What follows belongs to an exercise in optimizing a design on an open flow for small area and a short achievable clock period; a production flow would make more cautious choices.
RTL that was checked went through simulation tests only; none was proved equivalent to the original.
Not every run is shown, and edits may drop behaviour that the tests do not exercise.
The RTL of runs 2 to 4 was laid out without a check of its function.
Power and IR drop assume default switching activity.

$ cat design/flow/run.sh
#!/bin/bash
# synth_recipe.tcl (not shown) runs the flow's synth.tcl, then flattens the netlist and writes it again
# the make line also repeats each setting of config.mk as NAME=value (left out here)
make -C /OpenROAD-flow-scripts/flow DESIGN_CONFIG=/design/flow/config.mk WORK_HOME=/design/flow/orfs CLKGATE_MAP_FILE= SYNTH_SCRIPT=/design/flow/synth_recipe.tcl finish
$ cat design/flow/config.mk
export PLATFORM = sky130hd
export DESIGN_NAME = ifetcher_top
export DESIGN_NICKNAME = ifetcher_top
export VERILOG_FILES = /design/flow/design.v
export SDC_FILE = /design/flow/constraint.sdc
export NUM_CORES = 4
export LEC_CHECK = 0
export CAP_MARGIN = 20
export CORE_MARGIN = 2
export CORE_UTILIZATION = 30
export PLACE_DENSITY = 0.5
export SLEW_MARGIN = 20
$ cat design/flow/constraint.sdc
create_clock -name core_clock -period 4.0 [get_ports {iClk}]
set_input_delay 0.8000 -clock core_clock [delete_from_list [all_inputs] [get_ports {iClk}]]
set_output_delay 0.8000 -clock core_clock [all_outputs]
set_load 0.01 [all_outputs]
$ cat design/flow/design.v
module ifetcher_pcCtrl #(PCW=32)(
	iClk,
	iResetn,
	iJumpVld,
	iJumpPC,
	iNext,
	oPC
);
	input iClk,iResetn;
	input iNext;
	input iJumpVld;
	input [PCW-1:0] iJumpPC;
	output reg [PCW-1:0] oPC;
	reg [PCW-1:0] rPCCount;
	reg iNext_d1;
	reg [PCW-1:0] rPCHold;  
	always @(posedge iClk or negedge iResetn) begin
		if (!iResetn) begin
			rPCCount<={PCW{1'b0}};
			iNext_d1<=1'b0;
			rPCHold<={PCW{1'b0}};
		end else begin
			if (iNext) begin
				rPCCount<=oPC+3'b100;
			end else begin
				rPCCount<=rPCCount;
			end
			iNext_d1<=iNext;
			rPCHold<=oPC;
		end
	end
	always @(*) begin
		case ({iNext_d1,iJumpVld})
			2'b01: oPC=iJumpPC;
			2'b10: oPC=rPCCount;
			2'b11: oPC=iJumpPC;
			default: oPC=rPCHold;
		endcase
	end
endmodule
module ifetcher_cachePort#(PCW=32,IW=32) (
	iClk,
	iResetn,
	fromCache_resp,
	fromCache_instr,
	toCache_req,
	toCache_pc,
	iRcvFifoFull,
	oRcvFifoWE,
	oRcvFifoWD,
	oNext,
	iPC,
	oCountDone,
	oCountEn
);
	input iClk,iResetn;
	input iRcvFifoFull;
	input fromCache_resp;
	input [PCW-1:0] iPC;
	input [IW*4-1:0] fromCache_instr;
	output toCache_req;
	output oNext;
	output oRcvFifoWE;
	output [PCW-1:0] toCache_pc;
	output oCountDone;
	output [IW*4-1:0] oRcvFifoWD;
	output oCountEn;
	assign oNext=fromCache_resp;
	assign toCache_pc=iPC;
	assign oCountDone=fromCache_resp;
	assign oRcvFifoWD=fromCache_instr;
	assign oRcvFifoWE=fromCache_resp;
	reg rToCache_req;
	assign toCache_req=rToCache_req;
	assign oCountEn=rToCache_req;
	always @(posedge iClk or negedge iResetn) begin
		if (!iResetn) begin
			rToCache_req<=1'b0;
		end else begin
			case ({fromCache_resp,iRcvFifoFull})
				2'b01: rToCache_req<=1'b0;
				2'b10: rToCache_req<=1'b1;
				2'b11: rToCache_req<=1'b0;
				default: rToCache_req<=1'b1;
			endcase
		end
	end
endmodule
module ifetcher_jumpReset #(CW=8) (
	iClk,
	iResetn,
	iJumpVld,
	iCounter,
	oClear,
	oClearSync
);
	input iClk,iResetn;
	input iJumpVld;
	input [CW-1:0] iCounter;
	output oClear;
	output oClearSync;
	reg rClear;
	reg jumpVld_hold;
	wire outstanding;
	assign outstanding = (|iCounter)? 1'b1:1'b0;
	assign oClear=rClear;
	assign oClearSync=rClear|(jumpVld_hold&!outstanding);
	always @(posedge iClk or negedge iResetn) begin
		if (!iResetn) begin
			rClear<=1'b0;
			jumpVld_hold<=1'b0;
		end else begin
			if (iJumpVld)
				jumpVld_hold<=1'b1;
			else if (rClear)
				jumpVld_hold<=1'b0;
			if (jumpVld_hold&!outstanding) rClear<=1'b1;
			if (rClear) rClear<=1'b0;  
		end
	end
endmodule
module ifetcher_timeoutCounter #(CW=8) (
	iClk,
	iResetn,
	iCountEn,
	iCountDone,
	oTimeoutFatal,
	oCounter
);
	output [CW-1:0] oCounter;
	input iClk,iResetn;
	input iCountEn,iCountDone;
	output oTimeoutFatal;
	reg [CW-1:0] rCounter;
	assign oTimeoutFatal=(&rCounter)? 1'b1 : 1'b0;
	assign oCounter=rCounter;
	always @(posedge iClk or negedge iResetn) begin
		if (!iResetn) begin
			rCounter<={CW{1'b0}};
		end else begin
			case ({iCountDone,iCountEn})
				2'b01: rCounter<=rCounter+1'b1;
				2'b10,2'b11: rCounter<={CW{1'b0}};  
				default: rCounter<=rCounter;
			endcase
		end
	end
endmodule
module ifetcher_rcvdb #(IW=32) (
	iClk,
	iResetn,
	iClear,
	iWE,
	iWD,
	iRE,
	oRD,
	oEmpty,
	oFull
);
	input iClk,iResetn;
	input iClear,iWE,iRE;
	output oEmpty,oFull;
	input  [IW*4-1:0] iWD;
	output [IW*4-1:0] oRD;
	wire [2:0] count;
	reg[IW*4-1:0] mem[7:0];
	reg[2:0] rPtr,wPtr;
	assign oEmpty=(rPtr==wPtr)? 1'b1:1'b0;
	assign count=wPtr-rPtr;
	assign oFull=(count>=3'd6)? 1'b1:1'b0;
	assign oRD=mem[rPtr];
	always @(posedge iClk or negedge iResetn) begin
		if (!iResetn) begin
			rPtr<=3'h0;
			wPtr<=3'h0;
		end else if (iClear) begin
			rPtr<=3'h0;
			wPtr<=3'h0;
		end else begin
			if (iWE) begin
				wPtr<=wPtr+1'b1;
			end
			if (iRE) begin
				rPtr<=rPtr+1'b1;
			end
		end
	end
	always @(posedge iClk) begin
		if (iWE) begin
			mem[wPtr]<=iWD;
		end
	end
endmodule
module ifetcher_top #(PCW=32,IW=32,CW=8) (
	iClk,
	iResetn,
	fromCache_resp,
	fromCache_instr,
	toCache_req,
	toCache_pc,
	iJumpVld,
	iJumpPC,
	fromDec_RE,
	toDec_RD,
	toDec_empty,
	oTimeoutFatal
);  
	input iClk,iResetn;
	input fromCache_resp;
	input iJumpVld;
	input [PCW-1:0] iJumpPC;
	input [IW*4-1:0] fromCache_instr;
	input fromDec_RE;
	output toCache_req;
	output [PCW-1:0] toCache_pc;
	output oTimeoutFatal;
	output [IW*4-1:0] toDec_RD;
	output toDec_empty;
	wire wNext;
	wire [PCW-1:0] wPC;
	wire wRcvFifoFull,wRcvFifoWE;
	wire [IW*4-1:0] wRcvFifoWD;
	wire wCountDone,wCountEn;
	wire [CW-1:0] wCounter;
	wire wClear;
	wire wClearSync;
	ifetcher_pcCtrl #(PCW) pcCtrl(
		.iClk    (iClk),
		.iResetn (iResetn),
		.iJumpVld(iJumpVld),
		.iJumpPC (iJumpPC),
		.iNext   (wNext),
		.oPC     (wPC)
	);
	ifetcher_cachePort #(PCW,IW) cachePort(
		.iClk           (iClk),
		.iResetn        (iResetn),
		.fromCache_resp (fromCache_resp),
		.fromCache_instr(fromCache_instr),
		.toCache_req    (toCache_req),
		.toCache_pc     (toCache_pc),
		.iRcvFifoFull   (wRcvFifoFull),
		.oRcvFifoWE     (wRcvFifoWE),
		.oRcvFifoWD     (wRcvFifoWD),
		.oNext          (wNext),
		.iPC            (wPC),
		.oCountDone     (wCountDone),
		.oCountEn       (wCountEn)
	);
	ifetcher_jumpReset #(CW) jumpReset(
		.iClk    (iClk),
		.iResetn (iResetn),
		.iJumpVld(iJumpVld),
		.iCounter(wCounter),
		.oClear  (wClear),
		.oClearSync(wClearSync)
	);
	ifetcher_timeoutCounter #(CW) timeoutCunter(
		.iClk         (iClk),
		.iResetn      (iResetn),
		.iCountEn     (wCountEn),
		.iCountDone   (wCountDone),
		.oTimeoutFatal(oTimeoutFatal),
		.oCounter     (wCounter)
	);
	ifetcher_rcvdb #(IW) rcvdb(
		.iClk   (iClk),
		.iResetn(iResetn),
		.iClear (wClearSync),
		.iWE    (wRcvFifoWE),
		.iWD    (wRcvFifoWD),
		.iRE    (fromDec_RE),
		.oRD    (toDec_RD),
		.oEmpty (toDec_empty),
		.oFull  (wRcvFifoFull)
	);
endmodule  
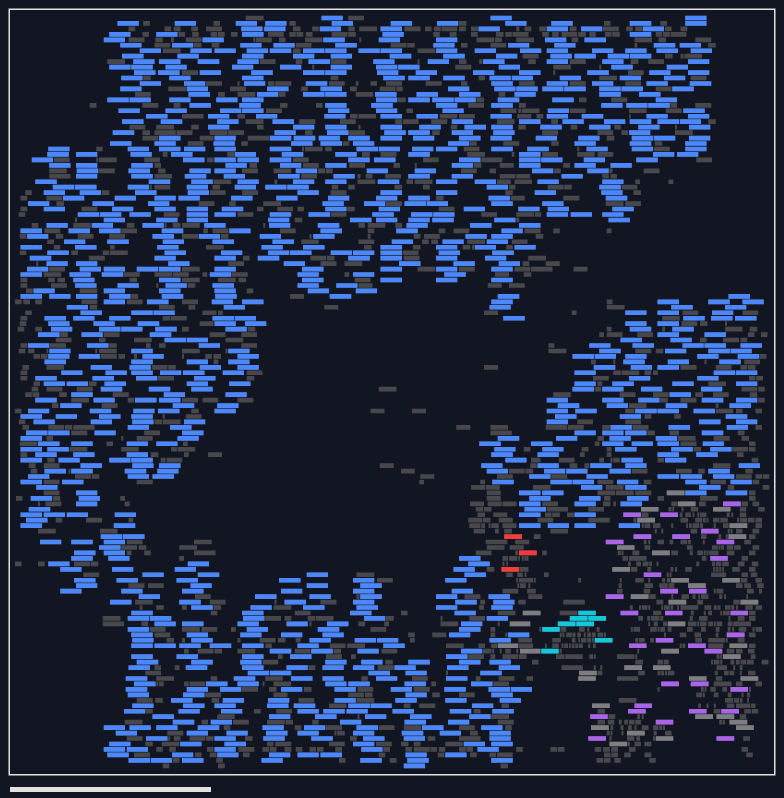
Figure 1: run 1, register map, names as in the netlist.
Scale bar: 100 µm.
legend:
  purple:
    name_in_the_netlist: `pcCtrl.rPCCount`
    placed_flops: 32
    where: bottom right
  blue:
    name_in_the_netlist: `rcvdb.mem`
    placed_flops: 1024
    where: spread over the die
  cyan:
    name_in_the_netlist: `timeoutCunter.rCounter`
    placed_flops: 8
    where: bottom right
  red:
    name_in_the_netlist: `rcvdb.wPtr`
    placed_flops: 3
not coloured: 39
Reg area: 32810 µm²
sequential share of cell area: 0.6180
sequential power: 14000 µW
fin util: 0.3759

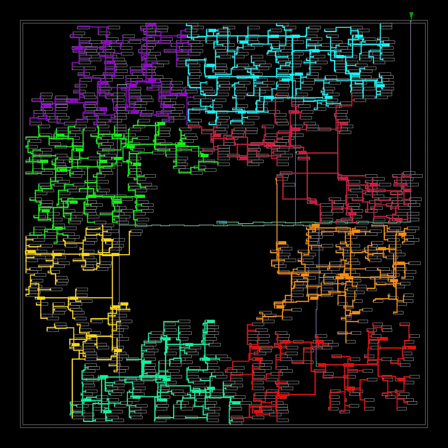
Figure 2: run 1, CTS result over the die.
number of buffers created by CTS: 119
CTS sink cnt: 1106

==> impl_metrics.toml, run 1 <==
[die]
die_height_um = 380.7
start_util = 0.3014
die-width_um = 380.7
fp-row-count = 138
pin_count = 328

[worst_setup_path]
path_cells = "buf_12, buf_12, mux4_2, mux2_2, clkdlybuf4s50_1"
critPathMaxStageDelay_ns = 0.57
end_kind = "output pin"
critPathBufInv = 3
crit_family = "buffers and inverters"
slowest_stage = "clkdlybuf4s50_1"
start_kind = "flip-flop"
cp_max_fo = 22
cp.required_ns = 3.20
critPathKind = "flip-flop to output pin"
reg2reg_setup_slack_ns = 1.37
arrival_ns = 3.01
cpMostUsedCell = "buf_12"

[global_routing]
grt_pass1_wl_um = 151400
grt_max_degree = 79
gr-usage-all-layers = 0.1415
grt_pass1_vias = 22130
antenna_found_initial = 13
gr-total-overflow = 0

[logic_synthesis]
yosys.area.top_type_share = 0.7223
synth_edf_count = 1024
synthXorXnorAreaFrac = 0.007407
synth_compound_gate_area_share = 0.007583
synth_warnings = 5
synth_top_flop_cell = "edfxtp_1"
syn_inst = 1904
avgSynthCellArea_um2 = 22.36
async_flop_share = 0.07414
synth.area.top_cells = "edfxtp_1 72%, mux4_2 14%, dfrtp_1 4.8%"
ys_top_cells_by_count = "1024 x edfxtp_1, 256 x mux4_2, 141 x mux2_2"
synth_top_family_by_area = "multiplexers"
ys_types = 49
synth_area_um2 = 42570
synthAdderAreaFrac = 0.002528
yosysSeqAreaShare = 0.7705
synth-simple-area-share = 0.01796
muxShareOfSynthArea = 0.1821
syn_nets = 2077
synth_top_cell_by_area = "edfxtp_1"
ys_ff_latch = 1106

[timing]
timing.fmax_ghz = 0.2623
fin_crit_sh = 0.9533
hold_slack_ns = 0.1788
fin_ws_ns = 0.1870
drv_slew = 0
setup_violations = 0
slew_headroom = 0.4773
hold_viol = 0
skew_ns = 0.02854
worst_pin_slew_ns = 0.7841
rsz0062_at_grt = "false"

[placement]
io_buffers = 327
dp_hpwl_um = 58950
dpl_worst_slack_ns = 0.5055
place_congestion = 0.7531

[clocking]
cts_tree = "done"
cts.htree.levels = 3
clockBufferDepth = 3
clk_pin_slew_worst_paths_ns = 0.06
clk_latency_ns = 0.75
cts_hold_buf = 0
cts_root_buffer = "clkbuf_16"

[job]
drv_cap = 0

[power]
p_seq_frac = 0.418
p_switching_uw = 8776
netSwitchingFraction = 0.2626
power_frac_clock = 0.330
power_frac_comb = 0.252
vdd_ir_drop_max_uv = 427.9
p_per_area_nw_per_um2 = 629.4
p_leak_uw = 0.01680

[cells_and_area]
num-fill-cells = 12910
drive_gt1_frac = 0.2872
areaGrowthSynthToFinish_pct = 24.73
final_nets = 2528

[drt]
vias = 20410
drt-pass1-iter-count = 5
first_iter_violations = 1234
remaining_drc_errors = 0
avgViaCountPerCell = 4.695
wirelength_um = 103100

[hold_path]
min_path_type = "input port to asynchronous set/reset pin"

[outcome]
status = "finished clean"
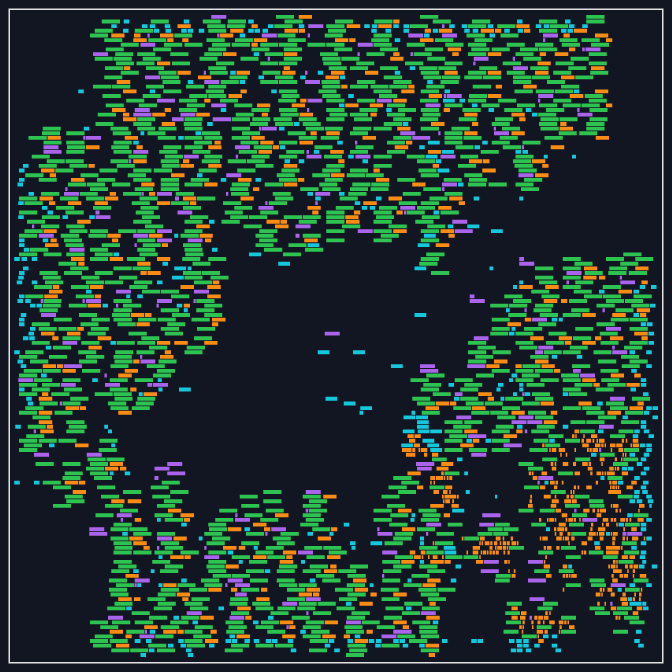
Figure 3: run 1, placement by cell class.
legend:
  green:
    class: flops
    cells: 1106
  cyan:
    class: other buffers and delay cells
    cells: 423
  orange:
    class: combinational and other logic
    cells: 705
  purple:
    class: clock drivers and dummy loads
    cells: 221
Core Region: 141200 µm²
post-route cell area: 53100 µm²

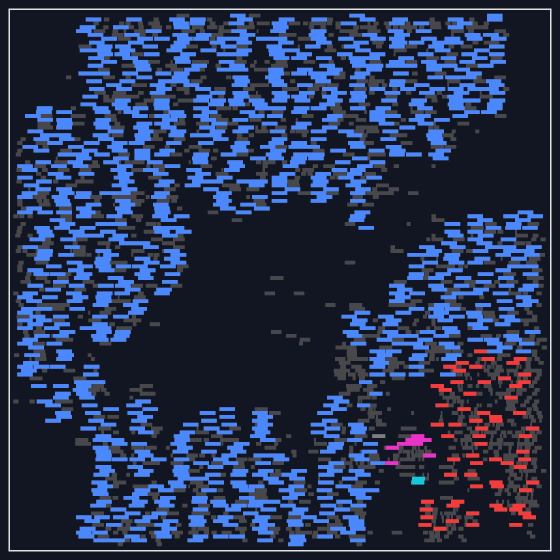
Figure 4: run 1, hierarchy map of the flops.
legend:
  magenta:
    scope: `timeoutCunter`
    placed_flops: 8
    where: bottom right
  blue:
    scope: `rcvdb`
    placed_flops: 1030
    where: spread over the die
  red:
    scope: `pcCtrl`
    placed_flops: 65
    where: bottom right
  cyan:
    scope: `jumpReset`
    placed_flops: 2
not coloured: 1
Non-Filler Instances: 4348
DIE AREA: 144900 µm²

## run 1: worst paths after layout
path                                  startpoint                   to  cells after the start
worst max-delay path               rcvdb.rPtr[0]         toDec_RD[81]                      5
min in group core_clock         jumpReset.rClear     jumpReset.rClear                      1
worst min-delay path                     iResetn    pcCtrl.rPCHold[7]                      1
max in group asynchronous                iResetn    pcCtrl.rPCHold[8]                      2
worst min register to register  jumpReset.rClear     jumpReset.rClear                      1
worst max register to register   pcCtrl.iNext_d1  pcCtrl.rPCCount[30]                      9
## run 1: registers in the layout, summed over array words and instances (netlist names)
| signal | cells |
|---|---|
| rcvdb.rPtr | 3 |
| cachePort.rToCache_req | 1 |
| pcCtrl.iNext_d1 | 1 |
| jumpReset.rClear | 1 |
| jumpReset.jumpVld_hold | 1 |
| rcvdb.mem | 1024 |
| rcvdb.wPtr | 3 |
| pcCtrl.rPCHold | 32 |
| pcCtrl.rPCCount | 32 |
| timeoutCunter.rCounter | 8 |
## run 1: final cells by class
type	count	area (µm²)	share of cell area
multi-input cells	679	9364	0.1764
flip-flops and latches	1106	32810	0.6180
clock inverters	71	835.8	0.01574
diodes	3	7.507	0.0001414
well taps	1890	2365	0.04454
repair buffers	423	4469	0.08417
clock buffers	150	3146	0.05924
inverters	26	97.59	0.001838
## run 1: layer usage
layer / part of all wire / GRT usage
met5: 0.00087 / 0
met4: 0.022 / 0.04458
met3: 0.050 / 0.03092
met2: 0.50 / 0.2369
met1: 0.43 / 0.1834
## run 1: power groups by stage
stage / logic [µW] / registers, µW / clock network [µW]
after CTS: 8710 / 14000 / 11400
after global placement: 8420 / 14200 / 0
after detailed placement: 8460 / 14300 / 0
after floorplan: 4640 / 14200 / 0
final: 8410 / 14000 / 11000
after global routing: 9040 / 14000 / 11900
## run 1: stage by stage
step           std cells  cell area (µm²)  TNS [ns]  power [µW]
2_1_floorplan       1904            42670   -437.18       18800
3_3_place_gp        4115            49000         0       22660
3_5_place_dp        4115            49000         0       22760
4_1_cts             4345            53090         0       34100
5_1_grt             4347            53090         0       34940
6_report            4348            53100         0       33420
## run 1: logic make-up after synthesis
group           count (synthesis)
compound gates                 56
simple gates                  143
flops                        1106
buf+inv                       119
xor+xnor                       36
fa+ha+maj                       8
mux                           436
## run 1: cells in the final DEF, fill, tap and decap left out, types with 4 or more instances in the layout
cell	netlist	final
edfxtp_1	1024	1024
clkdlybuf4s50_1	0	324
mux4_2	256	256
mux2_2	141	141
clkbuf_16	0	120
dfrtp_1	82	79
buf_4	2	58
nor2_1	56	50
buf_12	2	39
mux2i_1	33	33
nand2_1	33	31
a21oi_1	30	30
xnor2_1	27	27
clkbuf_1	47	27
inv_1	26	26
clkinv_2	0	24
clkinv_1	0	19
bufinv_16	0	14
nand4_1	10	10
o21ai_0	9	9
nand3_1	9	9
xor2_1	9	9
ha_1	7	7
nor2_4	0	6
o21ai_1	5	5
mux2_1	5	5
nor3_2	5	5
clkinvlp_4	0	5
nand2b_1	4	4
clkinv_16	0	4
## run 1: what timing repair did
item | in CTS | in global routing
endpoints found under the hold margin | 0 | 0
setup buffers | 9 | 0
gates resized for setup | 0 | 0
setup endpoints to repair | 128 | 0
Figure 5. Signal metal coverage by tile (run 1).
38 x 38 tiles, from white (low) to dark blue (high), scaled to the fullest tile. Values are wire area over tile area, all layers added.
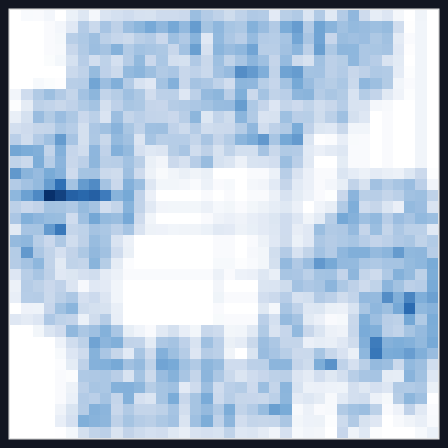

==> inputs of run 2 (changes only) <==
==> design/flow/design.v (replaced) <==
module ifetcher_top #(parameter PCW=32, parameter IW=32, parameter CW=8) (
	iClk,
	iResetn,
	fromCache_resp,
	fromCache_instr,
	toCache_req,
	toCache_pc,
	iJumpVld,
	iJumpPC,
	fromDec_RE,
	toDec_RD,
	toDec_empty,
	oTimeoutFatal
);
	input iClk,iResetn;
	input fromCache_resp;
	input iJumpVld;
	input [PCW-1:0] iJumpPC;
	input [IW*4-1:0] fromCache_instr;
	input fromDec_RE;
	output toCache_req;
	output [PCW-1:0] toCache_pc;
	output oTimeoutFatal;
	output [IW*4-1:0] toDec_RD;
	output toDec_empty;
	localparam N = 7;
	localparam W = IW*4;
	reg [PCW-1:0] rPC;
	wire [PCW-1:0] pc = iJumpVld ? iJumpPC : rPC;
	assign toCache_pc = pc;
	wire [PCW-1:0] pcInc = {pc[PCW-1:2] + 1'b1, pc[1:0]};
	always @(posedge iClk or negedge iResetn) begin
		if (!iResetn)
			rPC <= {PCW{1'b0}};
		else if (fromCache_resp)
			rPC <= pcInc;
		else
			rPC <= pc;
	end
	reg rReq;
	reg [CW-1:0] rCnt;
	reg rFatal;
	reg rJumpPend;
	reg rFlush;
	reg [2:0] rCount;
	reg rEmpty;
	assign toCache_req = rReq;
	assign oTimeoutFatal = rFatal;
	assign toDec_empty = rEmpty;
	wire cntZero = ~|rCnt;
	wire clear = rFlush | (rJumpPend & cntZero);
	wire [CW-1:0] cntNext = fromCache_resp ? {CW{1'b0}} :
	                        rReq ? rCnt + 1'b1 : rCnt;
	wire [2:0] countNext = clear ? 3'd0 :
	                       rCount + {2'b0,fromCache_resp} - {2'b0,fromDec_RE};
	always @(posedge iClk or negedge iResetn) begin
		if (!iResetn) begin
			rReq <= 1'b0;
			rCnt <= {CW{1'b0}};
			rFatal <= 1'b0;
			rJumpPend <= 1'b0;
			rFlush <= 1'b0;
			rCount <= 3'd0;
			rEmpty <= 1'b1;
		end else begin
			rReq <= (rCount < 3'd6);
			rCnt <= cntNext;
			rFatal <= &cntNext;
			if (iJumpVld)
				rJumpPend <= 1'b1;
			else if (rFlush)
				rJumpPend <= 1'b0;
			rFlush <= ~rFlush & rJumpPend & cntZero;
			rCount <= countNext;
			rEmpty <= (countNext == 3'd0);
		end
	end
	reg [N-1:0] rWSel, rRSel;
	always @(posedge iClk or negedge iResetn) begin
		if (!iResetn) begin
			rWSel <= {{N-1{1'b0}},1'b1};
			rRSel <= {{N-1{1'b0}},1'b1};
		end else if (clear) begin
			rWSel <= {{N-1{1'b0}},1'b1};
			rRSel <= {{N-1{1'b0}},1'b1};
		end else begin
			if (fromCache_resp)
				rWSel <= {rWSel[N-2:0],rWSel[N-1]};
			if (fromDec_RE)
				rRSel <= {rRSel[N-2:0],rRSel[N-1]};
		end
	end
	reg [W-1:0] mem [0:N-1];
	integer i;
	always @(posedge iClk) begin
		for (i = 0; i < N; i = i + 1)
			if (fromCache_resp & rWSel[i])
				mem[i] <= fromCache_instr;
	end
	reg [W-1:0] rd;
	always @(*) begin
		rd = {W{1'b0}};
		for (i = 0; i < N; i = i + 1)
			rd = rd | (mem[i] & {W{rRSel[i]}});
	end
	assign toDec_RD = rd;
endmodule
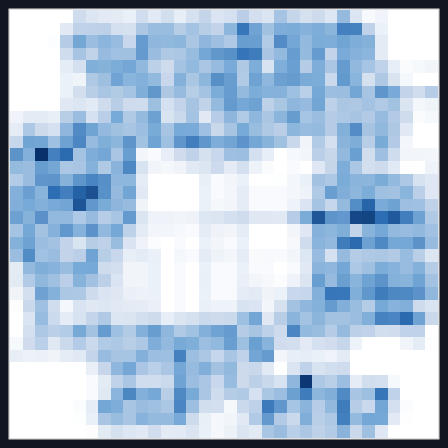
Figure 6: run 2, signal metal coverage by tile.
34 x 34 tiles, from white (low) to dark blue (high), scaled to the fullest tile. Values are wire area over tile area, all layers added.
fullest tile: 0.47
mean over tiles: 0.13
emptiest ninth of the die: middle
WL per Instance: 24.94 µm
Tot GR Track Use: 0.1587
via count: 19550
final wirelength: 95600 µm

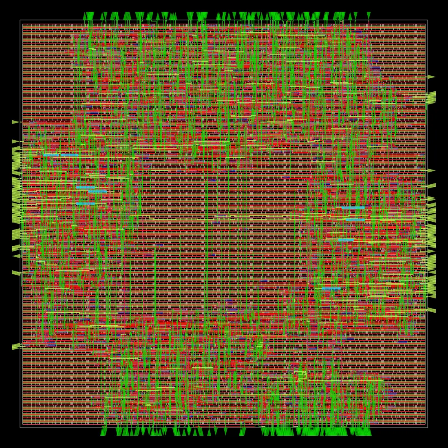
Figure 7: run 2, signal routing as the flow saved it.
wire length on met2: 47810 µm
Highest Signal Layer: met5
met1 wire length: 39660 µm
WL met3: 6002 µm

==> impl_metrics.toml, run 2 <==
[outcome]
status = "finished clean"

[timing]
worst_pin_slew_ns = 1.099
fin_crit_sh = 0.9696
slew_headroom = 0.2671
setup_violations = 0
hold_viol = 0
rsz0062_at_grt = "false"
drv_slew = 0
skew_ns = 0.02506
period_needed_ns = 3.878
fin_ws_ns = 0.1215
timing.fmax_ghz = 0.2578
tns_ns = 0

[logic_synthesis]
synth_top_flop_cell = "edfxtp_1"
synth_top_cell_by_area = "edfxtp_1"
ys_ff_latch = 958
synth_most_common_cell = "edfxtp_1"
yosysSeqAreaShare = 0.8237
yosys.area.top_type_share = 0.7787
avgSynthCellArea_um2 = 18.89
syn_nets = 2001
async_flop_share = 0.06472
ys_types = 51
ys_top_cells_by_count = "896 x edfxtp_1, 257 x a22oi_1, 141 x nand3_1"
syn_inst = 1829
synth.area.top_cells = "edfxtp_1 78%, a22oi_1 5.6%, dfrtp_1 4.3%"
synth_edf_count = 896
synth_warnings = 2
synth_area_um2 = 34550

[job]
drv_cap = 0

[clocking]
clkSinkCount = 958
cts_hold_buf = 0
clk_latency_ns = 0.68
cts_root_buffer = "clkbuf_16"
clk_pin_slew_worst_paths_ns = 0.06
cts.htree.levels = 3
cts_tree = "done"
cts_setup_buffers = 0
cts_buffers = 101
cts_resized = 0
clockBufferDepth = 3

[drt]
remaining_drc_errors = 0
postRouteAntennaNets = 0
drt-pass1-iter-count = 6
avgViaCountPerCell = 5.099
first_iter_violations = 1948

[hold_path]
min_path_type = "input port to asynchronous set/reset pin"

[worst_setup_path]
arrival_ns = 3.08
end_kind = "output pin"
cp.required_ns = 3.20
start_kind = "flip-flop"
cp_max_fo = 48
critPathKind = "flip-flop to output pin"

[cells_and_area]
drive_gt1_frac = 0.1220
largest-register = "mem"
final_nets = 2414
final_cell_mix = "896 x edfxtp_1, 325 x clkdlybuf4s50_1, 257 x a22oi_1, 141 x nand3_1, 128 x a222oi_1"
reg.largest.list = "mem x896, rPC x32, rCnt x8"
largest_reg_flops = 896
areaGrowthSynthToFinish_pct = 26.52
layout_commonest_cell = "edfxtp_1"

[die]
die-width_um = 343.4
start_util = 0.3022
core_area_um2 = 114300
pin_count = 328
die_height_um = 343.4
die_area_um2 = 117900
fp-row-count = 124

[power]
p_leak_uw = 0.01414
vdd_ir_drop_max_uv = 341.3
p_per_area_nw_per_um2 = 621.1

[global_routing]
gr-total-overflow = 0
grt_max_degree = 75
grt_pass1_vias = 20300
grt_pass1_wl_um = 138400
antenna_found_initial = 11

[placement]
dpl_worst_slack_ns = 0.7940
io_buffers = 327
place_congestion = 0.7696
dp_hpwl_um = 54980
[run 2: cell types whose count changed after synthesis, moves of 21 or more]
| cell | delta |
|---|---|
| a22oi_1 | +257 |
| mux4_2 | -256 |
| nand3_1 | +132 |
| a222oi_1 | +128 |
| edfxtp_1 | -128 |
| mux2_2 | -117 |
| clkbuf_1 | +49 |
| buf_1 | -28 |
| dfrtp_1 | -23 |
| a21oi_1 | -21 |
| nor2_1 | -21 |
[run 2: worst max-delay path: stages, from the launching register on]
cell and delay (ns):
dfrtp_4 1.02, buf_12 0.29, a222oi_1 0.11, nand3_1 0.23
clkdlybuf4s50_1 0.60
[run 2: where the power goes]
part / internal [µW] / leakage, µW / switching (µW)
logic: 2670 / 0.00367 / 3310
clock network: 5300 / 0.00157 / 3810
registers: 11800 / 0.00890 / 294
total: 19700 / 0.0141 / 7410
[run 2: layout make-up]
cell class	count	area (µm²)
fillers	10360	70630
well taps	1512	1892
flip-flops and latches	958	28490
repair buffers	421	4459
diodes	2	5.005
clock inverters	53	509.2
multi-input cells	743	5593
inverters	17	63.81
clock buffers	127	2709
[run 2: worst paths after layout]
check	from	to	slack (ns)	depth (start not counted)
setup / recovery	rRSel[2]	toDec_RD[92]	0.12	4
hold / removal	iResetn	rPC[3]	0.12	1
setup reg to reg	rPC[2]	rPC[28]	1.88	7
hold reg to reg	rFlush	rFlush	0.44	1
max in group asynchronous	iResetn	rPC[25]	3.18	2
min in group core_clock	rFlush	rFlush	0.44	1
[run 2: per-stage QoR]
stage          power, µW  utilization  hold slack [ns]  instances  area [µm²]
2_1_floorplan      14710            -           0.4032       1829       34560
3_3_place_gp       18330       0.3541           0.4149       3651       40490
3_5_place_dp       18380       0.3541           0.4388       3651       40490
4_1_cts            27580       0.3823           0.2813       3831       43710
5_1_grt            28260       0.3823           0.1324       3832       43720
6_report           27150       0.3823           0.1168       3833       43720
[run 2: logic make-up (layout without fill, tap and decap cells)]
group / count (synthesis) / after routing / synth area share
flops: 958 / 958 / 0.8237
simple gates: 248 / 248 / 0.03835
other cells: 0 / 2 / 0
xor+xnor: 35 / 35 / 0.008872
compound gates: 415 / 415 / 0.09951
fa+ha+maj: 7 / 7 / 0.002752
mux: 38 / 38 / 0.01188
buf+inv: 128 / 618 / 0.01495
[run 2: routing by layer]
layer  GRT usage  wire length, µm
met5           0              121
met4     0.04685             2007
met3     0.03045             6002
met2      0.2717            47810
met1      0.2043            39660
Figure 8. Placement by cell class (run 2).
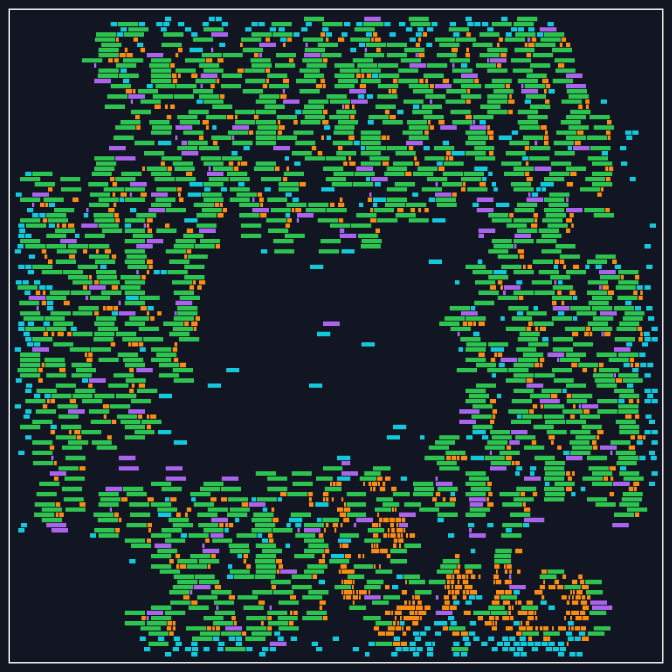

==> inputs of run 3 (changes only) <==
--- a/design/flow/design.v
+++ b/design/flow/design.v
@@ -75,33 +75,47 @@
 			rEmpty <= (countNext == 3'd0);
 		end
 	end
-	reg [N-1:0] rWSel, rRSel;
+	localparam NB = N-1;
+	reg [NB-1:0] rWSel, rRSel;
+	reg rBEmpty;
+	reg [W-1:0] rHead;
+	reg [W-1:0] ring [0:NB-1];
+	wire toHead = rEmpty | (fromDec_RE & rBEmpty);
+	wire ringWr = fromCache_resp & ~toHead;
+	wire ringRd = fromDec_RE & ~rBEmpty;
 	always @(posedge iClk or negedge iResetn) begin
 		if (!iResetn) begin
-			rWSel <= {{N-1{1'b0}},1'b1};
-			rRSel <= {{N-1{1'b0}},1'b1};
-		end else if (clear) begin
-			rWSel <= {{N-1{1'b0}},1'b1};
-			rRSel <= {{N-1{1'b0}},1'b1};
+			rWSel <= {{NB-1{1'b0}},1'b1};
+			rRSel <= {{NB-1{1'b0}},1'b1};
+			rBEmpty <= 1'b1;
 		end else begin
-			if (fromCache_resp)
-				rWSel <= {rWSel[N-2:0],rWSel[N-1]};
-			if (fromDec_RE)
-				rRSel <= {rRSel[N-2:0],rRSel[N-1]};
+			if (clear) begin
+				rWSel <= {{NB-1{1'b0}},1'b1};
+				rRSel <= {{NB-1{1'b0}},1'b1};
+			end else begin
+				if (ringWr)
+					rWSel <= {rWSel[NB-2:0],rWSel[NB-1]};
+				if (ringRd)
+					rRSel <= {rRSel[NB-2:0],rRSel[NB-1]};
+			end
+			rBEmpty <= (countNext <= 3'd1);
 		end
 	end
-	reg [W-1:0] mem [0:N-1];
 	integer i;
 	always @(posedge iClk) begin
-		for (i = 0; i < N; i = i + 1)
+		for (i = 0; i < NB; i = i + 1)
 			if (fromCache_resp & rWSel[i])
-				mem[i] <= fromCache_instr;
+				ring[i] <= fromCache_instr;
 	end
-	reg [W-1:0] rd;
+	reg [W-1:0] ringRD;
 	always @(*) begin
-		rd = {W{1'b0}};
-		for (i = 0; i < N; i = i + 1)
-			rd = rd | (mem[i] & {W{rRSel[i]}});
+		ringRD = {W{1'b0}};
+		for (i = 0; i < NB; i = i + 1)
+			ringRD = ringRD | (ring[i] & {W{rRSel[i]}});
 	end
-	assign toDec_RD = rd;
+	always @(posedge iClk) begin
+		if (fromDec_RE | rEmpty)
+			rHead <= rBEmpty ? fromCache_instr : ringRD;
+	end
+	assign toDec_RD = rHead;
 endmodule
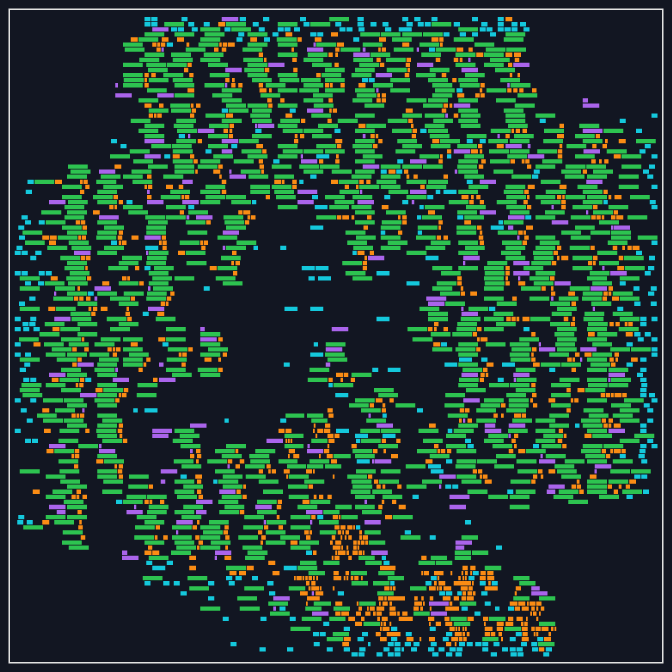
Figure 9: run 3, placement by cell class.
legend:
  purple:
    class: clock drivers and dummy loads
    cells: 188
  cyan:
    class: other buffers and delay cells
    cells: 384
  orange:
    class: combinational and other logic
    cells: 887
  green:
    class: flops
    cells: 957
Core Region: 118100 µm²
post-route cell area: 44580 µm²

==> impl_metrics.toml, run 3 <==
[drt]
wl_per_cell_um = 24.17
wirelength_um = 95670
vias = 19690
avgViaCountPerCell = 4.974
remaining_drc_errors = 0
drt-pass1-iter-count = 5
first_iter_violations = 1445
postRouteAntennaNets = 0

[timing]
rsz0062_at_grt = "false"
setup_violations = 0
slew_headroom = 0.3362
skew_ns = 0.03155
fin_ws_ns = 0.6454
tns_ns = 0
drv_slew = 0
timing.fmax_ghz = 0.2981
period_needed_ns = 3.355
hold_viol = 0
fin_crit_sh = 0.8386
worst_pin_slew_ns = 0.9957

[worst_setup_path]
critPathMaxStageDelay_ns = 0.48
slowest_stage = "buf_2"
crit_family = "buffers and inverters"
r2r_cells = 4
arrival_ns = 2.55
cp_num_cells = 5
cp.required_ns = 3.20
end_kind = "output pin"
critPathKind = "input port to output pin"
path_cells = "buf_2, buf_4, mux2i_1, inv_1, clkdlybuf4s50_1"
critPathBufInv = 4
start_kind = "input port"
cp_max_fo = 26

[clocking]
clockBufferDepth = 3
clkSinkCount = 957
cts_setup_buffers = 0
cts_buffers = 103
cts_tree = "done"
cts_root_buffer = "clkbuf_16"
clk_latency_ns = 0.68
clk_pin_slew_worst_paths_ns = 0.06
cts_resized = 0
cts_hold_buf = 0
cts.htree.levels = 3

[logic_synthesis]
synth_top_flop_cell = "edfxtp_1"
synth_compound_gate_area_share = 0.08750
synth_top_cell_by_area = "edfxtp_1"
muxShareOfSynthArea = 0.05351
synthXorXnorAreaFrac = 0.008340
synth-simple-area-share = 0.03739
synth_area_um2 = 35710
async_flop_share = 0.06374
ys_ff_latch = 957
synth_warnings = 2
ys_types = 49
syn_nets = 2126
synthAdderAreaFrac = 0.002663
syn_inst = 1954
synth.area.top_cells = "edfxtp_1 75%, a22oi_1 8.1%, mux2_2 4.8%"
synth_most_common_cell = "edfxtp_1"
ys_top_cells_by_count = "896 x edfxtp_1, 385 x a22oi_1, 151 x mux2_2"
avgSynthCellArea_um2 = 18.27
yosys.area.top_type_share = 0.7535
synth_edf_count = 896
synth_top_family_by_area = "compound AO/OA/AOI/OAI gates"
yosysSeqAreaShare = 0.7964

[die]
die-width_um = 349.0
start_util = 0.3024
fp-row-count = 126
die_height_um = 349.0
die_area_um2 = 121800

[outcome]
status = "finished clean"

[power]
power_frac_clock = 0.333
netSwitchingFraction = 0.2643
vdd_ir_drop_max_uv = 364.2
p_seq_frac = 0.479
power_frac_comb = 0.188
p_leak_uw = 0.01451
p_per_area_nw_per_um2 = 614.2
p_switching_uw = 7236
p_int_uw = 20140

[cells_and_area]
largest_reg_flops = 768
largest-register = "ring"
final_cell_mix = "896 x edfxtp_1, 385 x a22oi_1, 325 x clkdlybuf4s50_1, 151 x mux2_2, 139 x nand3_1"
final_nets = 2505
areaGrowthSynthToFinish_pct = 24.85
drive_gt1_frac = 0.1610
utilization = 0.3775
reg.largest.list = "ring x768, rHead x128, rPC x32"
num-fill-cells = 10790
multiInputGateArea_um2 = 6780
layout_commonest_cell = "edfxtp_1"
seqCellArea_um2 = 28460
instances_no_fill = 3958

[global_routing]
grt_pass1_vias = 20620
grt_pass1_wl_um = 138400
gr-usage-all-layers = 0.1540
grt_max_degree = 63
antenna_found_initial = 15
gr-total-overflow = 0

[job]
drv_cap = 0

[placement]
dp_cells = 3764
dp_hpwl_um = 53750
place_congestion = 0.7750
dpl_worst_slack_ns = 0.5928

[hold_path]
min_path_type = "input port to asynchronous set/reset pin"
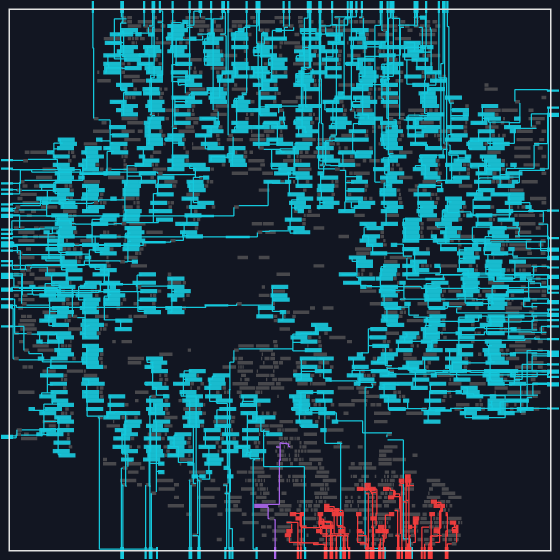
Figure 10: run 3, port wiring.
legend:
  cyan:
    port: `fromCache_instr`
    direction: input
    end_cells: 896
    buffers: 128
    wire: 15000 µm
  red:
    port: `iJumpPC`
    direction: input
    end_cells: 48
    buffers: 32
    wire: 1090 µm
  purple:
    port: `toCache_req`
    direction: output
    end_cells: 1
    buffers: 1
    wire: 87.9 µm
IO Pins: 328
port bufs: 327

## run 3: cell types whose count changed after synthesis, sizes merged, moves of 8 or more
cell,delta
a222oi,-128
a22oi,+128
mux2,+127
clkbuf,-9
nor2,-9
buf,+8
## run 3: power groups by stage
stage               clock, µW  combinational, µW  sequential, µW
floorplan                   0               2380           13200
global placement            0               5240           13300
detailed placement          0               5260           13300
CTS                      9370               5290           13200
global route             9760               5570           13200
finish                   9110               5150           13100
## run 3: cells by family (layout without fill, tap and decap cells)
group                      after synthesis  count (layout)
DFF                                    957             957
AOI/OAI and AO/OA                      415             415
and+or+nand+nor                        241             241
muxes                                  172             172
buffers and inverters                  128             590
xor gates and xnor gates                34              34
adders and majority gates                7               7
other                                    0               6
## run 3: path summary, 6_finish.rpt
kind | start | to | slack, ns
max | iJumpVld | toCache_pc[30] | 0.65
min | iResetn | rPC[2] | 0.23
max reg2reg | rRSel[0] | rHead[34] | 1.73
min reg2reg | rPC[0] | rPC[0] | 0.50
max in group asynchronous | iResetn | rPC[15] | 2.89
min in group core_clock | rPC[0] | rPC[0] | 0.50
## run 3: through the flow
stage | total power (µW) | hold WS [ns] | cell area [µm²]
detailed placement | 18610 | 0.4916 | 41310
global placement | 18570 | 0.4799 | 41310
CTS | 27820 | 0.1990 | 44560
floorplan | 15570 | 0.4802 | 35710
global route | 28560 | 0.2725 | 44580
finish | 27380 | 0.2282 | 44580
## run 3: metal layers
layer | up-vias | share of wire | track usage
met2 | 548 | 0.50 | 0.2621
met5 | - | 0.0012 | 0
met1 | 10250 | 0.42 | 0.1954
met3 | 136 | 0.057 | 0.03343
met4 | 18 | 0.021 | 0.04785
li1 | 8733 | - | -
## run 3: area by class of cell
class / count / area share
flip-flops and latches: 957 / 0.6385
multi-input cells: 869 / 0.1521
repair buffers: 384 / 0.09150
clock buffers: 134 / 0.06133
well taps: 1536 / 0.04311
clock inverters: 54 / 0.01159
inverters: 18 / 0.001516
diodes: 6 / 0.0003368
==> inputs of run 4 (changes only) <==
--- a/design/flow/config.mk
+++ b/design/flow/config.mk
@@ -5,8 +5,10 @@
 export SDC_FILE = /design/flow/constraint.sdc
 export NUM_CORES = 4
 export LEC_CHECK = 0
+export ABC_CLOCK_PERIOD_IN_PS = 2500
 export CAP_MARGIN = 20
 export CORE_MARGIN = 2
-export CORE_UTILIZATION = 30
-export PLACE_DENSITY = 0.5
+export CORE_UTILIZATION = 50
+export PLACE_DENSITY = 0.65
+export SETUP_SLACK_MARGIN = 1.4
 export SLEW_MARGIN = 20
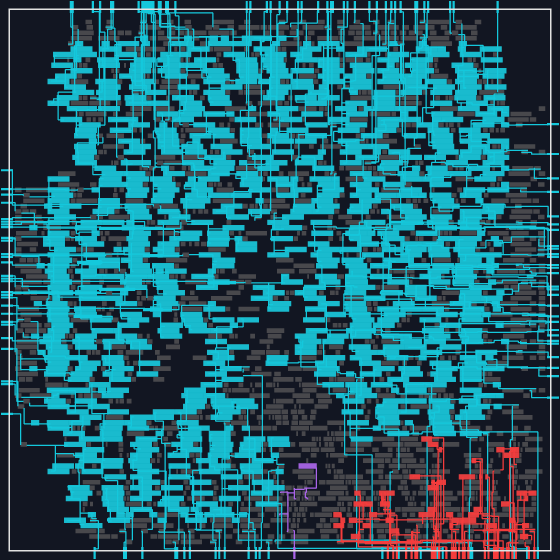
Figure 11: run 4, port wiring.
legend:
  purple:
    port: `toCache_req`
    direction: output
    end_cells: 1
    buffers: 1
    wire: 76.9 µm
  cyan:
    port: `fromCache_instr`
    direction: input
    end_cells: 896
    buffers: 128
    wire: 13800 µm
  red:
    port: `iJumpPC`
    direction: input
    end_cells: 48
    buffers: 32
    wire: 1510 µm

==> impl_metrics.toml, run 4 <==
[worst_setup_path]
crit_family = "buffers and inverters"
end_kind = "output pin"
cp.required_ns = 3.20
reg2reg_from = "rRSel[1]"
critPathBufInv = 5
slowest_stage = "dlygate4sd2_1"
critPathKind = "input port to output pin"
reg2reg_setup_slack_ns = 1.75
rr_endpoint = "rHead[4]"
cp_max_fo = 11
start_kind = "input port"
critPathMaxStageDelay_ns = 0.29
path_cells = "buf_16, buf_16, buf_4, mux2i_2, inv_1, dlygate4sd2_1"
arrival_ns = 1.81
cpMostUsedCell = "buf_16"
r2r_cells = 4
worstSetupStartpoint = "iJumpVld"

[clocking]
clk_pin_slew_worst_paths_ns = 0.06
cts_tree = "done"
cts_root_buffer = "clkbuf_16"
clockBufferDepth = 3
clkSinkCount = 957
cts.htree.levels = 3
cts_buffers = 95
clk_latency_ns = 0.65
cts_hold_buf = 0

[timing]
tns_ns = 0
slew_headroom = 0.2843
skew_ns = 0.02629
setup_violations = 0
rsz0062_at_grt = "true"
hold_slack_ns = 0.1723
timing.fmax_ghz = 0.3836
worst_pin_slew_ns = 1.074
fin_crit_sh = 0.6518
hold_viol = 0
drv_slew = 0
period_needed_ns = 2.607

[cells_and_area]
drive_gt1_frac = 0.1678
reg.largest.list = "ring x768, rHead x128, rPC x32"
final_cell_mix = "896 x edfxtp_1, 385 x a22oi_1, 274 x clkdlybuf4s50_1, 144 x mux2_2, 139 x nand3_1"
areaGrowthSynthToFinish_pct = 22.23
final_nets = 2499
instances_no_fill = 3347
largest_reg_flops = 768
largest-register = "ring"
num-fill-cells = 5010
layout_commonest_cell = "edfxtp_1"

[global_routing]
grt_pass1_wl_um = 126600
gr-total-overflow = 0
grt_pass1_vias = 19970
gr-usage-all-layers = 0.2283
grt_max_degree = 82
antenna_found_initial = 14

[drt]
vias = 19490
met1Wirelength_um = 35590
wirelength_um = 84370
remaining_drc_errors = 0
drt-pass1-iter-count = 8
avgViaCountPerCell = 5.822
wl_per_cell_um = 25.21
postRouteAntennaNets = 0
met3_length_um = 5663
highest_layer = "met5"
wl_met2_um = 41670
first_iter_violations = 1570

[placement]
place_congestion = 0.8338
dp_hpwl_um = 46060
io_buffers = 327
dp_cells = 3149

[logic_synthesis]
avgSynthCellArea_um2 = 18.27
syn_inst = 1954
synth_warnings = 2
ys_top_cells_by_count = "896 x edfxtp_1, 385 x a22oi_1, 151 x mux2_2"
synth_top_cell_by_area = "edfxtp_1"
syn_nets = 2126
yosysSeqAreaShare = 0.7964
synth_top_flop_cell = "edfxtp_1"
async_flop_share = 0.06374
synth_edf_count = 896
ys_types = 49
synth_most_common_cell = "edfxtp_1"
ys_ff_latch = 957
yosys.area.top_type_share = 0.7535
synth_area_um2 = 35710
synth.area.top_cells = "edfxtp_1 75%, a22oi_1 8.1%, mux2_2 4.8%"

[die]
core_area_um2 = 70390
pin_count = 328
fp-row-count = 97
die_area_um2 = 73570
die-width_um = 271.2
start_util = 0.5072
die_height_um = 271.2

[power]
p_total_uw = 26720
vdd_ir_drop_max_uv = 362.6
p_per_area_nw_per_um2 = 612.2
p_leak_uw = 0.01455

[job]
drv_cap = 0

[hold_path]
min_path_type = "input port to asynchronous set/reset pin"

[outcome]
status = "finished clean"
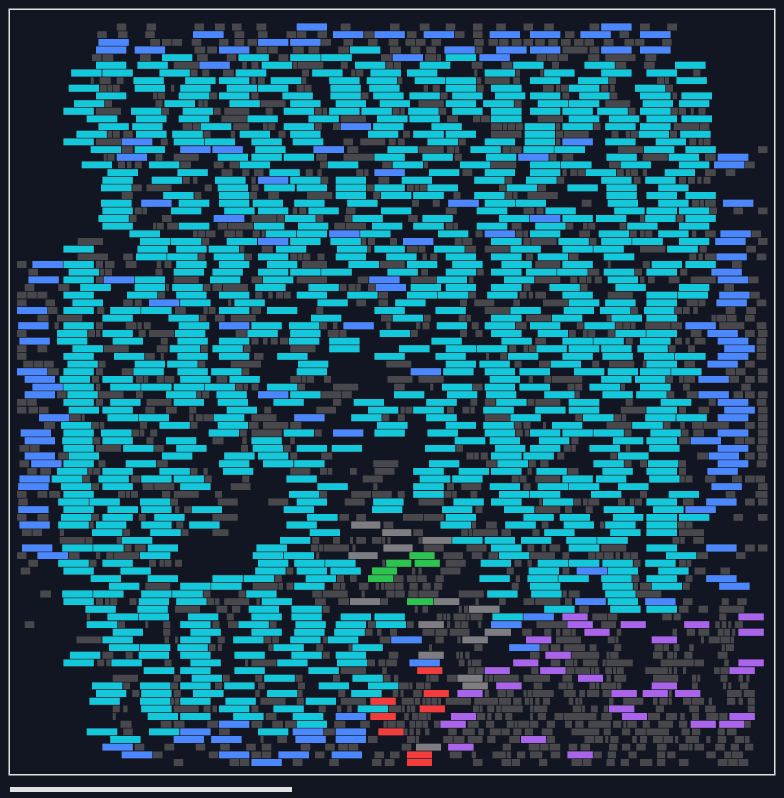
Figure 12: run 4, register map, names as in the netlist.
Scale bar: 100 µm.
legend:
  purple:
    name_in_the_netlist: `rPC`
    placed_flops: 32
    where: bottom right
  green:
    name_in_the_netlist: `rWSel`
    placed_flops: 6
    where: bottom middle
  red:
    name_in_the_netlist: `rCnt`
    placed_flops: 8
    where: bottom middle
  blue:
    name_in_the_netlist: `rHead`
    placed_flops: 128
    where: spread over the die
  cyan:
    name_in_the_netlist: `ring`
    placed_flops: 768
    where: spread over the die
not coloured: 15
fin util: 0.6200
sequential share of cell area: 0.6522
Reg area: 28460 µm²
sequential power: 13100 µW

[run 4: what timing repair did]
action,4_1_cts,5_1_grt
gates cloned,2,0
endpoints found under the setup margin,33,22
setup buffers,14,5
resized for setup,84,15
[run 4: layout make-up]
cell class              instances  area, µm²  share of cell area
clock buffers                 106       2440             0.05590
flip-flops and latches        957      28460              0.6522
diodes                          5      12.51           0.0002867
well taps                     940       1176             0.02695
inverters                      18      67.56            0.001548
clock inverters                66      611.8             0.01402
repair buffers                386       4018             0.09205
multi-input cells             869       6855              0.1571
[run 4: worst max path at each step]
stage                endpoint  slack, ns  cells after the start
5_1_grt         toCache_pc[7]       1.33                      6
4_1_cts         toCache_pc[4]       1.35                      5
3_3_place_gp    toCache_pc[4]       0.63                      5
3_5_place_dp   toCache_pc[10]       0.60                      4
2_1_floorplan         rPC[26]       1.41                     10
6_report        toCache_pc[7]       1.39                      6
[run 4: cells by family after synthesis]
family / Yosys count / synth area share
adder cells (fa/ha/maj): 7 / 0.002663
AND/OR/NAND/NOR: 241 / 0.03739
AO/OA/AOI/OAI: 415 / 0.08750
multiplexers: 172 / 0.05351
flip-flops: 957 / 0.7964
buffers and inverters: 128 / 0.01416
XOR/XNOR: 34 / 0.008340
[run 4: where the power goes]
group          total (µW)  switching, µW  leakage (µW)  internal (µW)
sequential          13100            723       0.00906          12400
combinational        5000           2470       0.00399           2530
clock                8650           3670       0.00149           4980
total               26700           6860        0.0146          19900
[run 4: through the flow]
step | instance area (µm²) | worst slack (ns)
floorplan | 35730 | 1.414
global placement | 40340 | 0.6256
detailed placement | 40340 | 0.5988
CTS | 43610 | 1.347
global route | 43640 | 1.328
finish | 43640 | 1.393
[run 4: routing by layer]
metal  track usage  vias to the layer above
met5             0                        -
met4       0.06593                       16
met3       0.04679                      111
met2        0.3787                      657
met1        0.3080                     9993
li1              -                     8708
Figure 13. Placement by cell class (run 4).
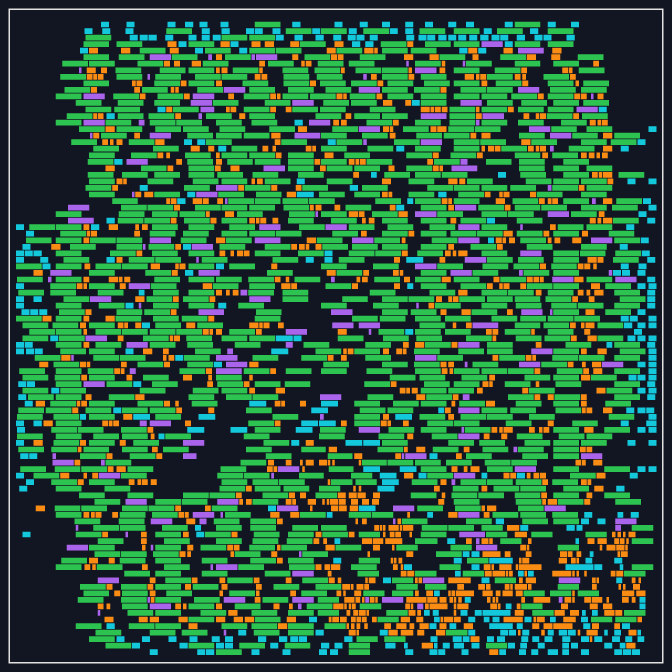

==> inputs of run 5 (changes only) <==
--- a/design/flow/design.v
+++ b/design/flow/design.v
@@ -107,15 +107,16 @@
 			if (fromCache_resp & rWSel[i])
 				ring[i] <= fromCache_instr;
 	end
-	reg [W-1:0] ringRD;
+	wire [NB-1:0] rdSel = rRSel & {NB{~rBEmpty}};
+	reg [W-1:0] headD;
 	always @(*) begin
-		ringRD = {W{1'b0}};
+		headD = fromCache_instr & {W{rBEmpty}};
 		for (i = 0; i < NB; i = i + 1)
-			ringRD = ringRD | (ring[i] & {W{rRSel[i]}});
+			headD = headD | (ring[i] & {W{rdSel[i]}});
 	end
 	always @(posedge iClk) begin
 		if (fromDec_RE | rEmpty)
-			rHead <= rBEmpty ? fromCache_instr : ringRD;
+			rHead <= headD;
 	end
 	assign toDec_RD = rHead;
 endmodule
==> design/flow/config.mk (replaced) <==
export PLATFORM = sky130hd
export DESIGN_NAME = ifetcher_top
export DESIGN_NICKNAME = ifetcher_top
export VERILOG_FILES = /design/flow/design.v
export SDC_FILE = /design/flow/constraint.sdc
export NUM_CORES = 4
export LEC_CHECK = 0
export ABC_CLOCK_PERIOD_IN_PS = 2000
export CAP_MARGIN = 20
export CORE_MARGIN = 2
export CORE_UTILIZATION = 65
export CTS_BUF_LIST = sky130_fd_sc_hd__clkbuf_8
export CTS_CLUSTER_SIZE = 30
export PLACE_DENSITY = 0.7
export SETUP_SLACK_MARGIN = 2.0
export SLEW_MARGIN = 20
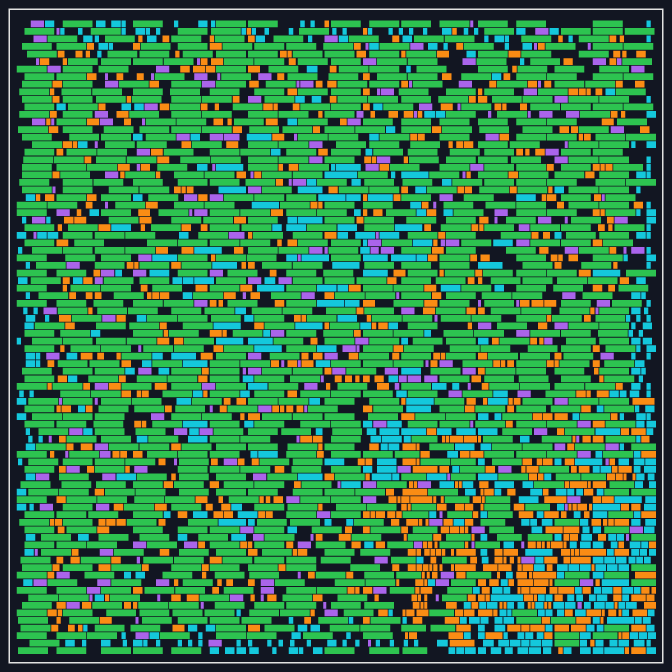
Figure 14: run 5, placement by cell class.
legend:
  cyan:
    class: other buffers and delay cells
    cells: 565
  orange:
    class: combinational and other logic
    cells: 768
  green:
    class: flops
    cells: 957
  purple:
    class: clock drivers and dummy loads
    cells: 251
Rows: 84
post-route cell area: 44370 µm²
sequential share of cell area: 0.6410

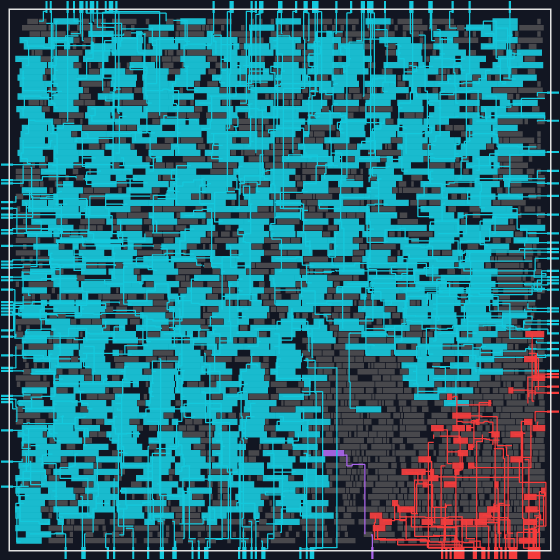
Figure 15: run 5, port wiring.
legend:
  cyan:
    port: `fromCache_instr`
    direction: input
    end_cells: 896
    buffers: 128
    wire: 12700 µm
  red:
    port: `iJumpPC`
    direction: input
    end_cells: 48
    buffers: 32
    wire: 1760 µm
  purple:
    port: `toCache_req`
    direction: output
    end_cells: 1
    buffers: 1
    wire: 52.1 µm

==> impl_metrics.toml, run 5 <==
[worst_setup_path]
arrival_ns = 1.72
crit_end = "toCache_pc[20]"
reg2reg_setup_slack_ns = 1.52
cp.required_ns = 3.20
r2r_cells = 16
end_kind = "output pin"

[placement]
io_buffers = 327
dpl_worst_slack_ns = 0.7399
placed_area_um2 = 39010

[cells_and_area]
largest_reg_flops = 768
layout_commonest_cell = "edfxtp_1"
final_cell_mix = "896 x edfxtp_1, 192 x a22oi_1, 151 x clkbuf_8, 134 x nand3_1, 129 x clkdlybuf4s50_1"
seqCellArea_um2 = 28440

[clocking]
clk_latency_ns = 0.81
clkSinkCount = 957

[timing]
period_needed_ns = 2.520
fin_ws_ns = 1.480
timing.fmax_ghz = 0.3968
fin_crit_sh = 0.6300
tns_ns = 0
skew_ns = 0.04733

[drt]
first_iter_violations = 3815
postRouteAntennaNets = 0
avgViaCountPerCell = 6.844
wirelength_um = 103900
remaining_drc_errors = 0

[outcome]
status = "finished clean"

[logic_synthesis]
muxShareOfSynthArea = 0.01330
avgSynthCellArea_um2 = 18.87
synth_top_cell_by_area = "edfxtp_1"
synth_top_flop_cell = "edfxtp_1"
syn_inst = 1835
async_flop_share = 0.06374
ys_top_cells_by_count = "896 x edfxtp_1, 257 x a22oi_1, 140 x nand3_1"
synthXorXnorAreaFrac = 0.008346
synthAdderAreaFrac = 0.002746

[die]
pin_count = 328
core_area_um2 = 52660

[power]
vdd_ir_drop_max_uv = 416.9
p_per_area_nw_per_um2 = 581.0

[job]
drv_cap = 0

[global_routing]
antenna_found_initial = 17
## run 5: changes by cell type in the layout (fill, tap and decap cells not counted), sizes merged, moves of 8 or more
cell and change:
a22oi -129, inv +54, a222oi +128, clkbuf +60, clkdlybuf4s50 -145, diode +9
buf +318, bufinv -9, nor2b +9, mux2 -127, clkinv -8
## run 5: what timing repair did
item | 4_1_cts | 5_1_grt
endpoints found under the hold margin | 19 | 0
pin swaps | 67 | 126
gates resized for setup | 839 | 144
hold buffers | 1 | 0
endpoints found under the setup margin | 973 | 327
gates cloned | 25 | 32
setup buffers | 94 | 48
## run 5: worst min path at each step
| stage | to | slack, ns | cells past startpoint |
|---|---|---|---|
| finish | rPC[0] | 0.37 | 3 |
| detailed placement | rPC[0] | 0.48 | 1 |
| global placement | rPC[1] | 0.48 | 1 |
| floorplan | rRSel[0] | 0.48 | 2 |
| CTS | rJumpPend | 0.34 | 2 |
| global route | rPC[0] | 0.34 | 3 |
## run 5: area by class of cell
class,instances,share of cell area
sequential,957,0.6410
inverter,17,0.001438
tap,688,0.01940
clock buffer,151,0.04683
timing repair buffer,565,0.1361
clock inverter,100,0.01046
antenna,14,0.0007895
multi-input combinational,751,0.1440
## run 5: metal layers
metal	up-vias	track usage	wire [µm]
li1	8992	-	-
met1	11110	0.4502	36120
met2	1792	0.5195	49700
met3	287	0.07707	13830
met4	12	0.1264	4215
met5	-	0	72
## run 5: cell families (layout without fill, tap and decap cells)
group,count (synthesis),count (layout)
adder cells (fa/ha/maj),7,7
XOR/XNOR,33,33
AO/OA/AOI/OAI,410,410
other,0,14
buffers and inverters,131,833
multiplexers,43,43
flip-flops,957,957
AND/OR/NAND/NOR,254,258
## run 5: through the flow
step           hold WS (ns)  power (µW)
2_1_floorplan        0.4802       15260
3_3_place_gp         0.4756       17950
3_5_place_dp         0.4793       18050
4_1_cts              0.3410       24980
5_1_grt              0.3434       26550
6_report             0.3701       25780
## run 5: critical path, stage by stage (launching register included)
cell and delay (ns):
dfrtp_1 0.40, mux2i_1 0.23, inv_1 0.14, buf_6 0.15
## run 5: report_power, final
| part | internal (µW) | switching (µW) |
|---|---|---|
| clock network | 3510 | 3720 |
| registers | 12500 | 489 |
| logic | 2350 | 3230 |
| total | 18300 | 7440 |
Figure 16. Signal routing as the flow saved it (run 5).
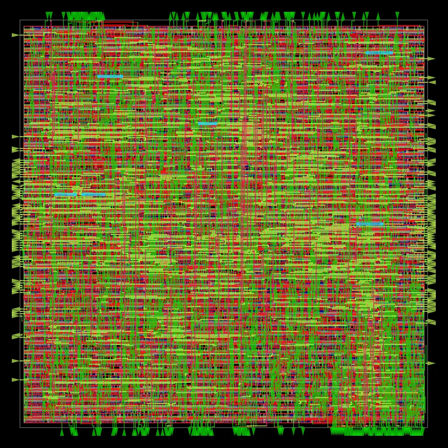

==> inputs of run 6 (changes only) <==
==> design/flow/flow/run.sh (new file) <==
#!/bin/bash
# Standard layout, with plain buf_1 cells as the port buffers.
set -euo pipefail
export BUFFER_PORTS_ARGS="-buffer_cell sky130_fd_sc_hd__buf_1"
bash standard.sh > flow_make.log 2>&1
==> design/flow/standard.sh (new file) <==
#!/bin/bash
# synth_recipe.tcl (not shown) runs the flow's synth.tcl, then flattens the netlist and writes it again
# the make line also repeats each setting of config.mk as NAME=value (left out here)
make -C /OpenROAD-flow-scripts/flow DESIGN_CONFIG=/design/flow/config.mk WORK_HOME=/design/flow/orfs CLKGATE_MAP_FILE= SYNTH_SCRIPT=/design/flow/synth_recipe.tcl "${@:-finish}"
removed: design/flow/run.sh
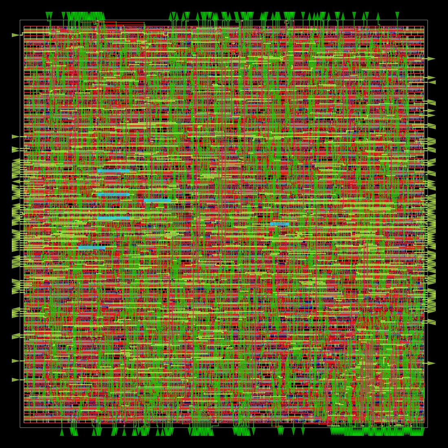
Figure 17: run 6, signal routing as the flow saved it.
WL per Instance: 28.46 µm
wire length on met2: 44040 µm
WL met3: 8901 µm
Tot GR Track Use: 0.3028
via count: 20980

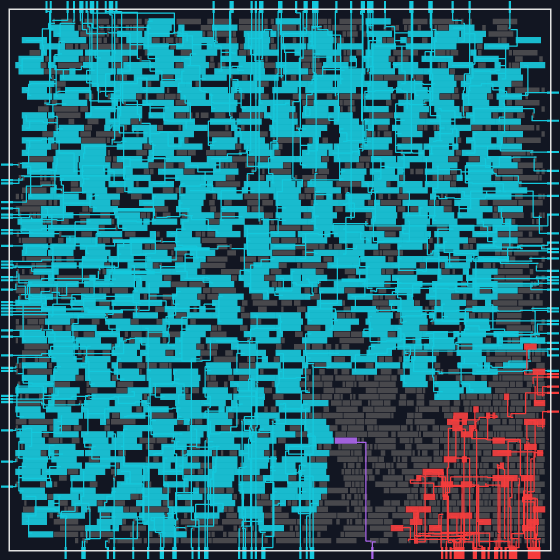
Figure 18: run 6, port wiring.
legend:
  purple:
    port: `toCache_req`
    direction: output
    end_cells: 1
    buffers: 1
    wire: 54.4 µm
  red:
    port: `iJumpPC`
    direction: input
    end_cells: 48
    buffers: 32
    wire: 1570 µm
  cyan:
    port: `fromCache_instr`
    direction: input
    end_cells: 896
    buffers: 128
    wire: 11800 µm

==> impl_metrics.toml, run 6 <==
[drt]
remaining_drc_errors = 0
postRouteAntennaNets = 0
wirelength_um = 90130
first_iter_violations = 2982

[logic_synthesis]
async_flop_share = 0.06374
yosysSeqAreaShare = 0.8212
avgSynthCellArea_um2 = 18.87
syn_inst = 1835
synth_top_cell_by_area = "edfxtp_1"
synth_top_flop_cell = "edfxtp_1"
synth_area_um2 = 34630
synthAdderAreaFrac = 0.002746
ys_ff_latch = 957
muxShareOfSynthArea = 0.01330
synth-simple-area-share = 0.03974
synthXorXnorAreaFrac = 0.008346
ys_types = 56
synth_top_family_by_area = "compound AO/OA/AOI/OAI gates"
ys_top_cells_by_count = "896 x edfxtp_1, 257 x a22oi_1, 140 x nand3_1"

[timing]
fin_ws_ns = 1.551
worst_pin_slew_ns = 0.7523
tns_ns = 0
skew_ns = 0.02798
timing.fmax_ghz = 0.4083
hold_viol = 0
period_needed_ns = 2.449
fin_crit_sh = 0.6123
slew_headroom = 0.4984
hold_slack_ns = 0.2676
rsz0062_at_grt = "true"

[global_routing]
antenna_found_initial = 14
grt_pass1_vias = 20470

[worst_setup_path]
critPathBufInv = 1
cp_max_fo = 2
crit_family = "flip-flops"
r2r_cells = 17
end_kind = "output pin"
cp.required_ns = 3.20
slowest_stage = "dfrtp_1"
path_cells = "mux2_4, buf_6"
cp_num_cells = 2
critPathMaxStageDelay_ns = 0.41
arrival_ns = 1.65
start_kind = "flip-flop"

[die]
core_area_um2 = 52660
fp-row-count = 84
pin_count = 328

[placement]
dpl_worst_slack_ns = 1.103
io_buffers = 327
placed_area_um2 = 36950

[power]
p_per_area_nw_per_um2 = 596.8
vdd_ir_drop_max_uv = 469.4

[outcome]
status = "finished clean"

[cells_and_area]
seqCellArea_um2 = 28440
layout_commonest_cell = "edfxtp_1"
final_cell_mix = "896 x edfxtp_1, 255 x a22oi_1, 181 x buf_1, 155 x clkbuf_8, 139 x nand3_1"
largest_reg_flops = 768
fin_area_um2 = 41590

[clocking]
clkSinkCount = 957
cts_buffers = 150
clk_latency_ns = 0.80

[hold_path]
hold_path_depth = 2

[job]
drv_cap = 0
==> run 6: cell counts after synthesis <==
No cell type changed its count.
==> run 6: layout make-up <==
class / count / share of cell area
flip-flops and latches: 957 / 0.6839
multi-input cells: 752 / 0.1449
repair buffers: 483 / 0.08562
clock buffers: 155 / 0.05130
well taps: 688 / 0.02070
clock inverters: 106 / 0.01149
inverters: 17 / 0.001534
diodes: 9 / 0.0005415
==> run 6: routing by layer <==
metal	track usage	vias to the layer above	share of wire
li1	-	8817	-
met1	0.4160	10680	0.38
met2	0.4850	1278	0.49
met3	0.06767	190	0.099
met4	0.1110	12	0.030
met5	0	-	0.00095
==> run 6: stage by stage <==
stage / cells / total power [µW]
final: 3167 / 24820
after detailed placement: 2774 / 17020
after CTS: 3115 / 24550
after global routing: 3164 / 25710
after global placement: 2774 / 16930
after floorplan: 1835 / 15260
==> run 6: kinds of logic after synthesis <==
family / after synthesis
multiplexers: 43
AO/OA/AOI/OAI: 410
flip-flops: 957
AND/OR/NAND/NOR: 254
adder cells (fa/ha/maj): 7
XOR/XNOR: 33
buffers and inverters: 131
==> run 6: power by group <==
part	switching (µW)	leakage (µW)	total (µW)	internal, µW
clock	3640	0.00151	7280	3640
combinational	2800	0.00380	4590	1790
sequential	471	0.00909	12900	12500
total	6920	0.0144	24800	17900
==> run 6: path summary, 6_finish.rpt <==
kind,from,to,slack (ns)
worst min-delay path,iJumpPC[1],rPC[1],0.27
min in group asynchronous,iResetn,rPC[16],0.53
max in group asynchronous,iResetn,rReq,2.46
worst max-delay path,rPC[18],toCache_pc[18],1.55
worst min register to register,rPC[1],rPC[1],0.52
worst max register to register,rPC[22],rPC[22],1.61
==> run 6: repair_timing <==
action	CTS	global route
setup buffers	67	26
hold endpoints to repair	21	0
resized for setup	125	174
gates cloned	12	17
pin swaps	3	34
hold buffers	1	0
setup endpoints to repair	360	251
==> inputs of run 7 (changes only) <==
--- a/design/flow/design.v
+++ b/design/flow/design.v
@@ -26,16 +26,16 @@
 	localparam N = 7;
 	localparam W = IW*4;
 	reg [PCW-1:0] rPC;
-	wire [PCW-1:0] pc = iJumpVld ? iJumpPC : rPC;
-	assign toCache_pc = pc;
-	wire [PCW-1:0] pcInc = {pc[PCW-1:2] + 1'b1, pc[1:0]};
+	assign toCache_pc = iJumpVld ? iJumpPC : rPC;
+	wire [PCW-1:0] jumpInc = {iJumpPC[PCW-1:2] + 1'b1, iJumpPC[1:0]};
+	wire [PCW-1:0] holdInc = {rPC[PCW-1:2] + 1'b1, rPC[1:0]};
+	wire [PCW-1:0] jumpNext = fromCache_resp ? jumpInc : iJumpPC;
+	wire [PCW-1:0] holdNext = fromCache_resp ? holdInc : rPC;
 	always @(posedge iClk or negedge iResetn) begin
 		if (!iResetn)
 			rPC <= {PCW{1'b0}};
-		else if (fromCache_resp)
-			rPC <= pcInc;
 		else
-			rPC <= pc;
+			rPC <= iJumpVld ? jumpNext : holdNext;
 	end
 	reg rReq;
 	reg [CW-1:0] rCnt;
==> design/flow/flow/run.sh (replaced) <==
#!/bin/bash
# Standard layout, with plain buf_1 cells as the port buffers and a clock
# tree of fewer, larger leaf clusters without dummy loads.
set -euo pipefail
export BUFFER_PORTS_ARGS="-buffer_cell sky130_fd_sc_hd__buf_1"
export CTS_ARGS="-sink_clustering_enable -repair_clock_nets -dont_use_dummy_load -buf_list sky130_fd_sc_hd__clkbuf_16 -sink_clustering_size 30 -sink_clustering_max_diameter 45"
bash standard.sh > flow_make.log 2>&1
--- a/design/flow/config.mk
+++ b/design/flow/config.mk
@@ -9,8 +9,7 @@
 export CAP_MARGIN = 20
 export CORE_MARGIN = 2
 export CORE_UTILIZATION = 65
-export CTS_BUF_LIST = sky130_fd_sc_hd__clkbuf_8
-export CTS_CLUSTER_SIZE = 30
 export PLACE_DENSITY = 0.7
 export SETUP_SLACK_MARGIN = 2.0
 export SLEW_MARGIN = 20
+export TNS_END_PERCENT = 0
==> impl_metrics.toml, run 7 <==
[worst_setup_path]
end_kind = "output pin"
critPathBufInv = 3
crit_family = "buffers and inverters"
start_kind = "input port"
cp.required_ns = 3.20
slowest_stage = "mux2_4"
cp_max_fo = 5
arrival_ns = 1.54
path_cells = "clkbuf_16, clkbuf_16, mux2_4, buf_6"
reg2reg_setup_slack_ns = 1.75
critPathMaxStageDelay_ns = 0.31

[cells_and_area]
seqCellArea_um2 = 28440
final_cell_mix = "896 x edfxtp_1, 317 x buf_1, 256 x a22oi_1, 153 x nand3_1, 128 x a222oi_1"
fin_area_um2 = 40160
layout_commonest_cell = "edfxtp_1"
num-fill-cells = 3187
largest_reg_flops = 768
areaGrowthSynthToFinish_pct = 13.92
multiInputGateArea_um2 = 6407
largest-register = "ring"

[placement]
placed_area_um2 = 37620
io_buffers = 327
place_congestion = 0.8574
dpl_worst_slack_ns = 0.9976

[drt]
drt-pass1-iter-count = 6
avgViaCountPerCell = 6.766
vias = 20390
first_iter_violations = 2625
remaining_drc_errors = 0
postRouteAntennaNets = 0

[die]
pin_count = 328
die-width_um = 236.9
die_area_um2 = 56110

[logic_synthesis]
ys_top_cells_by_count = "896 x edfxtp_1, 256 x a22oi_1, 153 x nand3_1"
syn_nets = 2118
yosysSeqAreaShare = 0.8067
ys_types = 46
avgSynthCellArea_um2 = 18.12
synth_top_cell_by_area = "edfxtp_1"
ys_ff_latch = 957
synth_top_flop_cell = "edfxtp_1"
syn_inst = 1945
async_flop_share = 0.06374
synth_area_um2 = 35250
synth_edf_count = 896

[hold_path]
min_path_type = "input port to asynchronous set/reset pin"

[power]
vdd_ir_drop_max_uv = 471.6
p_seq_frac = 0.546
p_int_uw = 17510
p_per_area_nw_per_um2 = 593.8
netSwitchingFraction = 0.2658
p_switching_uw = 6336
p_leak_uw = 0.01298
power_frac_comb = 0.165
power_frac_clock = 0.289
p_total_uw = 23840

[timing]
rsz0062_at_grt = "true"
period_needed_ns = 2.342
setup_violations = 0
hold_slack_ns = 0.2356
skew_ns = 0.05908
tns_ns = 0
timing.fmax_ghz = 0.4269
worst_pin_slew_ns = 1.074
fin_crit_sh = 0.5856
slew_headroom = 0.2810
fin_ws_ns = 1.658
hold_viol = 0

[outcome]
status = "finished clean"

[clocking]
cts_buffers = 85
cts_tree = "done"
cts_hold_buf = 0
cts_root_buffer = "clkbuf_16"
clk_latency_ns = 0.64
clkSinkCount = 957

[global_routing]
gr-usage-all-layers = 0.2927
grt_pass1_vias = 20250
antenna_found_initial = 17
gr-total-overflow = 0

[job]
drv_cap = 0
-- run 7: cell count changes after synthesis, moves of 7 or more --
| cell | delta |
|---|---|
| nand3_1 | +13 |
| and3_1 | +8 |
| mux2i_1 | +12 |
| o21ai_0 | +11 |
| buf_1 | +10 |
| and4_1 | +7 |
| nor4_2 | +8 |
| a21oi_1 | +7 |
| xor2_1 | +18 |
| nand4_1 | +16 |
-- run 7: power by group through the flow --
stage,Clock (µW),Sequential (µW),Combinational [µW]
2_1_floorplan,0,13400,1800
3_3_place_gp,0,13200,3690
3_5_place_dp,0,13300,3740
4_1_cts,6980,13000,3900
5_1_grt,7350,13100,4280
6_report,6880,13000,3940
-- run 7: cells by family (layout without fill, tap and decap cells) --
family / Yosys count / in the layout / share of synthesized area
buffers and inverters: 140 / 499 / 0.01519
AO/OA/AOI/OAI: 424 / 424 / 0.09790
flip-flops: 957 / 957 / 0.8067
multiplexers: 59 / 59 / 0.01775
adder cells (fa/ha/maj): 8 / 8 / 0.003052
other: 0 / 10 / 0
XOR/XNOR: 53 / 53 / 0.01317
AND/OR/NAND/NOR: 304 / 307 / 0.04621
-- run 7: repair_timing --
item                                    4_1_cts  5_1_grt
endpoints found under the setup margin      786      987
buffers inserted                              5       10
cloned                                        4        3
pin swaps                                     0        1
gates resized for setup                      11       30
-- run 7: path summary, 6_finish.rpt --
| check | startpoint | end | cells past startpoint |
|---|---|---|---|
| min in group core_clock | rFlush | rFlush | 1 |
| max | iJumpVld | toCache_pc[2] | 4 |
| max in group asynchronous | iResetn | rRSel[0] | 2 |
| min | iResetn | rPC[26] | 1 |
| min reg2reg | rFlush | rFlush | 1 |
| max reg2reg | rBEmpty | rHead[79] | 4 |
-- run 7: area by class of cell --
cell class,count,area share
inverters,19,0.001776
multi-input cells,851,0.1596
clock buffers,85,0.05297
diodes,10,0.0006232
well taps,696,0.02169
repair buffers,395,0.05506
flip-flops and latches,957,0.7083
-- run 7: per-layer routing --
metal	vias up	GRT usage	routed length [µm]
li1	8821	-	-
met1	10390	0.3973	31850
met2	988	0.4722	40310
met3	170	0.06727	8030
met4	14	0.1084	2357
met5	-	0	96
-- run 7: metrics by stage --
| step | utilization | cells |
|---|---|---|
| 2_1_floorplan | - | 1945 |
| 3_3_place_gp | 0.7005 | 2896 |
| 3_5_place_dp | 0.7005 | 2896 |
| 4_1_cts | 0.7433 | 2990 |
| 5_1_grt | 0.7475 | 3009 |
| 6_report | 0.7477 | 3013 |
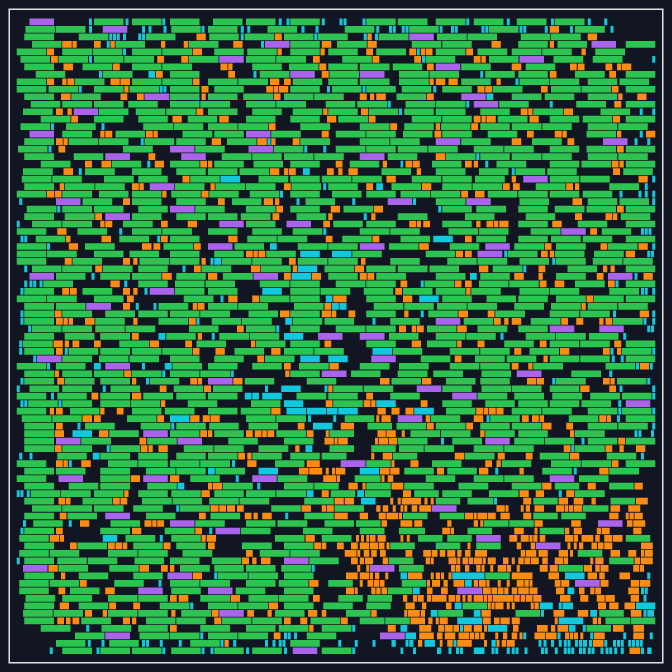
Figure 19: run 7, placement by cell class.
legend:
  green:
    class: flops
    cells: 957
  orange:
    class: combinational and other logic
    cells: 870
  purple:
    class: clock drivers
    cells: 85
  cyan:
    class: other buffers and delay cells
    cells: 395
Rows: 85
Core Region: 53710 µm²
sequential share of cell area: 0.7083
fin util: 0.7477

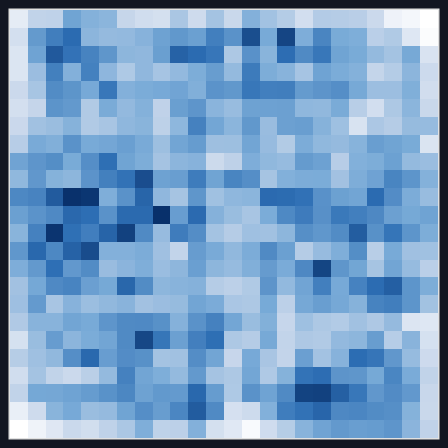
Figure 20: run 7, signal metal coverage by tile.
24 x 24 tiles, from white (low) to dark blue (high), scaled to the fullest tile. Values are wire area over tile area, all layers added.
tiles over half the peak: 47%
emptiest ninth of the die: top right
densest ninth of the die: left middle
fullest tile: 0.51
mean over tiles: 0.25
WL per Instance: 27.43 µm
final wirelength: 82650 µm

==> inputs of run 8 (changes only) <==
==> design/flow/flow/run.sh (replaced) <==
#!/bin/bash
# Standard layout, with plain buf_1 cells as the port buffers and a clock
# tree of fewer, larger leaf clusters without dummy loads.
set -euo pipefail
export BUFFER_PORTS_ARGS="-buffer_cell sky130_fd_sc_hd__buf_1"
export CTS_ARGS="-sink_clustering_enable -repair_clock_nets -dont_use_dummy_load -buf_list sky130_fd_sc_hd__clkbuf_16 -sink_clustering_size 24 -sink_clustering_max_diameter 60"
bash standard.sh > flow_make.log 2>&1
--- a/design/flow/config.mk
+++ b/design/flow/config.mk
@@ -5,7 +5,7 @@
 export SDC_FILE = /design/flow/constraint.sdc
 export NUM_CORES = 4
 export LEC_CHECK = 0
-export ABC_CLOCK_PERIOD_IN_PS = 2000
+export ABC_CLOCK_PERIOD_IN_PS = 300
 export CAP_MARGIN = 20
 export CORE_MARGIN = 2
 export CORE_UTILIZATION = 65
==> impl_metrics.toml, run 8 <==
[global_routing]
antenna_found_initial = 19
grt_pass1_wl_um = 120800
gr-usage-all-layers = 0.2878
gr-total-overflow = 0
grt_pass1_vias = 19900
grt_max_degree = 104

[timing]
skew_ns = 0.04080
drv_slew = 0
fin_crit_sh = 0.5854
worst_pin_slew_ns = 1.021
hold_viol = 0
timing.fmax_ghz = 0.4270
setup_violations = 0
rsz0062_at_grt = "true"
tns_ns = 0
slew_headroom = 0.3136
period_needed_ns = 2.342
fin_ws_ns = 1.658

[drt]
drt-pass1-iter-count = 7
wl_per_cell_um = 27.44
wirelength_um = 81810
postRouteAntennaNets = 0
first_iter_violations = 2554
remaining_drc_errors = 0
avgViaCountPerCell = 6.765

[power]
vdd_ir_drop_max_uv = 502.2
p_per_area_nw_per_um2 = 560.3
p_leak_uw = 0.01256

[worst_setup_path]
path_cells = "clkbuf_16, clkbuf_16, mux2_4, buf_6"
arrival_ns = 1.54
start_kind = "input port"
critPathBufInv = 3
cp_num_cells = 4
reg2reg_from = "rBEmpty"
slowest_stage = "mux2_4"
crit_family = "buffers and inverters"
worstSetupStartpoint = "iJumpVld"
cp_max_fo = 5
r2r_cells = 4
cp.required_ns = 3.20
cpMostUsedCell = "clkbuf_16"
end_kind = "output pin"
critPathMaxStageDelay_ns = 0.31
critPathKind = "input port to output pin"

[logic_synthesis]
syn_inst = 1945
async_flop_share = 0.06374
synth_top_cell_by_area = "edfxtp_1"
synth_edf_count = 896
ys_ff_latch = 957
ys_types = 46
synth.area.top_cells = "edfxtp_1 76%, a22oi_1 5.5%, dfrtp_1 4.0%"
yosys.area.top_type_share = 0.7633
synth_area_um2 = 35250
synth_top_flop_cell = "edfxtp_1"
yosysSeqAreaShare = 0.8067
ys_top_cells_by_count = "896 x edfxtp_1, 256 x a22oi_1, 153 x nand3_1"
avgSynthCellArea_um2 = 18.12
synth_warnings = 2
syn_nets = 2118
synth_most_common_cell = "edfxtp_1"

[die]
die-width_um = 236.9
fp-row-count = 85
pin_count = 328
die_area_um2 = 56110
die_height_um = 236.9
start_util = 0.6563
core_area_um2 = 53710

[cells_and_area]
largest_reg_flops = 768
drive_gt1_frac = 0.08656
num-fill-cells = 3266
final_cell_mix = "896 x edfxtp_1, 317 x buf_1, 256 x a22oi_1, 153 x nand3_1, 128 x a222oi_1"
layout_commonest_cell = "edfxtp_1"
instances_no_fill = 2982
areaGrowthSynthToFinish_pct = 11.50
largest-register = "ring"
final_nets = 2451
reg.largest.list = "ring x768, rHead x128, rPC x32"

[placement]
io_buffers = 327
dp_cells = 2896
dpl_worst_slack_ns = 0.9976
dp_hpwl_um = 44310
place_congestion = 0.8574

[clocking]
clockBufferDepth = 3
cts.htree.levels = 2
clk_latency_ns = 0.63
cts_tree = "done"
cts_root_buffer = "clkbuf_16"
clk_pin_slew_worst_paths_ns = 0.08

[job]
drv_cap = 0

[outcome]
status = "finished clean"

[hold_path]
min_path_type = "input port to asynchronous set/reset pin"
run 8: metal layers:
layer / GRT usage / vias up / routed length (µm)
met5: 0 / - / 116
met4: 0.1022 / 18 / 2506
met3: 0.05980 / 155 / 7334
met2: 0.4648 / 984 / 39950
met1: 0.3968 / 10260 / 31910
li1: - / 8757 / -
run 8: area by class of cell:
class | count | area [µm²] | area share
Sequential cell | 957 | 28450 | 0.7237
Tap cell | 696 | 870.8 | 0.02216
Clock buffer | 50 | 1251 | 0.03183
Inverter | 19 | 71.32 | 0.001815
Antenna cell | 10 | 25.02 | 0.0006367
Multi-Input combinational cell | 851 | 6399 | 0.1628
Timing Repair Buffer | 399 | 2241 | 0.05701
run 8: power by group:
| part | switching, µW | internal [µW] | total (µW) |
|---|---|---|---|
| Combinational | 2640 | 1310 | 3950 |
| Sequential | 536 | 12400 | 13000 |
| Clock | 2860 | 2220 | 5080 |
| Total | 6040 | 16000 | 22000 |
run 8: timing repair:
action,CTS,global route
hold buffers,0,0
setup buffers,5,14
gates cloned,4,3
gates resized for setup,12,30
setup endpoints to repair,806,939
endpoints found under the hold margin,0,0
run 8: worst paths after layout:
check,slack (ns),end
setup / recovery,1.66,toCache_pc[2]
hold / removal,0.25,rPC[27]
setup reg to reg,1.75,rHead[96]
hold reg to reg,0.45,rFlush
max in group asynchronous,2.78,rBEmpty
min in group core_clock,0.45,rFlush
run 8: cell families (layout without fill, tap and decap cells):
family,count (synthesis),count (layout),synth area share
AO/OA/AOI/OAI,424,424,0.09790
XOR/XNOR,53,53,0.01317
adder cells (fa/ha/maj),8,8,0.003052
buffers and inverters,140,468,0.01519
flip-flops,957,957,0.8067
multiplexers,59,59,0.01775
other,0,10,0
AND/OR/NAND/NOR,304,307,0.04621
run 8: worst reg2reg max path, stage by stage (launching register included):
cell,delay [ns]
dfstp_4,0.78
nor2b_4,0.18
buf_12,0.30
a222oi_1,0.54
nand3_1,0.20
run 8: per-stage QoR:
step	power [µW]	hold WS, ns	util	cell area (µm²)
after floorplan	15160	0.4032	-	35300
after global placement	16910	0.4134	0.7005	37620
after detailed placement	17010	0.4436	0.7005	37620
after CTS	22050	0.2293	0.7270	39050
after global routing	22840	0.2686	0.7316	39290
final	22020	0.2471	0.7318	39300
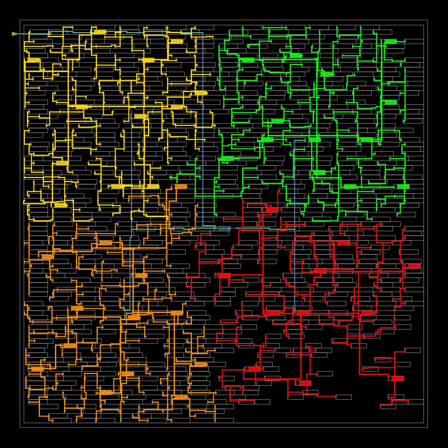
Figure 21: run 8, CTS result over the die.
number of buffers created by CTS: 50
CTS sink cnt: 957

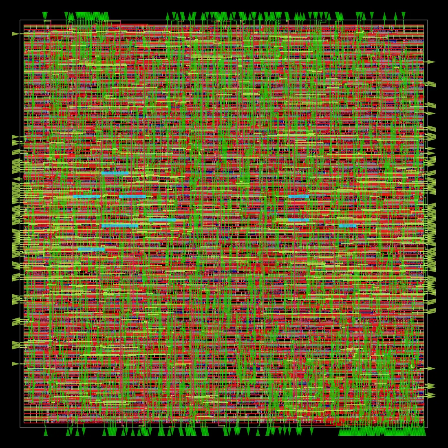
Figure 22: run 8, signal routing as the flow saved it.
via count: 20170
met1 wire length: 31910 µm

==> inputs of run 9 (changes only) <==
--- a/design/flow/config.mk
+++ b/design/flow/config.mk
@@ -5,7 +5,7 @@
 export SDC_FILE = /design/flow/constraint.sdc
 export NUM_CORES = 4
 export LEC_CHECK = 0
-export ABC_CLOCK_PERIOD_IN_PS = 300
+export ABC_CLOCK_PERIOD_IN_PS = 2000
 export CAP_MARGIN = 20
 export CORE_MARGIN = 2
 export CORE_UTILIZATION = 65
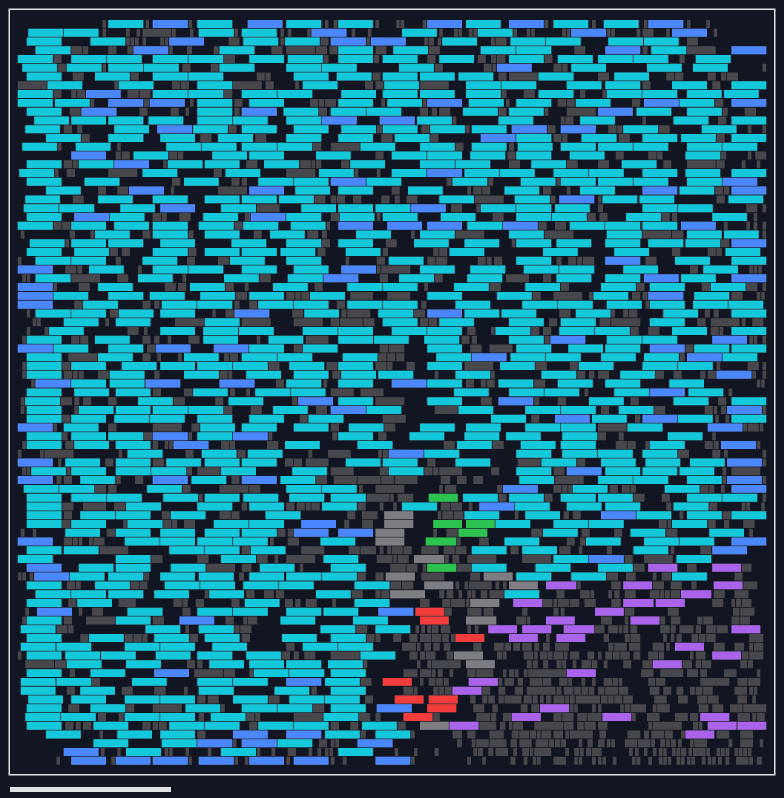
Figure 23: run 9, register map, names as in the netlist.
Scale bar: 50 µm.
legend:
  purple:
    name_in_the_netlist: `rPC`
    placed_flops: 32
    where: bottom right
  cyan:
    name_in_the_netlist: `ring`
    placed_flops: 768
    where: spread over the die
  red:
    name_in_the_netlist: `rCnt`
    placed_flops: 8
    where: bottom middle
  green:
    name_in_the_netlist: `rWSel`
    placed_flops: 6
  blue:
    name_in_the_netlist: `rHead`
    placed_flops: 128
    where: spread over the die
not coloured: 15
fin util: 0.7318
sequential power: 13000 µW

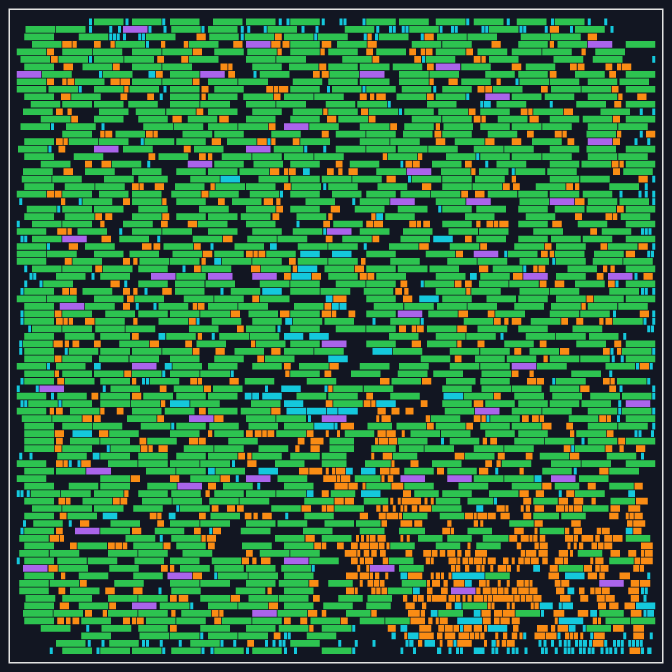
Figure 24: run 9, placement by cell class.
legend:
  green:
    class: flops
    cells: 957
  orange:
    class: combinational and other logic
    cells: 870
  cyan:
    class: other buffers and delay cells
    cells: 399
  purple:
    class: clock drivers
    cells: 50
post-route cell area: 39300 µm²
sequential share of cell area: 0.7237

==> impl_metrics.toml, run 9 <==
[outcome]
status = "finished clean"

[logic_synthesis]
ys_ff_latch = 957
synth_top_cell_by_area = "edfxtp_1"
syn_nets = 2118
ys_types = 46
synth_most_common_cell = "edfxtp_1"
avgSynthCellArea_um2 = 18.12
synth_edf_count = 896
syn_inst = 1945
yosysSeqAreaShare = 0.8067
ys_top_cells_by_count = "896 x edfxtp_1, 256 x a22oi_1, 153 x nand3_1"
synth.area.top_cells = "edfxtp_1 76%, a22oi_1 5.5%, dfrtp_1 4.0%"
synth_warnings = 2
yosys.area.top_type_share = 0.7633
synth_area_um2 = 35250
synth_top_flop_cell = "edfxtp_1"
async_flop_share = 0.06374

[die]
die_area_um2 = 56110
die_height_um = 236.9
pin_count = 328
fp-row-count = 85
start_util = 0.6563
core_area_um2 = 53710
die-width_um = 236.9

[worst_setup_path]
critPathBufInv = 3
cp.required_ns = 3.20
rr_endpoint = "rHead[96]"
reg2reg_from = "rBEmpty"
critPathMaxStageDelay_ns = 0.31
r2r_cells = 4
cpMostUsedCell = "clkbuf_16"
start_kind = "input port"
crit_family = "buffers and inverters"
cp_max_fo = 5
worstSetupStartpoint = "iJumpVld"
reg2reg_setup_slack_ns = 1.75
path_cells = "clkbuf_16, clkbuf_16, mux2_4, buf_6"
slowest_stage = "mux2_4"
end_kind = "output pin"
cp_num_cells = 4
critPathKind = "input port to output pin"

[placement]
place_congestion = 0.8574
io_buffers = 327
dp_hpwl_um = 44310

[clocking]
cts_root_buffer = "clkbuf_16"
clockBufferDepth = 3
cts.htree.levels = 2
cts_buffers = 50
cts_hold_buf = 0
clk_pin_slew_worst_paths_ns = 0.08
clkSinkCount = 957
cts_tree = "done"
clk_latency_ns = 0.63

[cells_and_area]
reg.largest.list = "ring x768, rHead x128, rPC x32"
largest-register = "ring"
num-fill-cells = 3266
layout_commonest_cell = "edfxtp_1"
areaGrowthSynthToFinish_pct = 11.50
multiInputGateArea_um2 = 6399
final_nets = 2451
seqCellArea_um2 = 28450
drive_gt1_frac = 0.08656
final_cell_mix = "896 x edfxtp_1, 317 x buf_1, 256 x a22oi_1, 153 x nand3_1, 128 x a222oi_1"
largest_reg_flops = 768

[hold_path]
min_path_type = "input port to asynchronous set/reset pin"

[timing]
period_needed_ns = 2.342
fin_crit_sh = 0.5854
worst_pin_slew_ns = 1.021
skew_ns = 0.04080
hold_viol = 0
drv_slew = 0
tns_ns = 0
rsz0062_at_grt = "true"
setup_violations = 0
timing.fmax_ghz = 0.4270
slew_headroom = 0.3136

[global_routing]
gr-usage-all-layers = 0.2878
grt_pass1_vias = 19900
gr-total-overflow = 0
antenna_found_initial = 19
grt_pass1_wl_um = 120800
grt_max_degree = 104

[power]
vdd_ir_drop_max_uv = 502.2
p_per_area_nw_per_um2 = 560.3
p_leak_uw = 0.01256

[drt]
wl_per_cell_um = 27.44
wirelength_um = 81810
postRouteAntennaNets = 0
vias = 20170
remaining_drc_errors = 0
drt-pass1-iter-count = 7
avgViaCountPerCell = 6.765
first_iter_violations = 2554

[job]
drv_cap = 0
[run 9: cell counts after synthesis]
No cell type changed its count.
[run 9: layout make-up]
| type | instances | area share |
|---|---|---|
| sequential | 957 | 0.7237 |
| multi-input combinational | 851 | 0.1628 |
| timing repair buffer | 399 | 0.05701 |
| clock buffer | 50 | 0.03183 |
| tap | 696 | 0.02216 |
| inverter | 19 | 0.001815 |
| antenna | 10 | 0.0006367 |
[run 9: kinds of logic (layout without fill, tap and decap cells)]
group / count (synthesis) / count (layout) / synth area share
mux: 59 / 59 / 0.01775
flops: 957 / 957 / 0.8067
xor+xnor: 53 / 53 / 0.01317
simple gates: 304 / 307 / 0.04621
other cells: 0 / 10 / 0
fa+ha+maj: 8 / 8 / 0.003052
compound gates: 424 / 424 / 0.09790
buf+inv: 140 / 468 / 0.01519
[run 9: layer usage]
metal | track usage | routed length, µm | up-vias | share of wire
li1 | - | - | 8757 | -
met1 | 0.3968 | 31910 | 10260 | 0.39
met2 | 0.4648 | 39950 | 984 | 0.49
met3 | 0.05980 | 7334 | 155 | 0.090
met4 | 0.1022 | 2506 | 18 | 0.031
met5 | 0 | 116 | - | 0.0014
[run 9: how the worst max path moves through the flow]
| stage | slack [ns] | to |
|---|---|---|
| after floorplan | 1.60 | ring[4][0] |
| after global placement | 1.04 | toCache_pc[2] |
| after detailed placement | 1.0 | toCache_pc[2] |
| after CTS | 1.61 | toCache_pc[2] |
| after global routing | 1.65 | toCache_pc[2] |
| final | 1.66 | toCache_pc[2] |
[run 9: through the flow]
| step | std cells | hold WS (ns) | setup slack, ns | power (µW) | instance area [µm²] |
|---|---|---|---|---|---|
| 5_1_grt | 2978 | 0.2686 | 1.654 | 22840 | 39290 |
| 4_1_cts | 2955 | 0.2293 | 1.613 | 22050 | 39050 |
| 3_5_place_dp | 2896 | 0.4436 | 0.9976 | 17010 | 37620 |
| 6_report | 2982 | 0.2471 | 1.658 | 22020 | 39300 |
| 3_3_place_gp | 2896 | 0.4134 | 1.043 | 16910 | 37620 |
| 2_1_floorplan | 1945 | 0.4032 | 1.600 | 15160 | 35300 |
[run 9: worst reg2reg max path: cells and delay by family, from the launching register on]
| family | cells | cell delay (ns) |
|---|---|---|
| compound gates | 1 | 0.54 |
| buf+inv | 1 | 0.30 |
| flops | 1 | 0.78 |
| simple gates | 2 | 0.38 |
[run 9: power breakdown]
group	switching, µW	total, µW	internal, µW	leakage (µW)
clock	2860	5080	2220	0.000616
combinational	2640	3950	1310	0.00285
sequential	536	13000	12400	0.00909
total	6040	22000	16000	0.0126
[run 9: what timing repair did]
item,in CTS,in global routing
endpoints found under the setup margin,806,939
pin swaps,0,0
setup buffers,5,14
gates resized for setup,12,30
cloned,4,3
==> inputs of run 10 (changes only) <==
==> design/flow/config.mk (replaced) <==
export PLATFORM = sky130hd
export DESIGN_NAME = ifetcher_top
export DESIGN_NICKNAME = ifetcher_top
export VERILOG_FILES = /design/flow/design.v
export SDC_FILE = /design/flow/constraint.sdc
export NUM_CORES = 4
export LEC_CHECK = 0
export ABC_AREA = 1
export CAP_MARGIN = 20
export CORE_MARGIN = 2
export CORE_UTILIZATION = 75
export PLACE_DENSITY = 0.8
export SETUP_SLACK_MARGIN = 2.0
export SLEW_MARGIN = 20
export TNS_END_PERCENT = 0
==> impl_metrics.toml, run 10 <==
[logic_synthesis]
yosysSeqAreaShare = 0.7621
ys_top_cells_by_count = "926 x nand2_1, 896 x edfxtp_1, 191 x nand3_1"
synth_area_um2 = 37320
synth.area.top_cells = "edfxtp_1 72%, nand2_1 9.3%, dfrtp_1 3.8%"
async_flop_share = 0.06374
synth_warnings = 2
syn_inst = 2782
ys_types = 47
synth_edf_count = 896
avgSynthCellArea_um2 = 13.41

[cells_and_area]
largest_reg_flops = 768
largest-register = "ring"
drive_gt1_frac = 0.07752
areaGrowthSynthToFinish_pct = 9.744
final_nets = 3271
final_cell_mix = "918 x nand2_1, 896 x edfxtp_1, 296 x buf_1, 191 x nand3_1, 100 x a221oi_1"
layout_commonest_cell = "nand2_1"

[worst_setup_path]
r2r_cells = 6
reg2reg_from = "rBEmpty"
cp.required_ns = 4.34
rr_endpoint = "rHead[61]"
critPathKind = "flip-flop to flip-flop"
worstSetupStartpoint = "rBEmpty"
reg2reg_setup_slack_ns = 1.67
start_kind = "flip-flop"
cp_max_fo = 55

[job]
drv_cap = 0

[clocking]
clk_pin_slew_worst_paths_ns = 0.09
clockBufferDepth = 3
clkSinkCount = 957
clk_latency_ns = 0.63
cts.htree.levels = 2
cts_root_buffer = "clkbuf_16"
cts_tree = "done"

[outcome]
status = "finished clean"

[global_routing]
grt_max_degree = 106
antenna_found_initial = 20
grt_pass1_wl_um = 137000
gr-total-overflow = 0
grt_pass1_vias = 24480

[drt]
postRouteAntennaNets = 0
first_iter_violations = 3185
remaining_drc_errors = 0
avgViaCountPerCell = 6.525

[timing]
slew_headroom = 0.4263
period_needed_ns = 2.330
tns_ns = 0
skew_ns = 0.05960
drv_slew = 0
timing.fmax_ghz = 0.4291
setup_violations = 0
hold_viol = 0
worst_pin_slew_ns = 0.8605
fin_crit_sh = 0.5826
rsz0062_at_grt = "true"

[power]
p_leak_uw = 0.01422
p_per_area_nw_per_um2 = 599.8
vdd_ir_drop_max_uv = 535.3
p_total_uw = 24560

[die]
die-width_um = 227.1
core_area_um2 = 49050
start_util = 0.7607

[placement]
dp_hpwl_um = 53700
dp_cells = 3693
io_buffers = 327
placed_area_um2 = 39220

[hold_path]
min_path_type = "input port to asynchronous set/reset pin"
[run 10: through the flow]
stage,util,hold slack [ns],worst slack (ns)
4_1_cts,0.8321,0.1861,1.709
6_report,0.8349,0.2001,1.670
5_1_grt,0.8346,0.2213,1.636
2_1_floorplan,-,0.4367,0.5816
3_5_place_dp,0.7996,0.4546,1.245
3_3_place_gp,0.7996,0.4492,1.288
[run 10: worst min path at each step]
stage / start / slack (ns) / endpoint
detailed placement: rPC[1] / 0.45 / rPC[1]
global route: iResetn / 0.22 / rPC[24]
finish: iResetn / 0.20 / rPC[24]
CTS: iResetn / 0.19 / rPC[24]
floorplan: rPC[0] / 0.44 / rPC[0]
global placement: rPC[0] / 0.45 / rPC[0]
[run 10: cell families after synthesis]
family / count (synthesis) / synth area share
buffers and inverters: 223 / 0.02920
DFF: 957 / 0.7621
adders and majority gates: 8 / 0.002883
xor gates and xnor gates: 13 / 0.003051
AOI/OAI and AO/OA: 242 / 0.05167
and+or+nand+nor: 1339 / 0.1511
[run 10: power breakdown]
part	switching (µW)	internal (µW)	leakage (µW)	total (µW)
Combinational	3980	1540	0.00446	5520
Clock	2850	2260	0.000629	5110
Sequential	718	13200	0.00914	13900
Total	7550	17000	0.0142	24600
[run 10: cell type report]
| cell class | count | area (µm²) |
|---|---|---|
| diodes | 13 | 32.53 |
| clock buffers | 51 | 1276 |
| fillers | 2451 | 8100 |
| inverters | 104 | 470.5 |
| multi-input cells | 1602 | 7900 |
| flip-flops and latches | 957 | 28440 |
| well taps | 664 | 830.8 |
| repair buffers | 382 | 1999 |
[run 10: per-layer routing]
metal  wire length (µm)  part of all wire  GRT usage
met2              46030              0.49     0.5871
met3              10780              0.12    0.08686
met5                 96            0.0010          0
met4               3169             0.034     0.1514
met1              33340              0.36     0.4735
[run 10: worst max-delay path: stages, from the launching register on]
cell and delay (ns):
dfstp_4 0.67, inv_4 0.06, nand2_1 0.14, inv_6 0.22
buf_4 0.33, a221oi_1 0.46, nand3_1 0.16
[run 10: what timing repair did]
action | CTS | global route
gates resized for setup | 72 | 21
buffers inserted | 12 | 0
pin swaps | 1 | 0
gates cloned | 2 | 2
endpoints found under the setup margin | 263 | 336
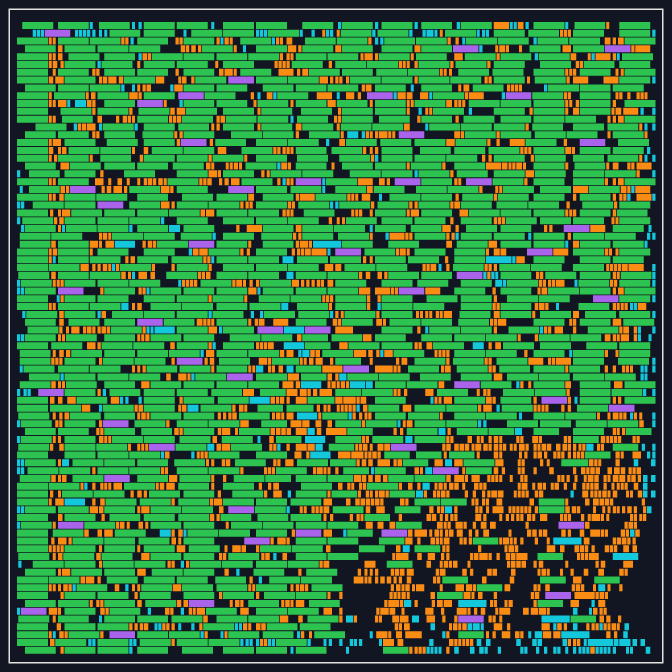
Figure 25: run 10, placement by cell class.
legend:
  cyan:
    class: other buffers and delay cells
    cells: 382
  green:
    class: flops
    cells: 957
  orange:
    class: combinational and other logic
    cells: 1706
  purple:
    class: clock drivers
    cells: 51
post-route cell area: 40950 µm²
Rows: 81

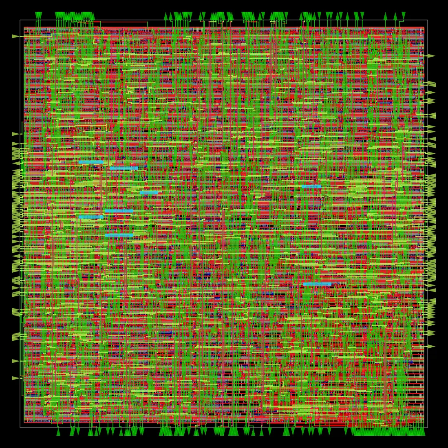
Figure 26: run 10, signal routing as the flow saved it.
Tot GR Track Use: 0.3599
WL per Instance: 24.76 µm
final wirelength: 93420 µm

==> inputs of run 11 (changes only) <==
==> design/flow/flow/run.sh (replaced) <==
#!/bin/bash
# Standard synthesis, then a small netlist rewrite of the toCache_pc muxes
# (flow/eco_pc.tcl), then the standard layout with plain buf_1 port buffers
# and a clock tree of larger leaf clusters without dummy loads.
set -euo pipefail
export BUFFER_PORTS_ARGS="-buffer_cell sky130_fd_sc_hd__buf_1"
export CTS_ARGS="-sink_clustering_enable -repair_clock_nets -dont_use_dummy_load -buf_list sky130_fd_sc_hd__clkbuf_16 -sink_clustering_size 24 -sink_clustering_max_diameter 60"
bash standard.sh synth > flow_synth.log 2>&1
R=orfs/results/${FLOW_PLATFORM}/ifetcher_top/base
ECO_IN=$R/1_synth.odb ECO_OUT=$R/1_synth.odb openroad -no_init -exit flow/eco_pc.tcl > flow_eco.log 2>&1
bash standard.sh > flow_make.log 2>&1
==> design/flow/flow/eco_pc.tcl (new file) <==
# Post-synthesis rewrite of the toCache_pc output muxes: each address bit
# gets its own NAND-NAND mux (iJumpVld ? iJumpPC[i] : rPC[i]) that drives
# only the port; logic the old mux output also fed keeps the old mux.
# Logic left without loads is then removed. No register is touched.
read_db $::env(ECO_IN)
set block [ord::get_db_block]
proc master {n} { return [[ord::get_db] findMaster sky130_fd_sc_hd__$n] }
proc bnet {name} {
  foreach bt [[ord::get_db_block] getBTerms] { if {[$bt getName] eq $name} { return [$bt getNet] } }
  error "no port $name"
}
set ffq [dict create]
foreach inst [$block getInsts] {
  if {[regexp {^rPC\\?\[([0-9]+)\\?\]} [$inst getName] -> i]} {
    dict set ffq $i [[$inst findITerm Q] getNet]
  }
}
if {[dict size $ffq] != 32} { error "found [dict size $ffq] rPC flops" }
set jv [bnet iJumpVld]
set inv [odb::dbInst_create $block [master inv_2] eco_jvb]
set jvb [odb::dbNet_create $block eco_jvb_n]
[$inv findITerm A] connect $jv
[$inv findITerm Y] connect $jvb
for {set i 0} {$i < 32} {incr i} {
  set onet [bnet "toCache_pc\[$i\]"]
  set old [odb::dbNet_create $block eco_pc_old_$i]
  foreach it [$onet getITerms] { $it disconnect; $it connect $old }
  set a [odb::dbNet_create $block eco_pc_a_$i]
  set b [odb::dbNet_create $block eco_pc_b_$i]
  set g1 [odb::dbInst_create $block [master nand2_1] eco_pc_g1_$i]
  set g2 [odb::dbInst_create $block [master nand2_1] eco_pc_g2_$i]
  set g3 [odb::dbInst_create $block [master nand2_1] eco_pc_g3_$i]
  [$g1 findITerm A] connect $jv
  [$g1 findITerm B] connect [bnet "iJumpPC\[$i\]"]
  [$g1 findITerm Y] connect $a
  [$g2 findITerm A] connect $jvb
  [$g2 findITerm B] connect [dict get $ffq $i]
  [$g2 findITerm Y] connect $b
  [$g3 findITerm A] connect $a
  [$g3 findITerm B] connect $b
  [$g3 findITerm Y] connect $onet
}
# remove logic whose outputs drive nothing
set removed 0
while 1 {
  set dead {}
  foreach inst [$block getInsts] {
    set outs 0; set used 0
    foreach it [$inst getITerms] {
      if {[$it getSigType] ne "SIGNAL"} continue
      if {![$it isOutputSignal]} continue
      incr outs
      set n [$it getNet]
      if {$n eq "NULL" || $n eq ""} continue
      if {[llength [$n getBTerms]] > 0 || [llength [$n getITerms]] > 1} { set used 1 }
    }
    if {$outs > 0 && !$used} { lappend dead $inst }
  }
  if {[llength $dead] == 0} break
  foreach inst $dead {
    set nets {}
    foreach it [$inst getITerms] { set n [$it getNet]; if {$n ne "NULL" && $n ne ""} { lappend nets $n } }
    odb::dbInst_destroy $inst
    incr removed
    foreach n $nets { if {[llength [$n getITerms]] == 0 && [llength [$n getBTerms]] == 0} { odb::dbNet_destroy $n } }
  }
}
puts "eco_pc: removed $removed dead instances"
write_db $::env(ECO_OUT)
==> design/flow/config.mk (replaced) <==
export PLATFORM = sky130hd
export DESIGN_NAME = ifetcher_top
export DESIGN_NICKNAME = ifetcher_top
export VERILOG_FILES = /design/flow/design.v
export SDC_FILE = /design/flow/constraint.sdc
export NUM_CORES = 4
export LEC_CHECK = 0
export ABC_CLOCK_PERIOD_IN_PS = 2000
export CAP_MARGIN = 20
export CORE_MARGIN = 2
export CORE_UTILIZATION = 65
export PLACE_DENSITY = 0.7
export SETUP_SLACK_MARGIN = 2.0
export SLEW_MARGIN = 20
export TNS_END_PERCENT = 0
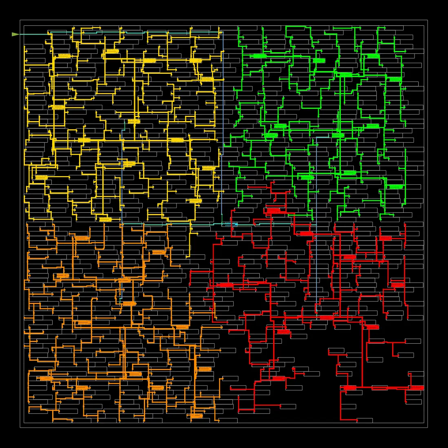
Figure 27: run 11, CTS result over the die.
H-tree Lvls: 2
clock root buffer: clkbuf_16
number of buffers created by CTS: 52
num sequential: 957

==> impl_metrics.toml, run 11 <==
[clocking]
clkSinkCount = 957
clockBufferDepth = 3
clk_latency_ns = 0.62
cts_tree = "done"

[timing]
tns_ns = 0
worst_pin_slew_ns = 0.9318
fin_crit_sh = 0.5612
setup_violations = 0
slew_headroom = 0.3781
drv_slew = 0
hold_viol = 0
timing.fmax_ghz = 0.4454
rsz0062_at_grt = "true"
skew_ns = 0.04680
period_needed_ns = 2.245
fin_ws_ns = 1.755

[cells_and_area]
largest-register = "ring"
drive_gt1_frac = 0.09501
fin_area_um2 = 39640
layout_commonest_cell = "edfxtp_1"
final_cell_mix = "896 x edfxtp_1, 286 x buf_1, 256 x a22oi_1, 152 x nand3_1, 128 x a222oi_1"
seqCellArea_um2 = 28450
final_nets = 2522
num-fill-cells = 3301

[job]
drv_cap = 0

[global_routing]
grt_pass1_wl_um = 123600
grt_pass1_vias = 20410
gr-total-overflow = 0
antenna_found_initial = 17
gr-usage-all-layers = 0.2931

[power]
power_frac_comb = 0.182
p_int_uw = 16070
p_switching_uw = 6032
netSwitchingFraction = 0.2729
p_seq_frac = 0.585
p_leak_uw = 0.01289
vdd_ir_drop_max_uv = 474.6

[die]
core_area_um2 = 53810
fp-row-count = 85
die-width_um = 237.2
start_util = 0.6567

[placement]
placed_area_um2 = 37760
dpl_worst_slack_ns = 1.063
dp_hpwl_um = 45770
io_buffers = 327

[logic_synthesis]
syn_inst = 2012
synth_warnings = 2
avgSynthCellArea_um2 = 17.56
synth_area_um2 = 35340

[drt]
postRouteAntennaNets = 0
wl_per_cell_um = 27.61
wirelength_um = 84240
first_iter_violations = 2591

[worst_setup_path]
end_kind = "flip-flop"
worstSetupStartpoint = "rBEmpty"
reg2reg_from = "rBEmpty"
critPathKind = "flip-flop to flip-flop"
cp.required_ns = 4.36
cp_max_fo = 18
start_kind = "flip-flop"

[outcome]
status = "finished clean"

[hold_path]
min_path_type = "input port to asynchronous set/reset pin"
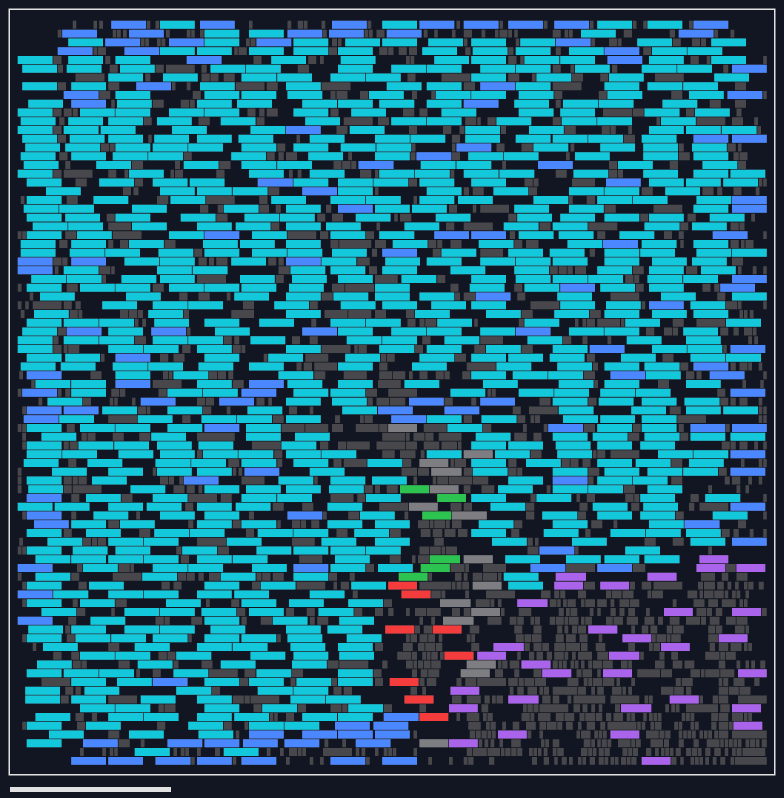
Figure 28: run 11, register map, names as in the netlist.
Scale bar: 50 µm.
legend:
  blue:
    name_in_the_netlist: `rHead`
    placed_flops: 128
    where: spread over the die
  green:
    name_in_the_netlist: `rWSel`
    placed_flops: 6
  purple:
    name_in_the_netlist: `rPC`
    placed_flops: 32
    where: bottom right
  red:
    name_in_the_netlist: `rCnt`
    placed_flops: 8
    where: bottom middle
  cyan:
    name_in_the_netlist: `ring`
    placed_flops: 768
    where: spread over the die
sequential power: 12900 µW
fin util: 0.7366

==> run 11: final timing paths <==
kind / to / slack (ns) / cells after the start
max in group asynchronous: rRSel[0] / 2.98 / 2
min: rCount[2] / 0.28 / 1
max reg2reg: rHead[87] / 1.76 / 6
max: rHead[87] / 1.76 / 6
min in group core_clock: rFlush / 0.44 / 1
min reg2reg: rFlush / 0.44 / 1
==> run 11: per-stage QoR <==
stage / hold WS (ns) / total power [µW]
2_1_floorplan: 0.4032 / 15160
3_3_place_gp: 0.4133 / 16910
3_5_place_dp: 0.4410 / 16980
4_1_cts: 0.2586 / 22140
5_1_grt: 0.2918 / 22920
6_report: 0.2757 / 22110
==> run 11: per-layer routing <==
metal | wire [µm] | vias to the layer above | global-route usage
li1 | - | 8933 | -
met1 | 33200 | 10520 | 0.4153
met2 | 41000 | 1054 | 0.4775
met3 | 8203 | 133 | 0.05807
met4 | 1737 | 16 | 0.07700
met5 | 99 | - | 0
==> run 11: power groups by stage <==
stage / logic (µW) / registers (µW) / clock network, µW
global placement: 3780 / 13100 / 0
global route: 4350 / 13000 / 5530
finish: 4020 / 12900 / 5140
detailed placement: 3830 / 13200 / 0
CTS: 3980 / 12900 / 5220
floorplan: 1800 / 13400 / 0
==> run 11: timing repair <==
item | 4_1_cts | 5_1_grt
resized for setup | 34 | 58
setup endpoints to repair | 899 | 998
endpoints found under the hold margin | 0 | 0
cloned | 9 | 6
buffers inserted | 2 | 12
pin swaps | 6 | 11
==> run 11: layout make-up <==
cell class,instances,share of cell area
multi-input combinational,921,0.1642
tap,696,0.02197
clock buffer,52,0.03283
timing repair inverter,1,0.0002841
timing repair buffer,396,0.05988
sequential,957,0.7177
antenna,8,0.0005050
inverter,20,0.002651
==> run 11: critical path, cell delays in order, from the launching register on <==
cell and delay [ns]:
dfstp_4 0.69, buf_4 0.13, nor2b_4 0.05, buf_4 0.16
buf_4 0.21, a222oi_1 0.59, nand3_1 0.14
Figure 29. Signal routing as the flow saved it (run 11).
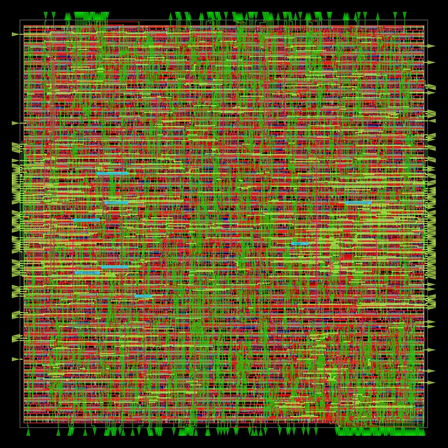

==> inputs of run 12 (changes only) <==
--- a/design/flow/design.v
+++ b/design/flow/design.v
@@ -26,16 +26,16 @@
 	localparam N = 7;
 	localparam W = IW*4;
 	reg [PCW-1:0] rPC;
-	assign toCache_pc = iJumpVld ? iJumpPC : rPC;
-	wire [PCW-1:0] jumpInc = {iJumpPC[PCW-1:2] + 1'b1, iJumpPC[1:0]};
-	wire [PCW-1:0] holdInc = {rPC[PCW-1:2] + 1'b1, rPC[1:0]};
-	wire [PCW-1:0] jumpNext = fromCache_resp ? jumpInc : iJumpPC;
-	wire [PCW-1:0] holdNext = fromCache_resp ? holdInc : rPC;
+	wire [PCW-1:0] pc = iJumpVld ? iJumpPC : rPC;
+	assign toCache_pc = pc;
+	wire [PCW-1:0] pcInc = {pc[PCW-1:2] + 1'b1, pc[1:0]};
 	always @(posedge iClk or negedge iResetn) begin
 		if (!iResetn)
 			rPC <= {PCW{1'b0}};
+		else if (fromCache_resp)
+			rPC <= pcInc;
 		else
-			rPC <= iJumpVld ? jumpNext : holdNext;
+			rPC <= pc;
 	end
 	reg rReq;
 	reg [CW-1:0] rCnt;
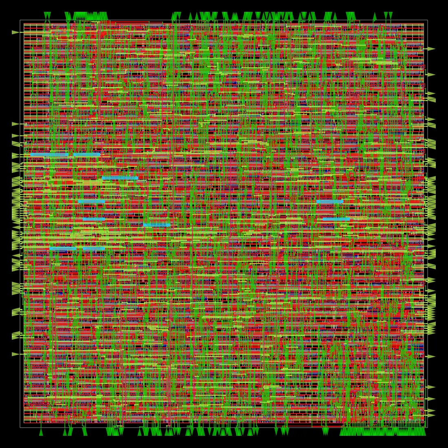
Figure 30: run 12, signal routing as the flow saved it.
WL per Instance: 26.95 µm
via count: 19690
wire length on met2: 38360 µm
WL met3: 7469 µm
final wirelength: 79710 µm

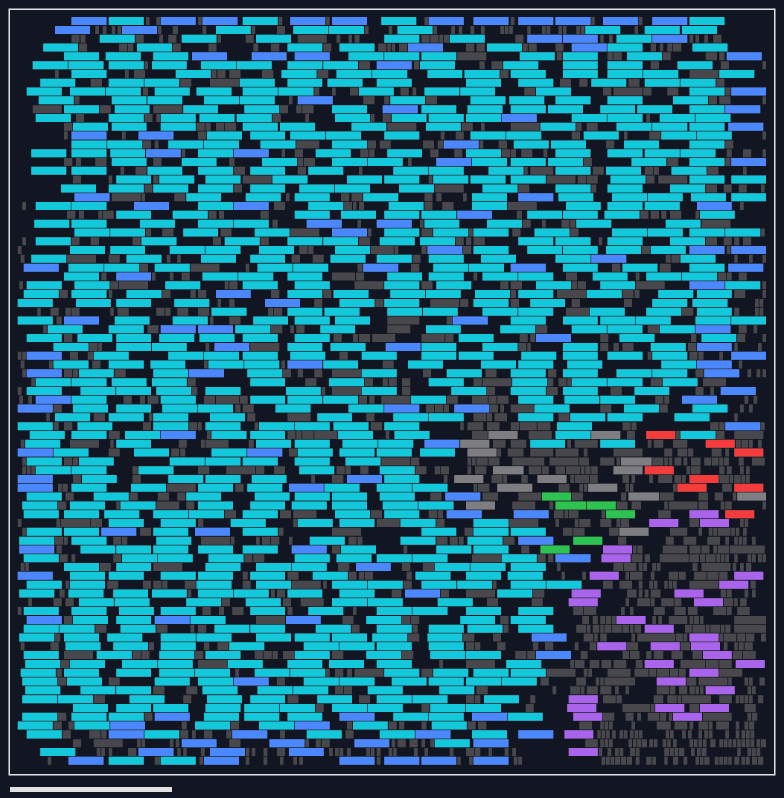
Figure 31: run 12, register map, names as in the netlist.
Scale bar: 50 µm.
legend:
  red:
    name_in_the_netlist: `rCnt`
    placed_flops: 8
    where: right middle
  blue:
    name_in_the_netlist: `rHead`
    placed_flops: 128
    where: spread over the die
  purple:
    name_in_the_netlist: `rPC`
    placed_flops: 32
    where: bottom right
  green:
    name_in_the_netlist: `rWSel`
    placed_flops: 6
  cyan:
    name_in_the_netlist: `ring`
    placed_flops: 768
    where: spread over the die
not coloured: 15
sequential share of cell area: 0.7284
Reg area: 28440 µm²
fin util: 0.7299

==> impl_metrics.toml, run 12 <==
[timing]
tns_ns = 0
setup_violations = 0
hold_viol = 0
fin_crit_sh = 0.5402
period_needed_ns = 2.161
rsz0062_at_grt = "true"
drv_slew = 0
slew_headroom = 0.2799
timing.fmax_ghz = 0.4628
worst_pin_slew_ns = 1.080
skew_ns = 0.04306

[die]
die_area_um2 = 55690
die_height_um = 236.0
fp-row-count = 85
die-width_um = 236.0
pin_count = 328
core_area_um2 = 53500
start_util = 0.6539

[hold_path]
min_path_type = "input port to asynchronous set/reset pin"

[global_routing]
grt_max_degree = 129
grt_pass1_vias = 19130
gr-usage-all-layers = 0.2780
grt_pass1_wl_um = 116700
gr-total-overflow = 0
antenna_found_initial = 18

[placement]
io_buffers = 327
dp_hpwl_um = 42000
place_congestion = 0.8544

[drt]
avgViaCountPerCell = 6.658
postRouteAntennaNets = 0
remaining_drc_errors = 0
first_iter_violations = 2460
drt-pass1-iter-count = 7

[worst_setup_path]
start_kind = "input port"
arrival_ns = 1.36
r2r_cells = 4
cp_max_fo = 8
critPathKind = "input port to output pin"
cp.required_ns = 3.20
end_kind = "output pin"

[outcome]
status = "finished clean"

[cells_and_area]
reg.largest.list = "ring x768, rHead x128, rPC x32"
final_cell_mix = "896 x edfxtp_1, 300 x buf_1, 257 x a22oi_1, 140 x nand3_1, 128 x a222oi_1"
layout_commonest_cell = "edfxtp_1"
drive_gt1_frac = 0.09018
largest-register = "ring"
multiInputGateArea_um2 = 6103
largest_reg_flops = 768
areaGrowthSynthToFinish_pct = 11.62
num-fill-cells = 3304
final_nets = 2425

[clocking]
clkSinkCount = 957
clockBufferDepth = 3
cts_tree = "done"
cts_root_buffer = "clkbuf_16"
cts.htree.levels = 2
cts_buffers = 52
clk_pin_slew_worst_paths_ns = 0.06
clk_latency_ns = 0.62

[logic_synthesis]
syn_nets = 2101
synth_area_um2 = 34980
synth_warnings = 2
syn_inst = 1929
avgSynthCellArea_um2 = 18.13

[power]
p_seq_frac = 0.584
p_int_uw = 16160
power_frac_comb = 0.184
netSwitchingFraction = 0.2704
p_leak_uw = 0.01271
p_switching_uw = 5987
power_frac_clock = 0.232
vdd_ir_drop_max_uv = 431.9
p_per_area_nw_per_um2 = 567.2

[job]
drv_cap = 0
[run 12: changes by cell type in the layout (fill, tap and decap cells not counted), sizes merged, moves of 6 or more]
cell,delta
mux2,+17
and4,-6
a21oi,-7
buf,-18
mux2i,-12
o21ai,-6
nand3,-11
nor4,-10
nand4,-15
and3,-7
xor2,-18
[run 12: final cells by class]
type | count | share of cell area
Timing Repair Buffer | 383 | 0.05678
Antenna cell | 10 | 0.0006409
Multi-Input combinational cell | 843 | 0.1563
Sequential cell | 957 | 0.7284
Clock buffer | 52 | 0.03333
Tap cell | 696 | 0.02230
Inverter | 16 | 0.002211
[run 12: timing repair]
item / 4_1_cts / 5_1_grt
setup endpoints to repair: 926 / 565
setup buffers: 1 / 8
pin swaps: 1 / 4
resized for setup: 8 / 49
hold buffers: 0 / 0
cloned: 1 / 7
[run 12: power groups by stage]
| stage | Clock (µW) | Combinational, µW | Sequential, µW |
|---|---|---|---|
| 6_report | 5130 | 4080 | 12900 |
| 5_1_grt | 5530 | 4390 | 13000 |
| 4_1_cts | 5230 | 3960 | 13000 |
| 3_5_place_dp | 0 | 3870 | 13200 |
| 3_3_place_gp | 0 | 3840 | 13200 |
| 2_1_floorplan | 0 | 1900 | 13400 |
[run 12: final timing paths]
check | startpoint | to | slack, ns
min in group core_clock | iJumpVld | rJumpPend | 0.47
worst max-delay path | iJumpVld | toCache_pc[25] | 1.84
worst max register to register | rBEmpty | rHead[69] | 1.91
worst min register to register | rPC[0] | rPC[0] | 0.52
worst min-delay path | iResetn | rPC[20] | 0.37
max in group asynchronous | iResetn | rBEmpty | 2.69
[run 12: per-stage QoR]
stage	instances	instance area, µm²	hold WS [ns]	total power (µW)	worst slack, ns
after floorplan	1929	35030	0.4802	15260	1.253
after global placement	2878	37300	0.4923	17000	0.9729
after detailed placement	2878	37300	0.5021	17070	0.9321
after CTS	2932	38680	0.3659	22140	1.648
after global routing	2953	39040	0.4226	22960	1.813
final	2957	39050	0.3711	22150	1.839
[run 12: per-layer routing]
metal,global-route usage,wire length (µm)
met1,0.3949,32070
met2,0.4439,38360
met3,0.06518,7469
met4,0.07084,1664
met5,0,144
[run 12: worst max-delay path, cell delays in order]
cell and delay (ns):
buf_16 0.14, clkbuf_16 0.17, nand2_1 0.05, nand2_1 0.07, buf_2 0.12

==> screenshots <==
CTS result over the die.
Plate I
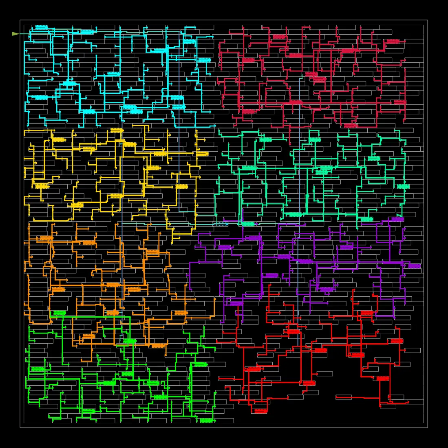
Plate II
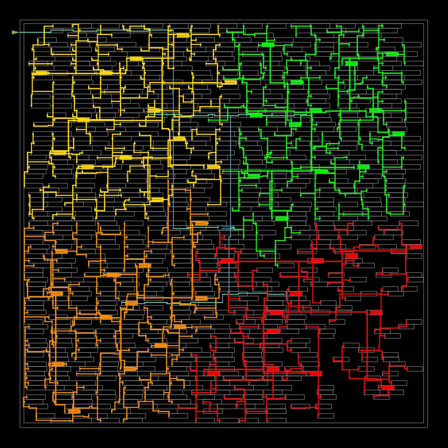
Plate III
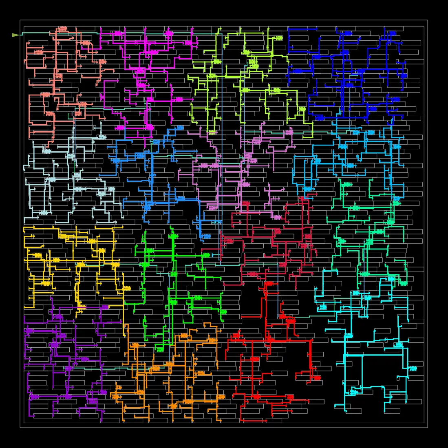
Plate IV
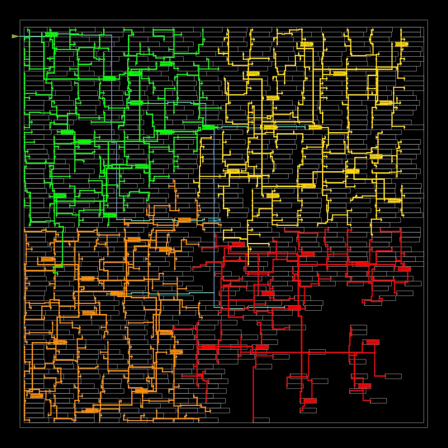
Plate V
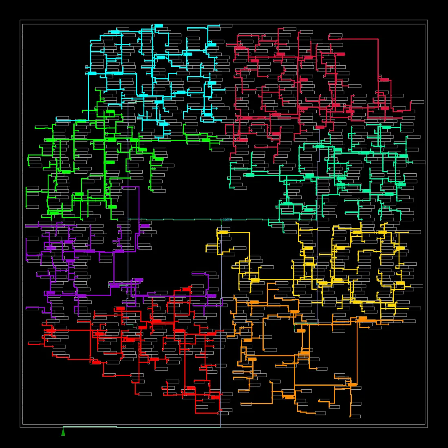
Plate VI
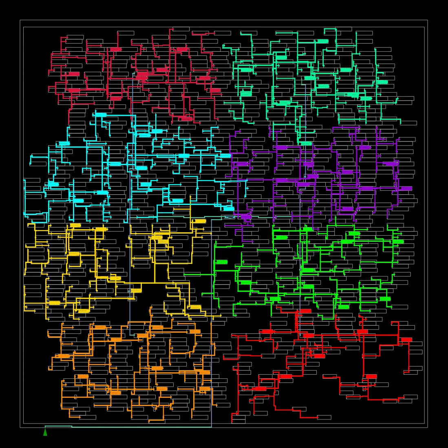
| from | picture |
|---|---|
| run 6 | Plate III |
| run 7 | Plate I |
| run 3 | Plate V |
| run 10 | Plate IV |
| run 12 | Plate II |
| run 4 | Plate VI |

## afterwards: timing with drivers on the ports
The results above use ideal ports. As a check the final layouts listed here were re-extracted and re-timed, cells and wires unchanged. Step 1 (the two cells are an assumption about what drives the block):
set clk [get_ports {iClk}]
set_driving_cell -lib_cell sky130_fd_sc_hd__clkbuf_16 $clk
set_driving_cell -lib_cell sky130_fd_sc_hd__buf_2 [delete_from_list [all_inputs] $clk]
Step 2 times the ports against the registers' clock, not the clock port: input delays grow and output delays shrink by t, the midpoint of the rising clock arrivals with the driver on. a / b / c = no drivers / after step 1 / after step 2; a / b = the first two.
| run | shift t [ns] | slack for setup (ns) | worst hold slack (ns) | slew at the worst register clock pin (ns) |
|---|---|---|---|---|
| run 1 | 0.799 | 0.187 / 0.112 / 0.472 | 0.179 / 0.133 / 0.426 | 0.06 / 0.06 |
| run 2 | 0.740 | 0.122 / 0.051 / 0.754 | 0.117 / 0.068 / 0.438 | 0.06 / 0.06 |
| run 3 | 0.735 | 0.645 / 0.622 / 0.622 | 0.228 / 0.189 / 0.501 | 0.07 / 0.07 |
| run 4 | 0.698 | 1.393 / 1.253 / 1.032 | 0.172 / 0.139 / 0.504 | 0.06 / 0.06 |
| run 5 | 0.849 | 1.480 / 1.422 / 0.693 | 0.370 / 0.347 / 0.534 | 0.07 / 0.07 |
| run 6 | 0.853 | 1.551 / 1.484 / 0.760 | 0.268 / 0.232 / 0.516 | 0.06 / 0.06 |
| run 7 | 0.664 | 1.658 / 1.550 / 1.242 | 0.236 / 0.197 / 0.444 | 0.08 / 0.08 |
| run 8 | 0.665 | 1.658 / 1.554 / 1.104 | 0.247 / 0.208 / 0.447 | 0.09 / 0.09 |
| run 9 | 0.665 | 1.658 / 1.554 / 1.104 | 0.247 / 0.208 / 0.447 | 0.09 / 0.09 |
| run 10 | 0.648 | 1.670 / 1.627 / 1.293 | 0.200 / 0.165 / 0.465 | 0.09 / 0.09 |
| run 11 | 0.668 | 1.755 / 1.733 / 1.302 | 0.276 / 0.239 / 0.437 | 0.09 / 0.09 |
| run 12 | 0.663 | 1.839 / 1.634 / 1.214 | 0.371 / 0.329 / 0.515 | 0.09 / 0.09 |
After both steps every run listed still meets setup and hold. For run 6, which loses most, drivers alone change the setup slack by -0.067 ns; drivers and shift together by -0.791 ns.
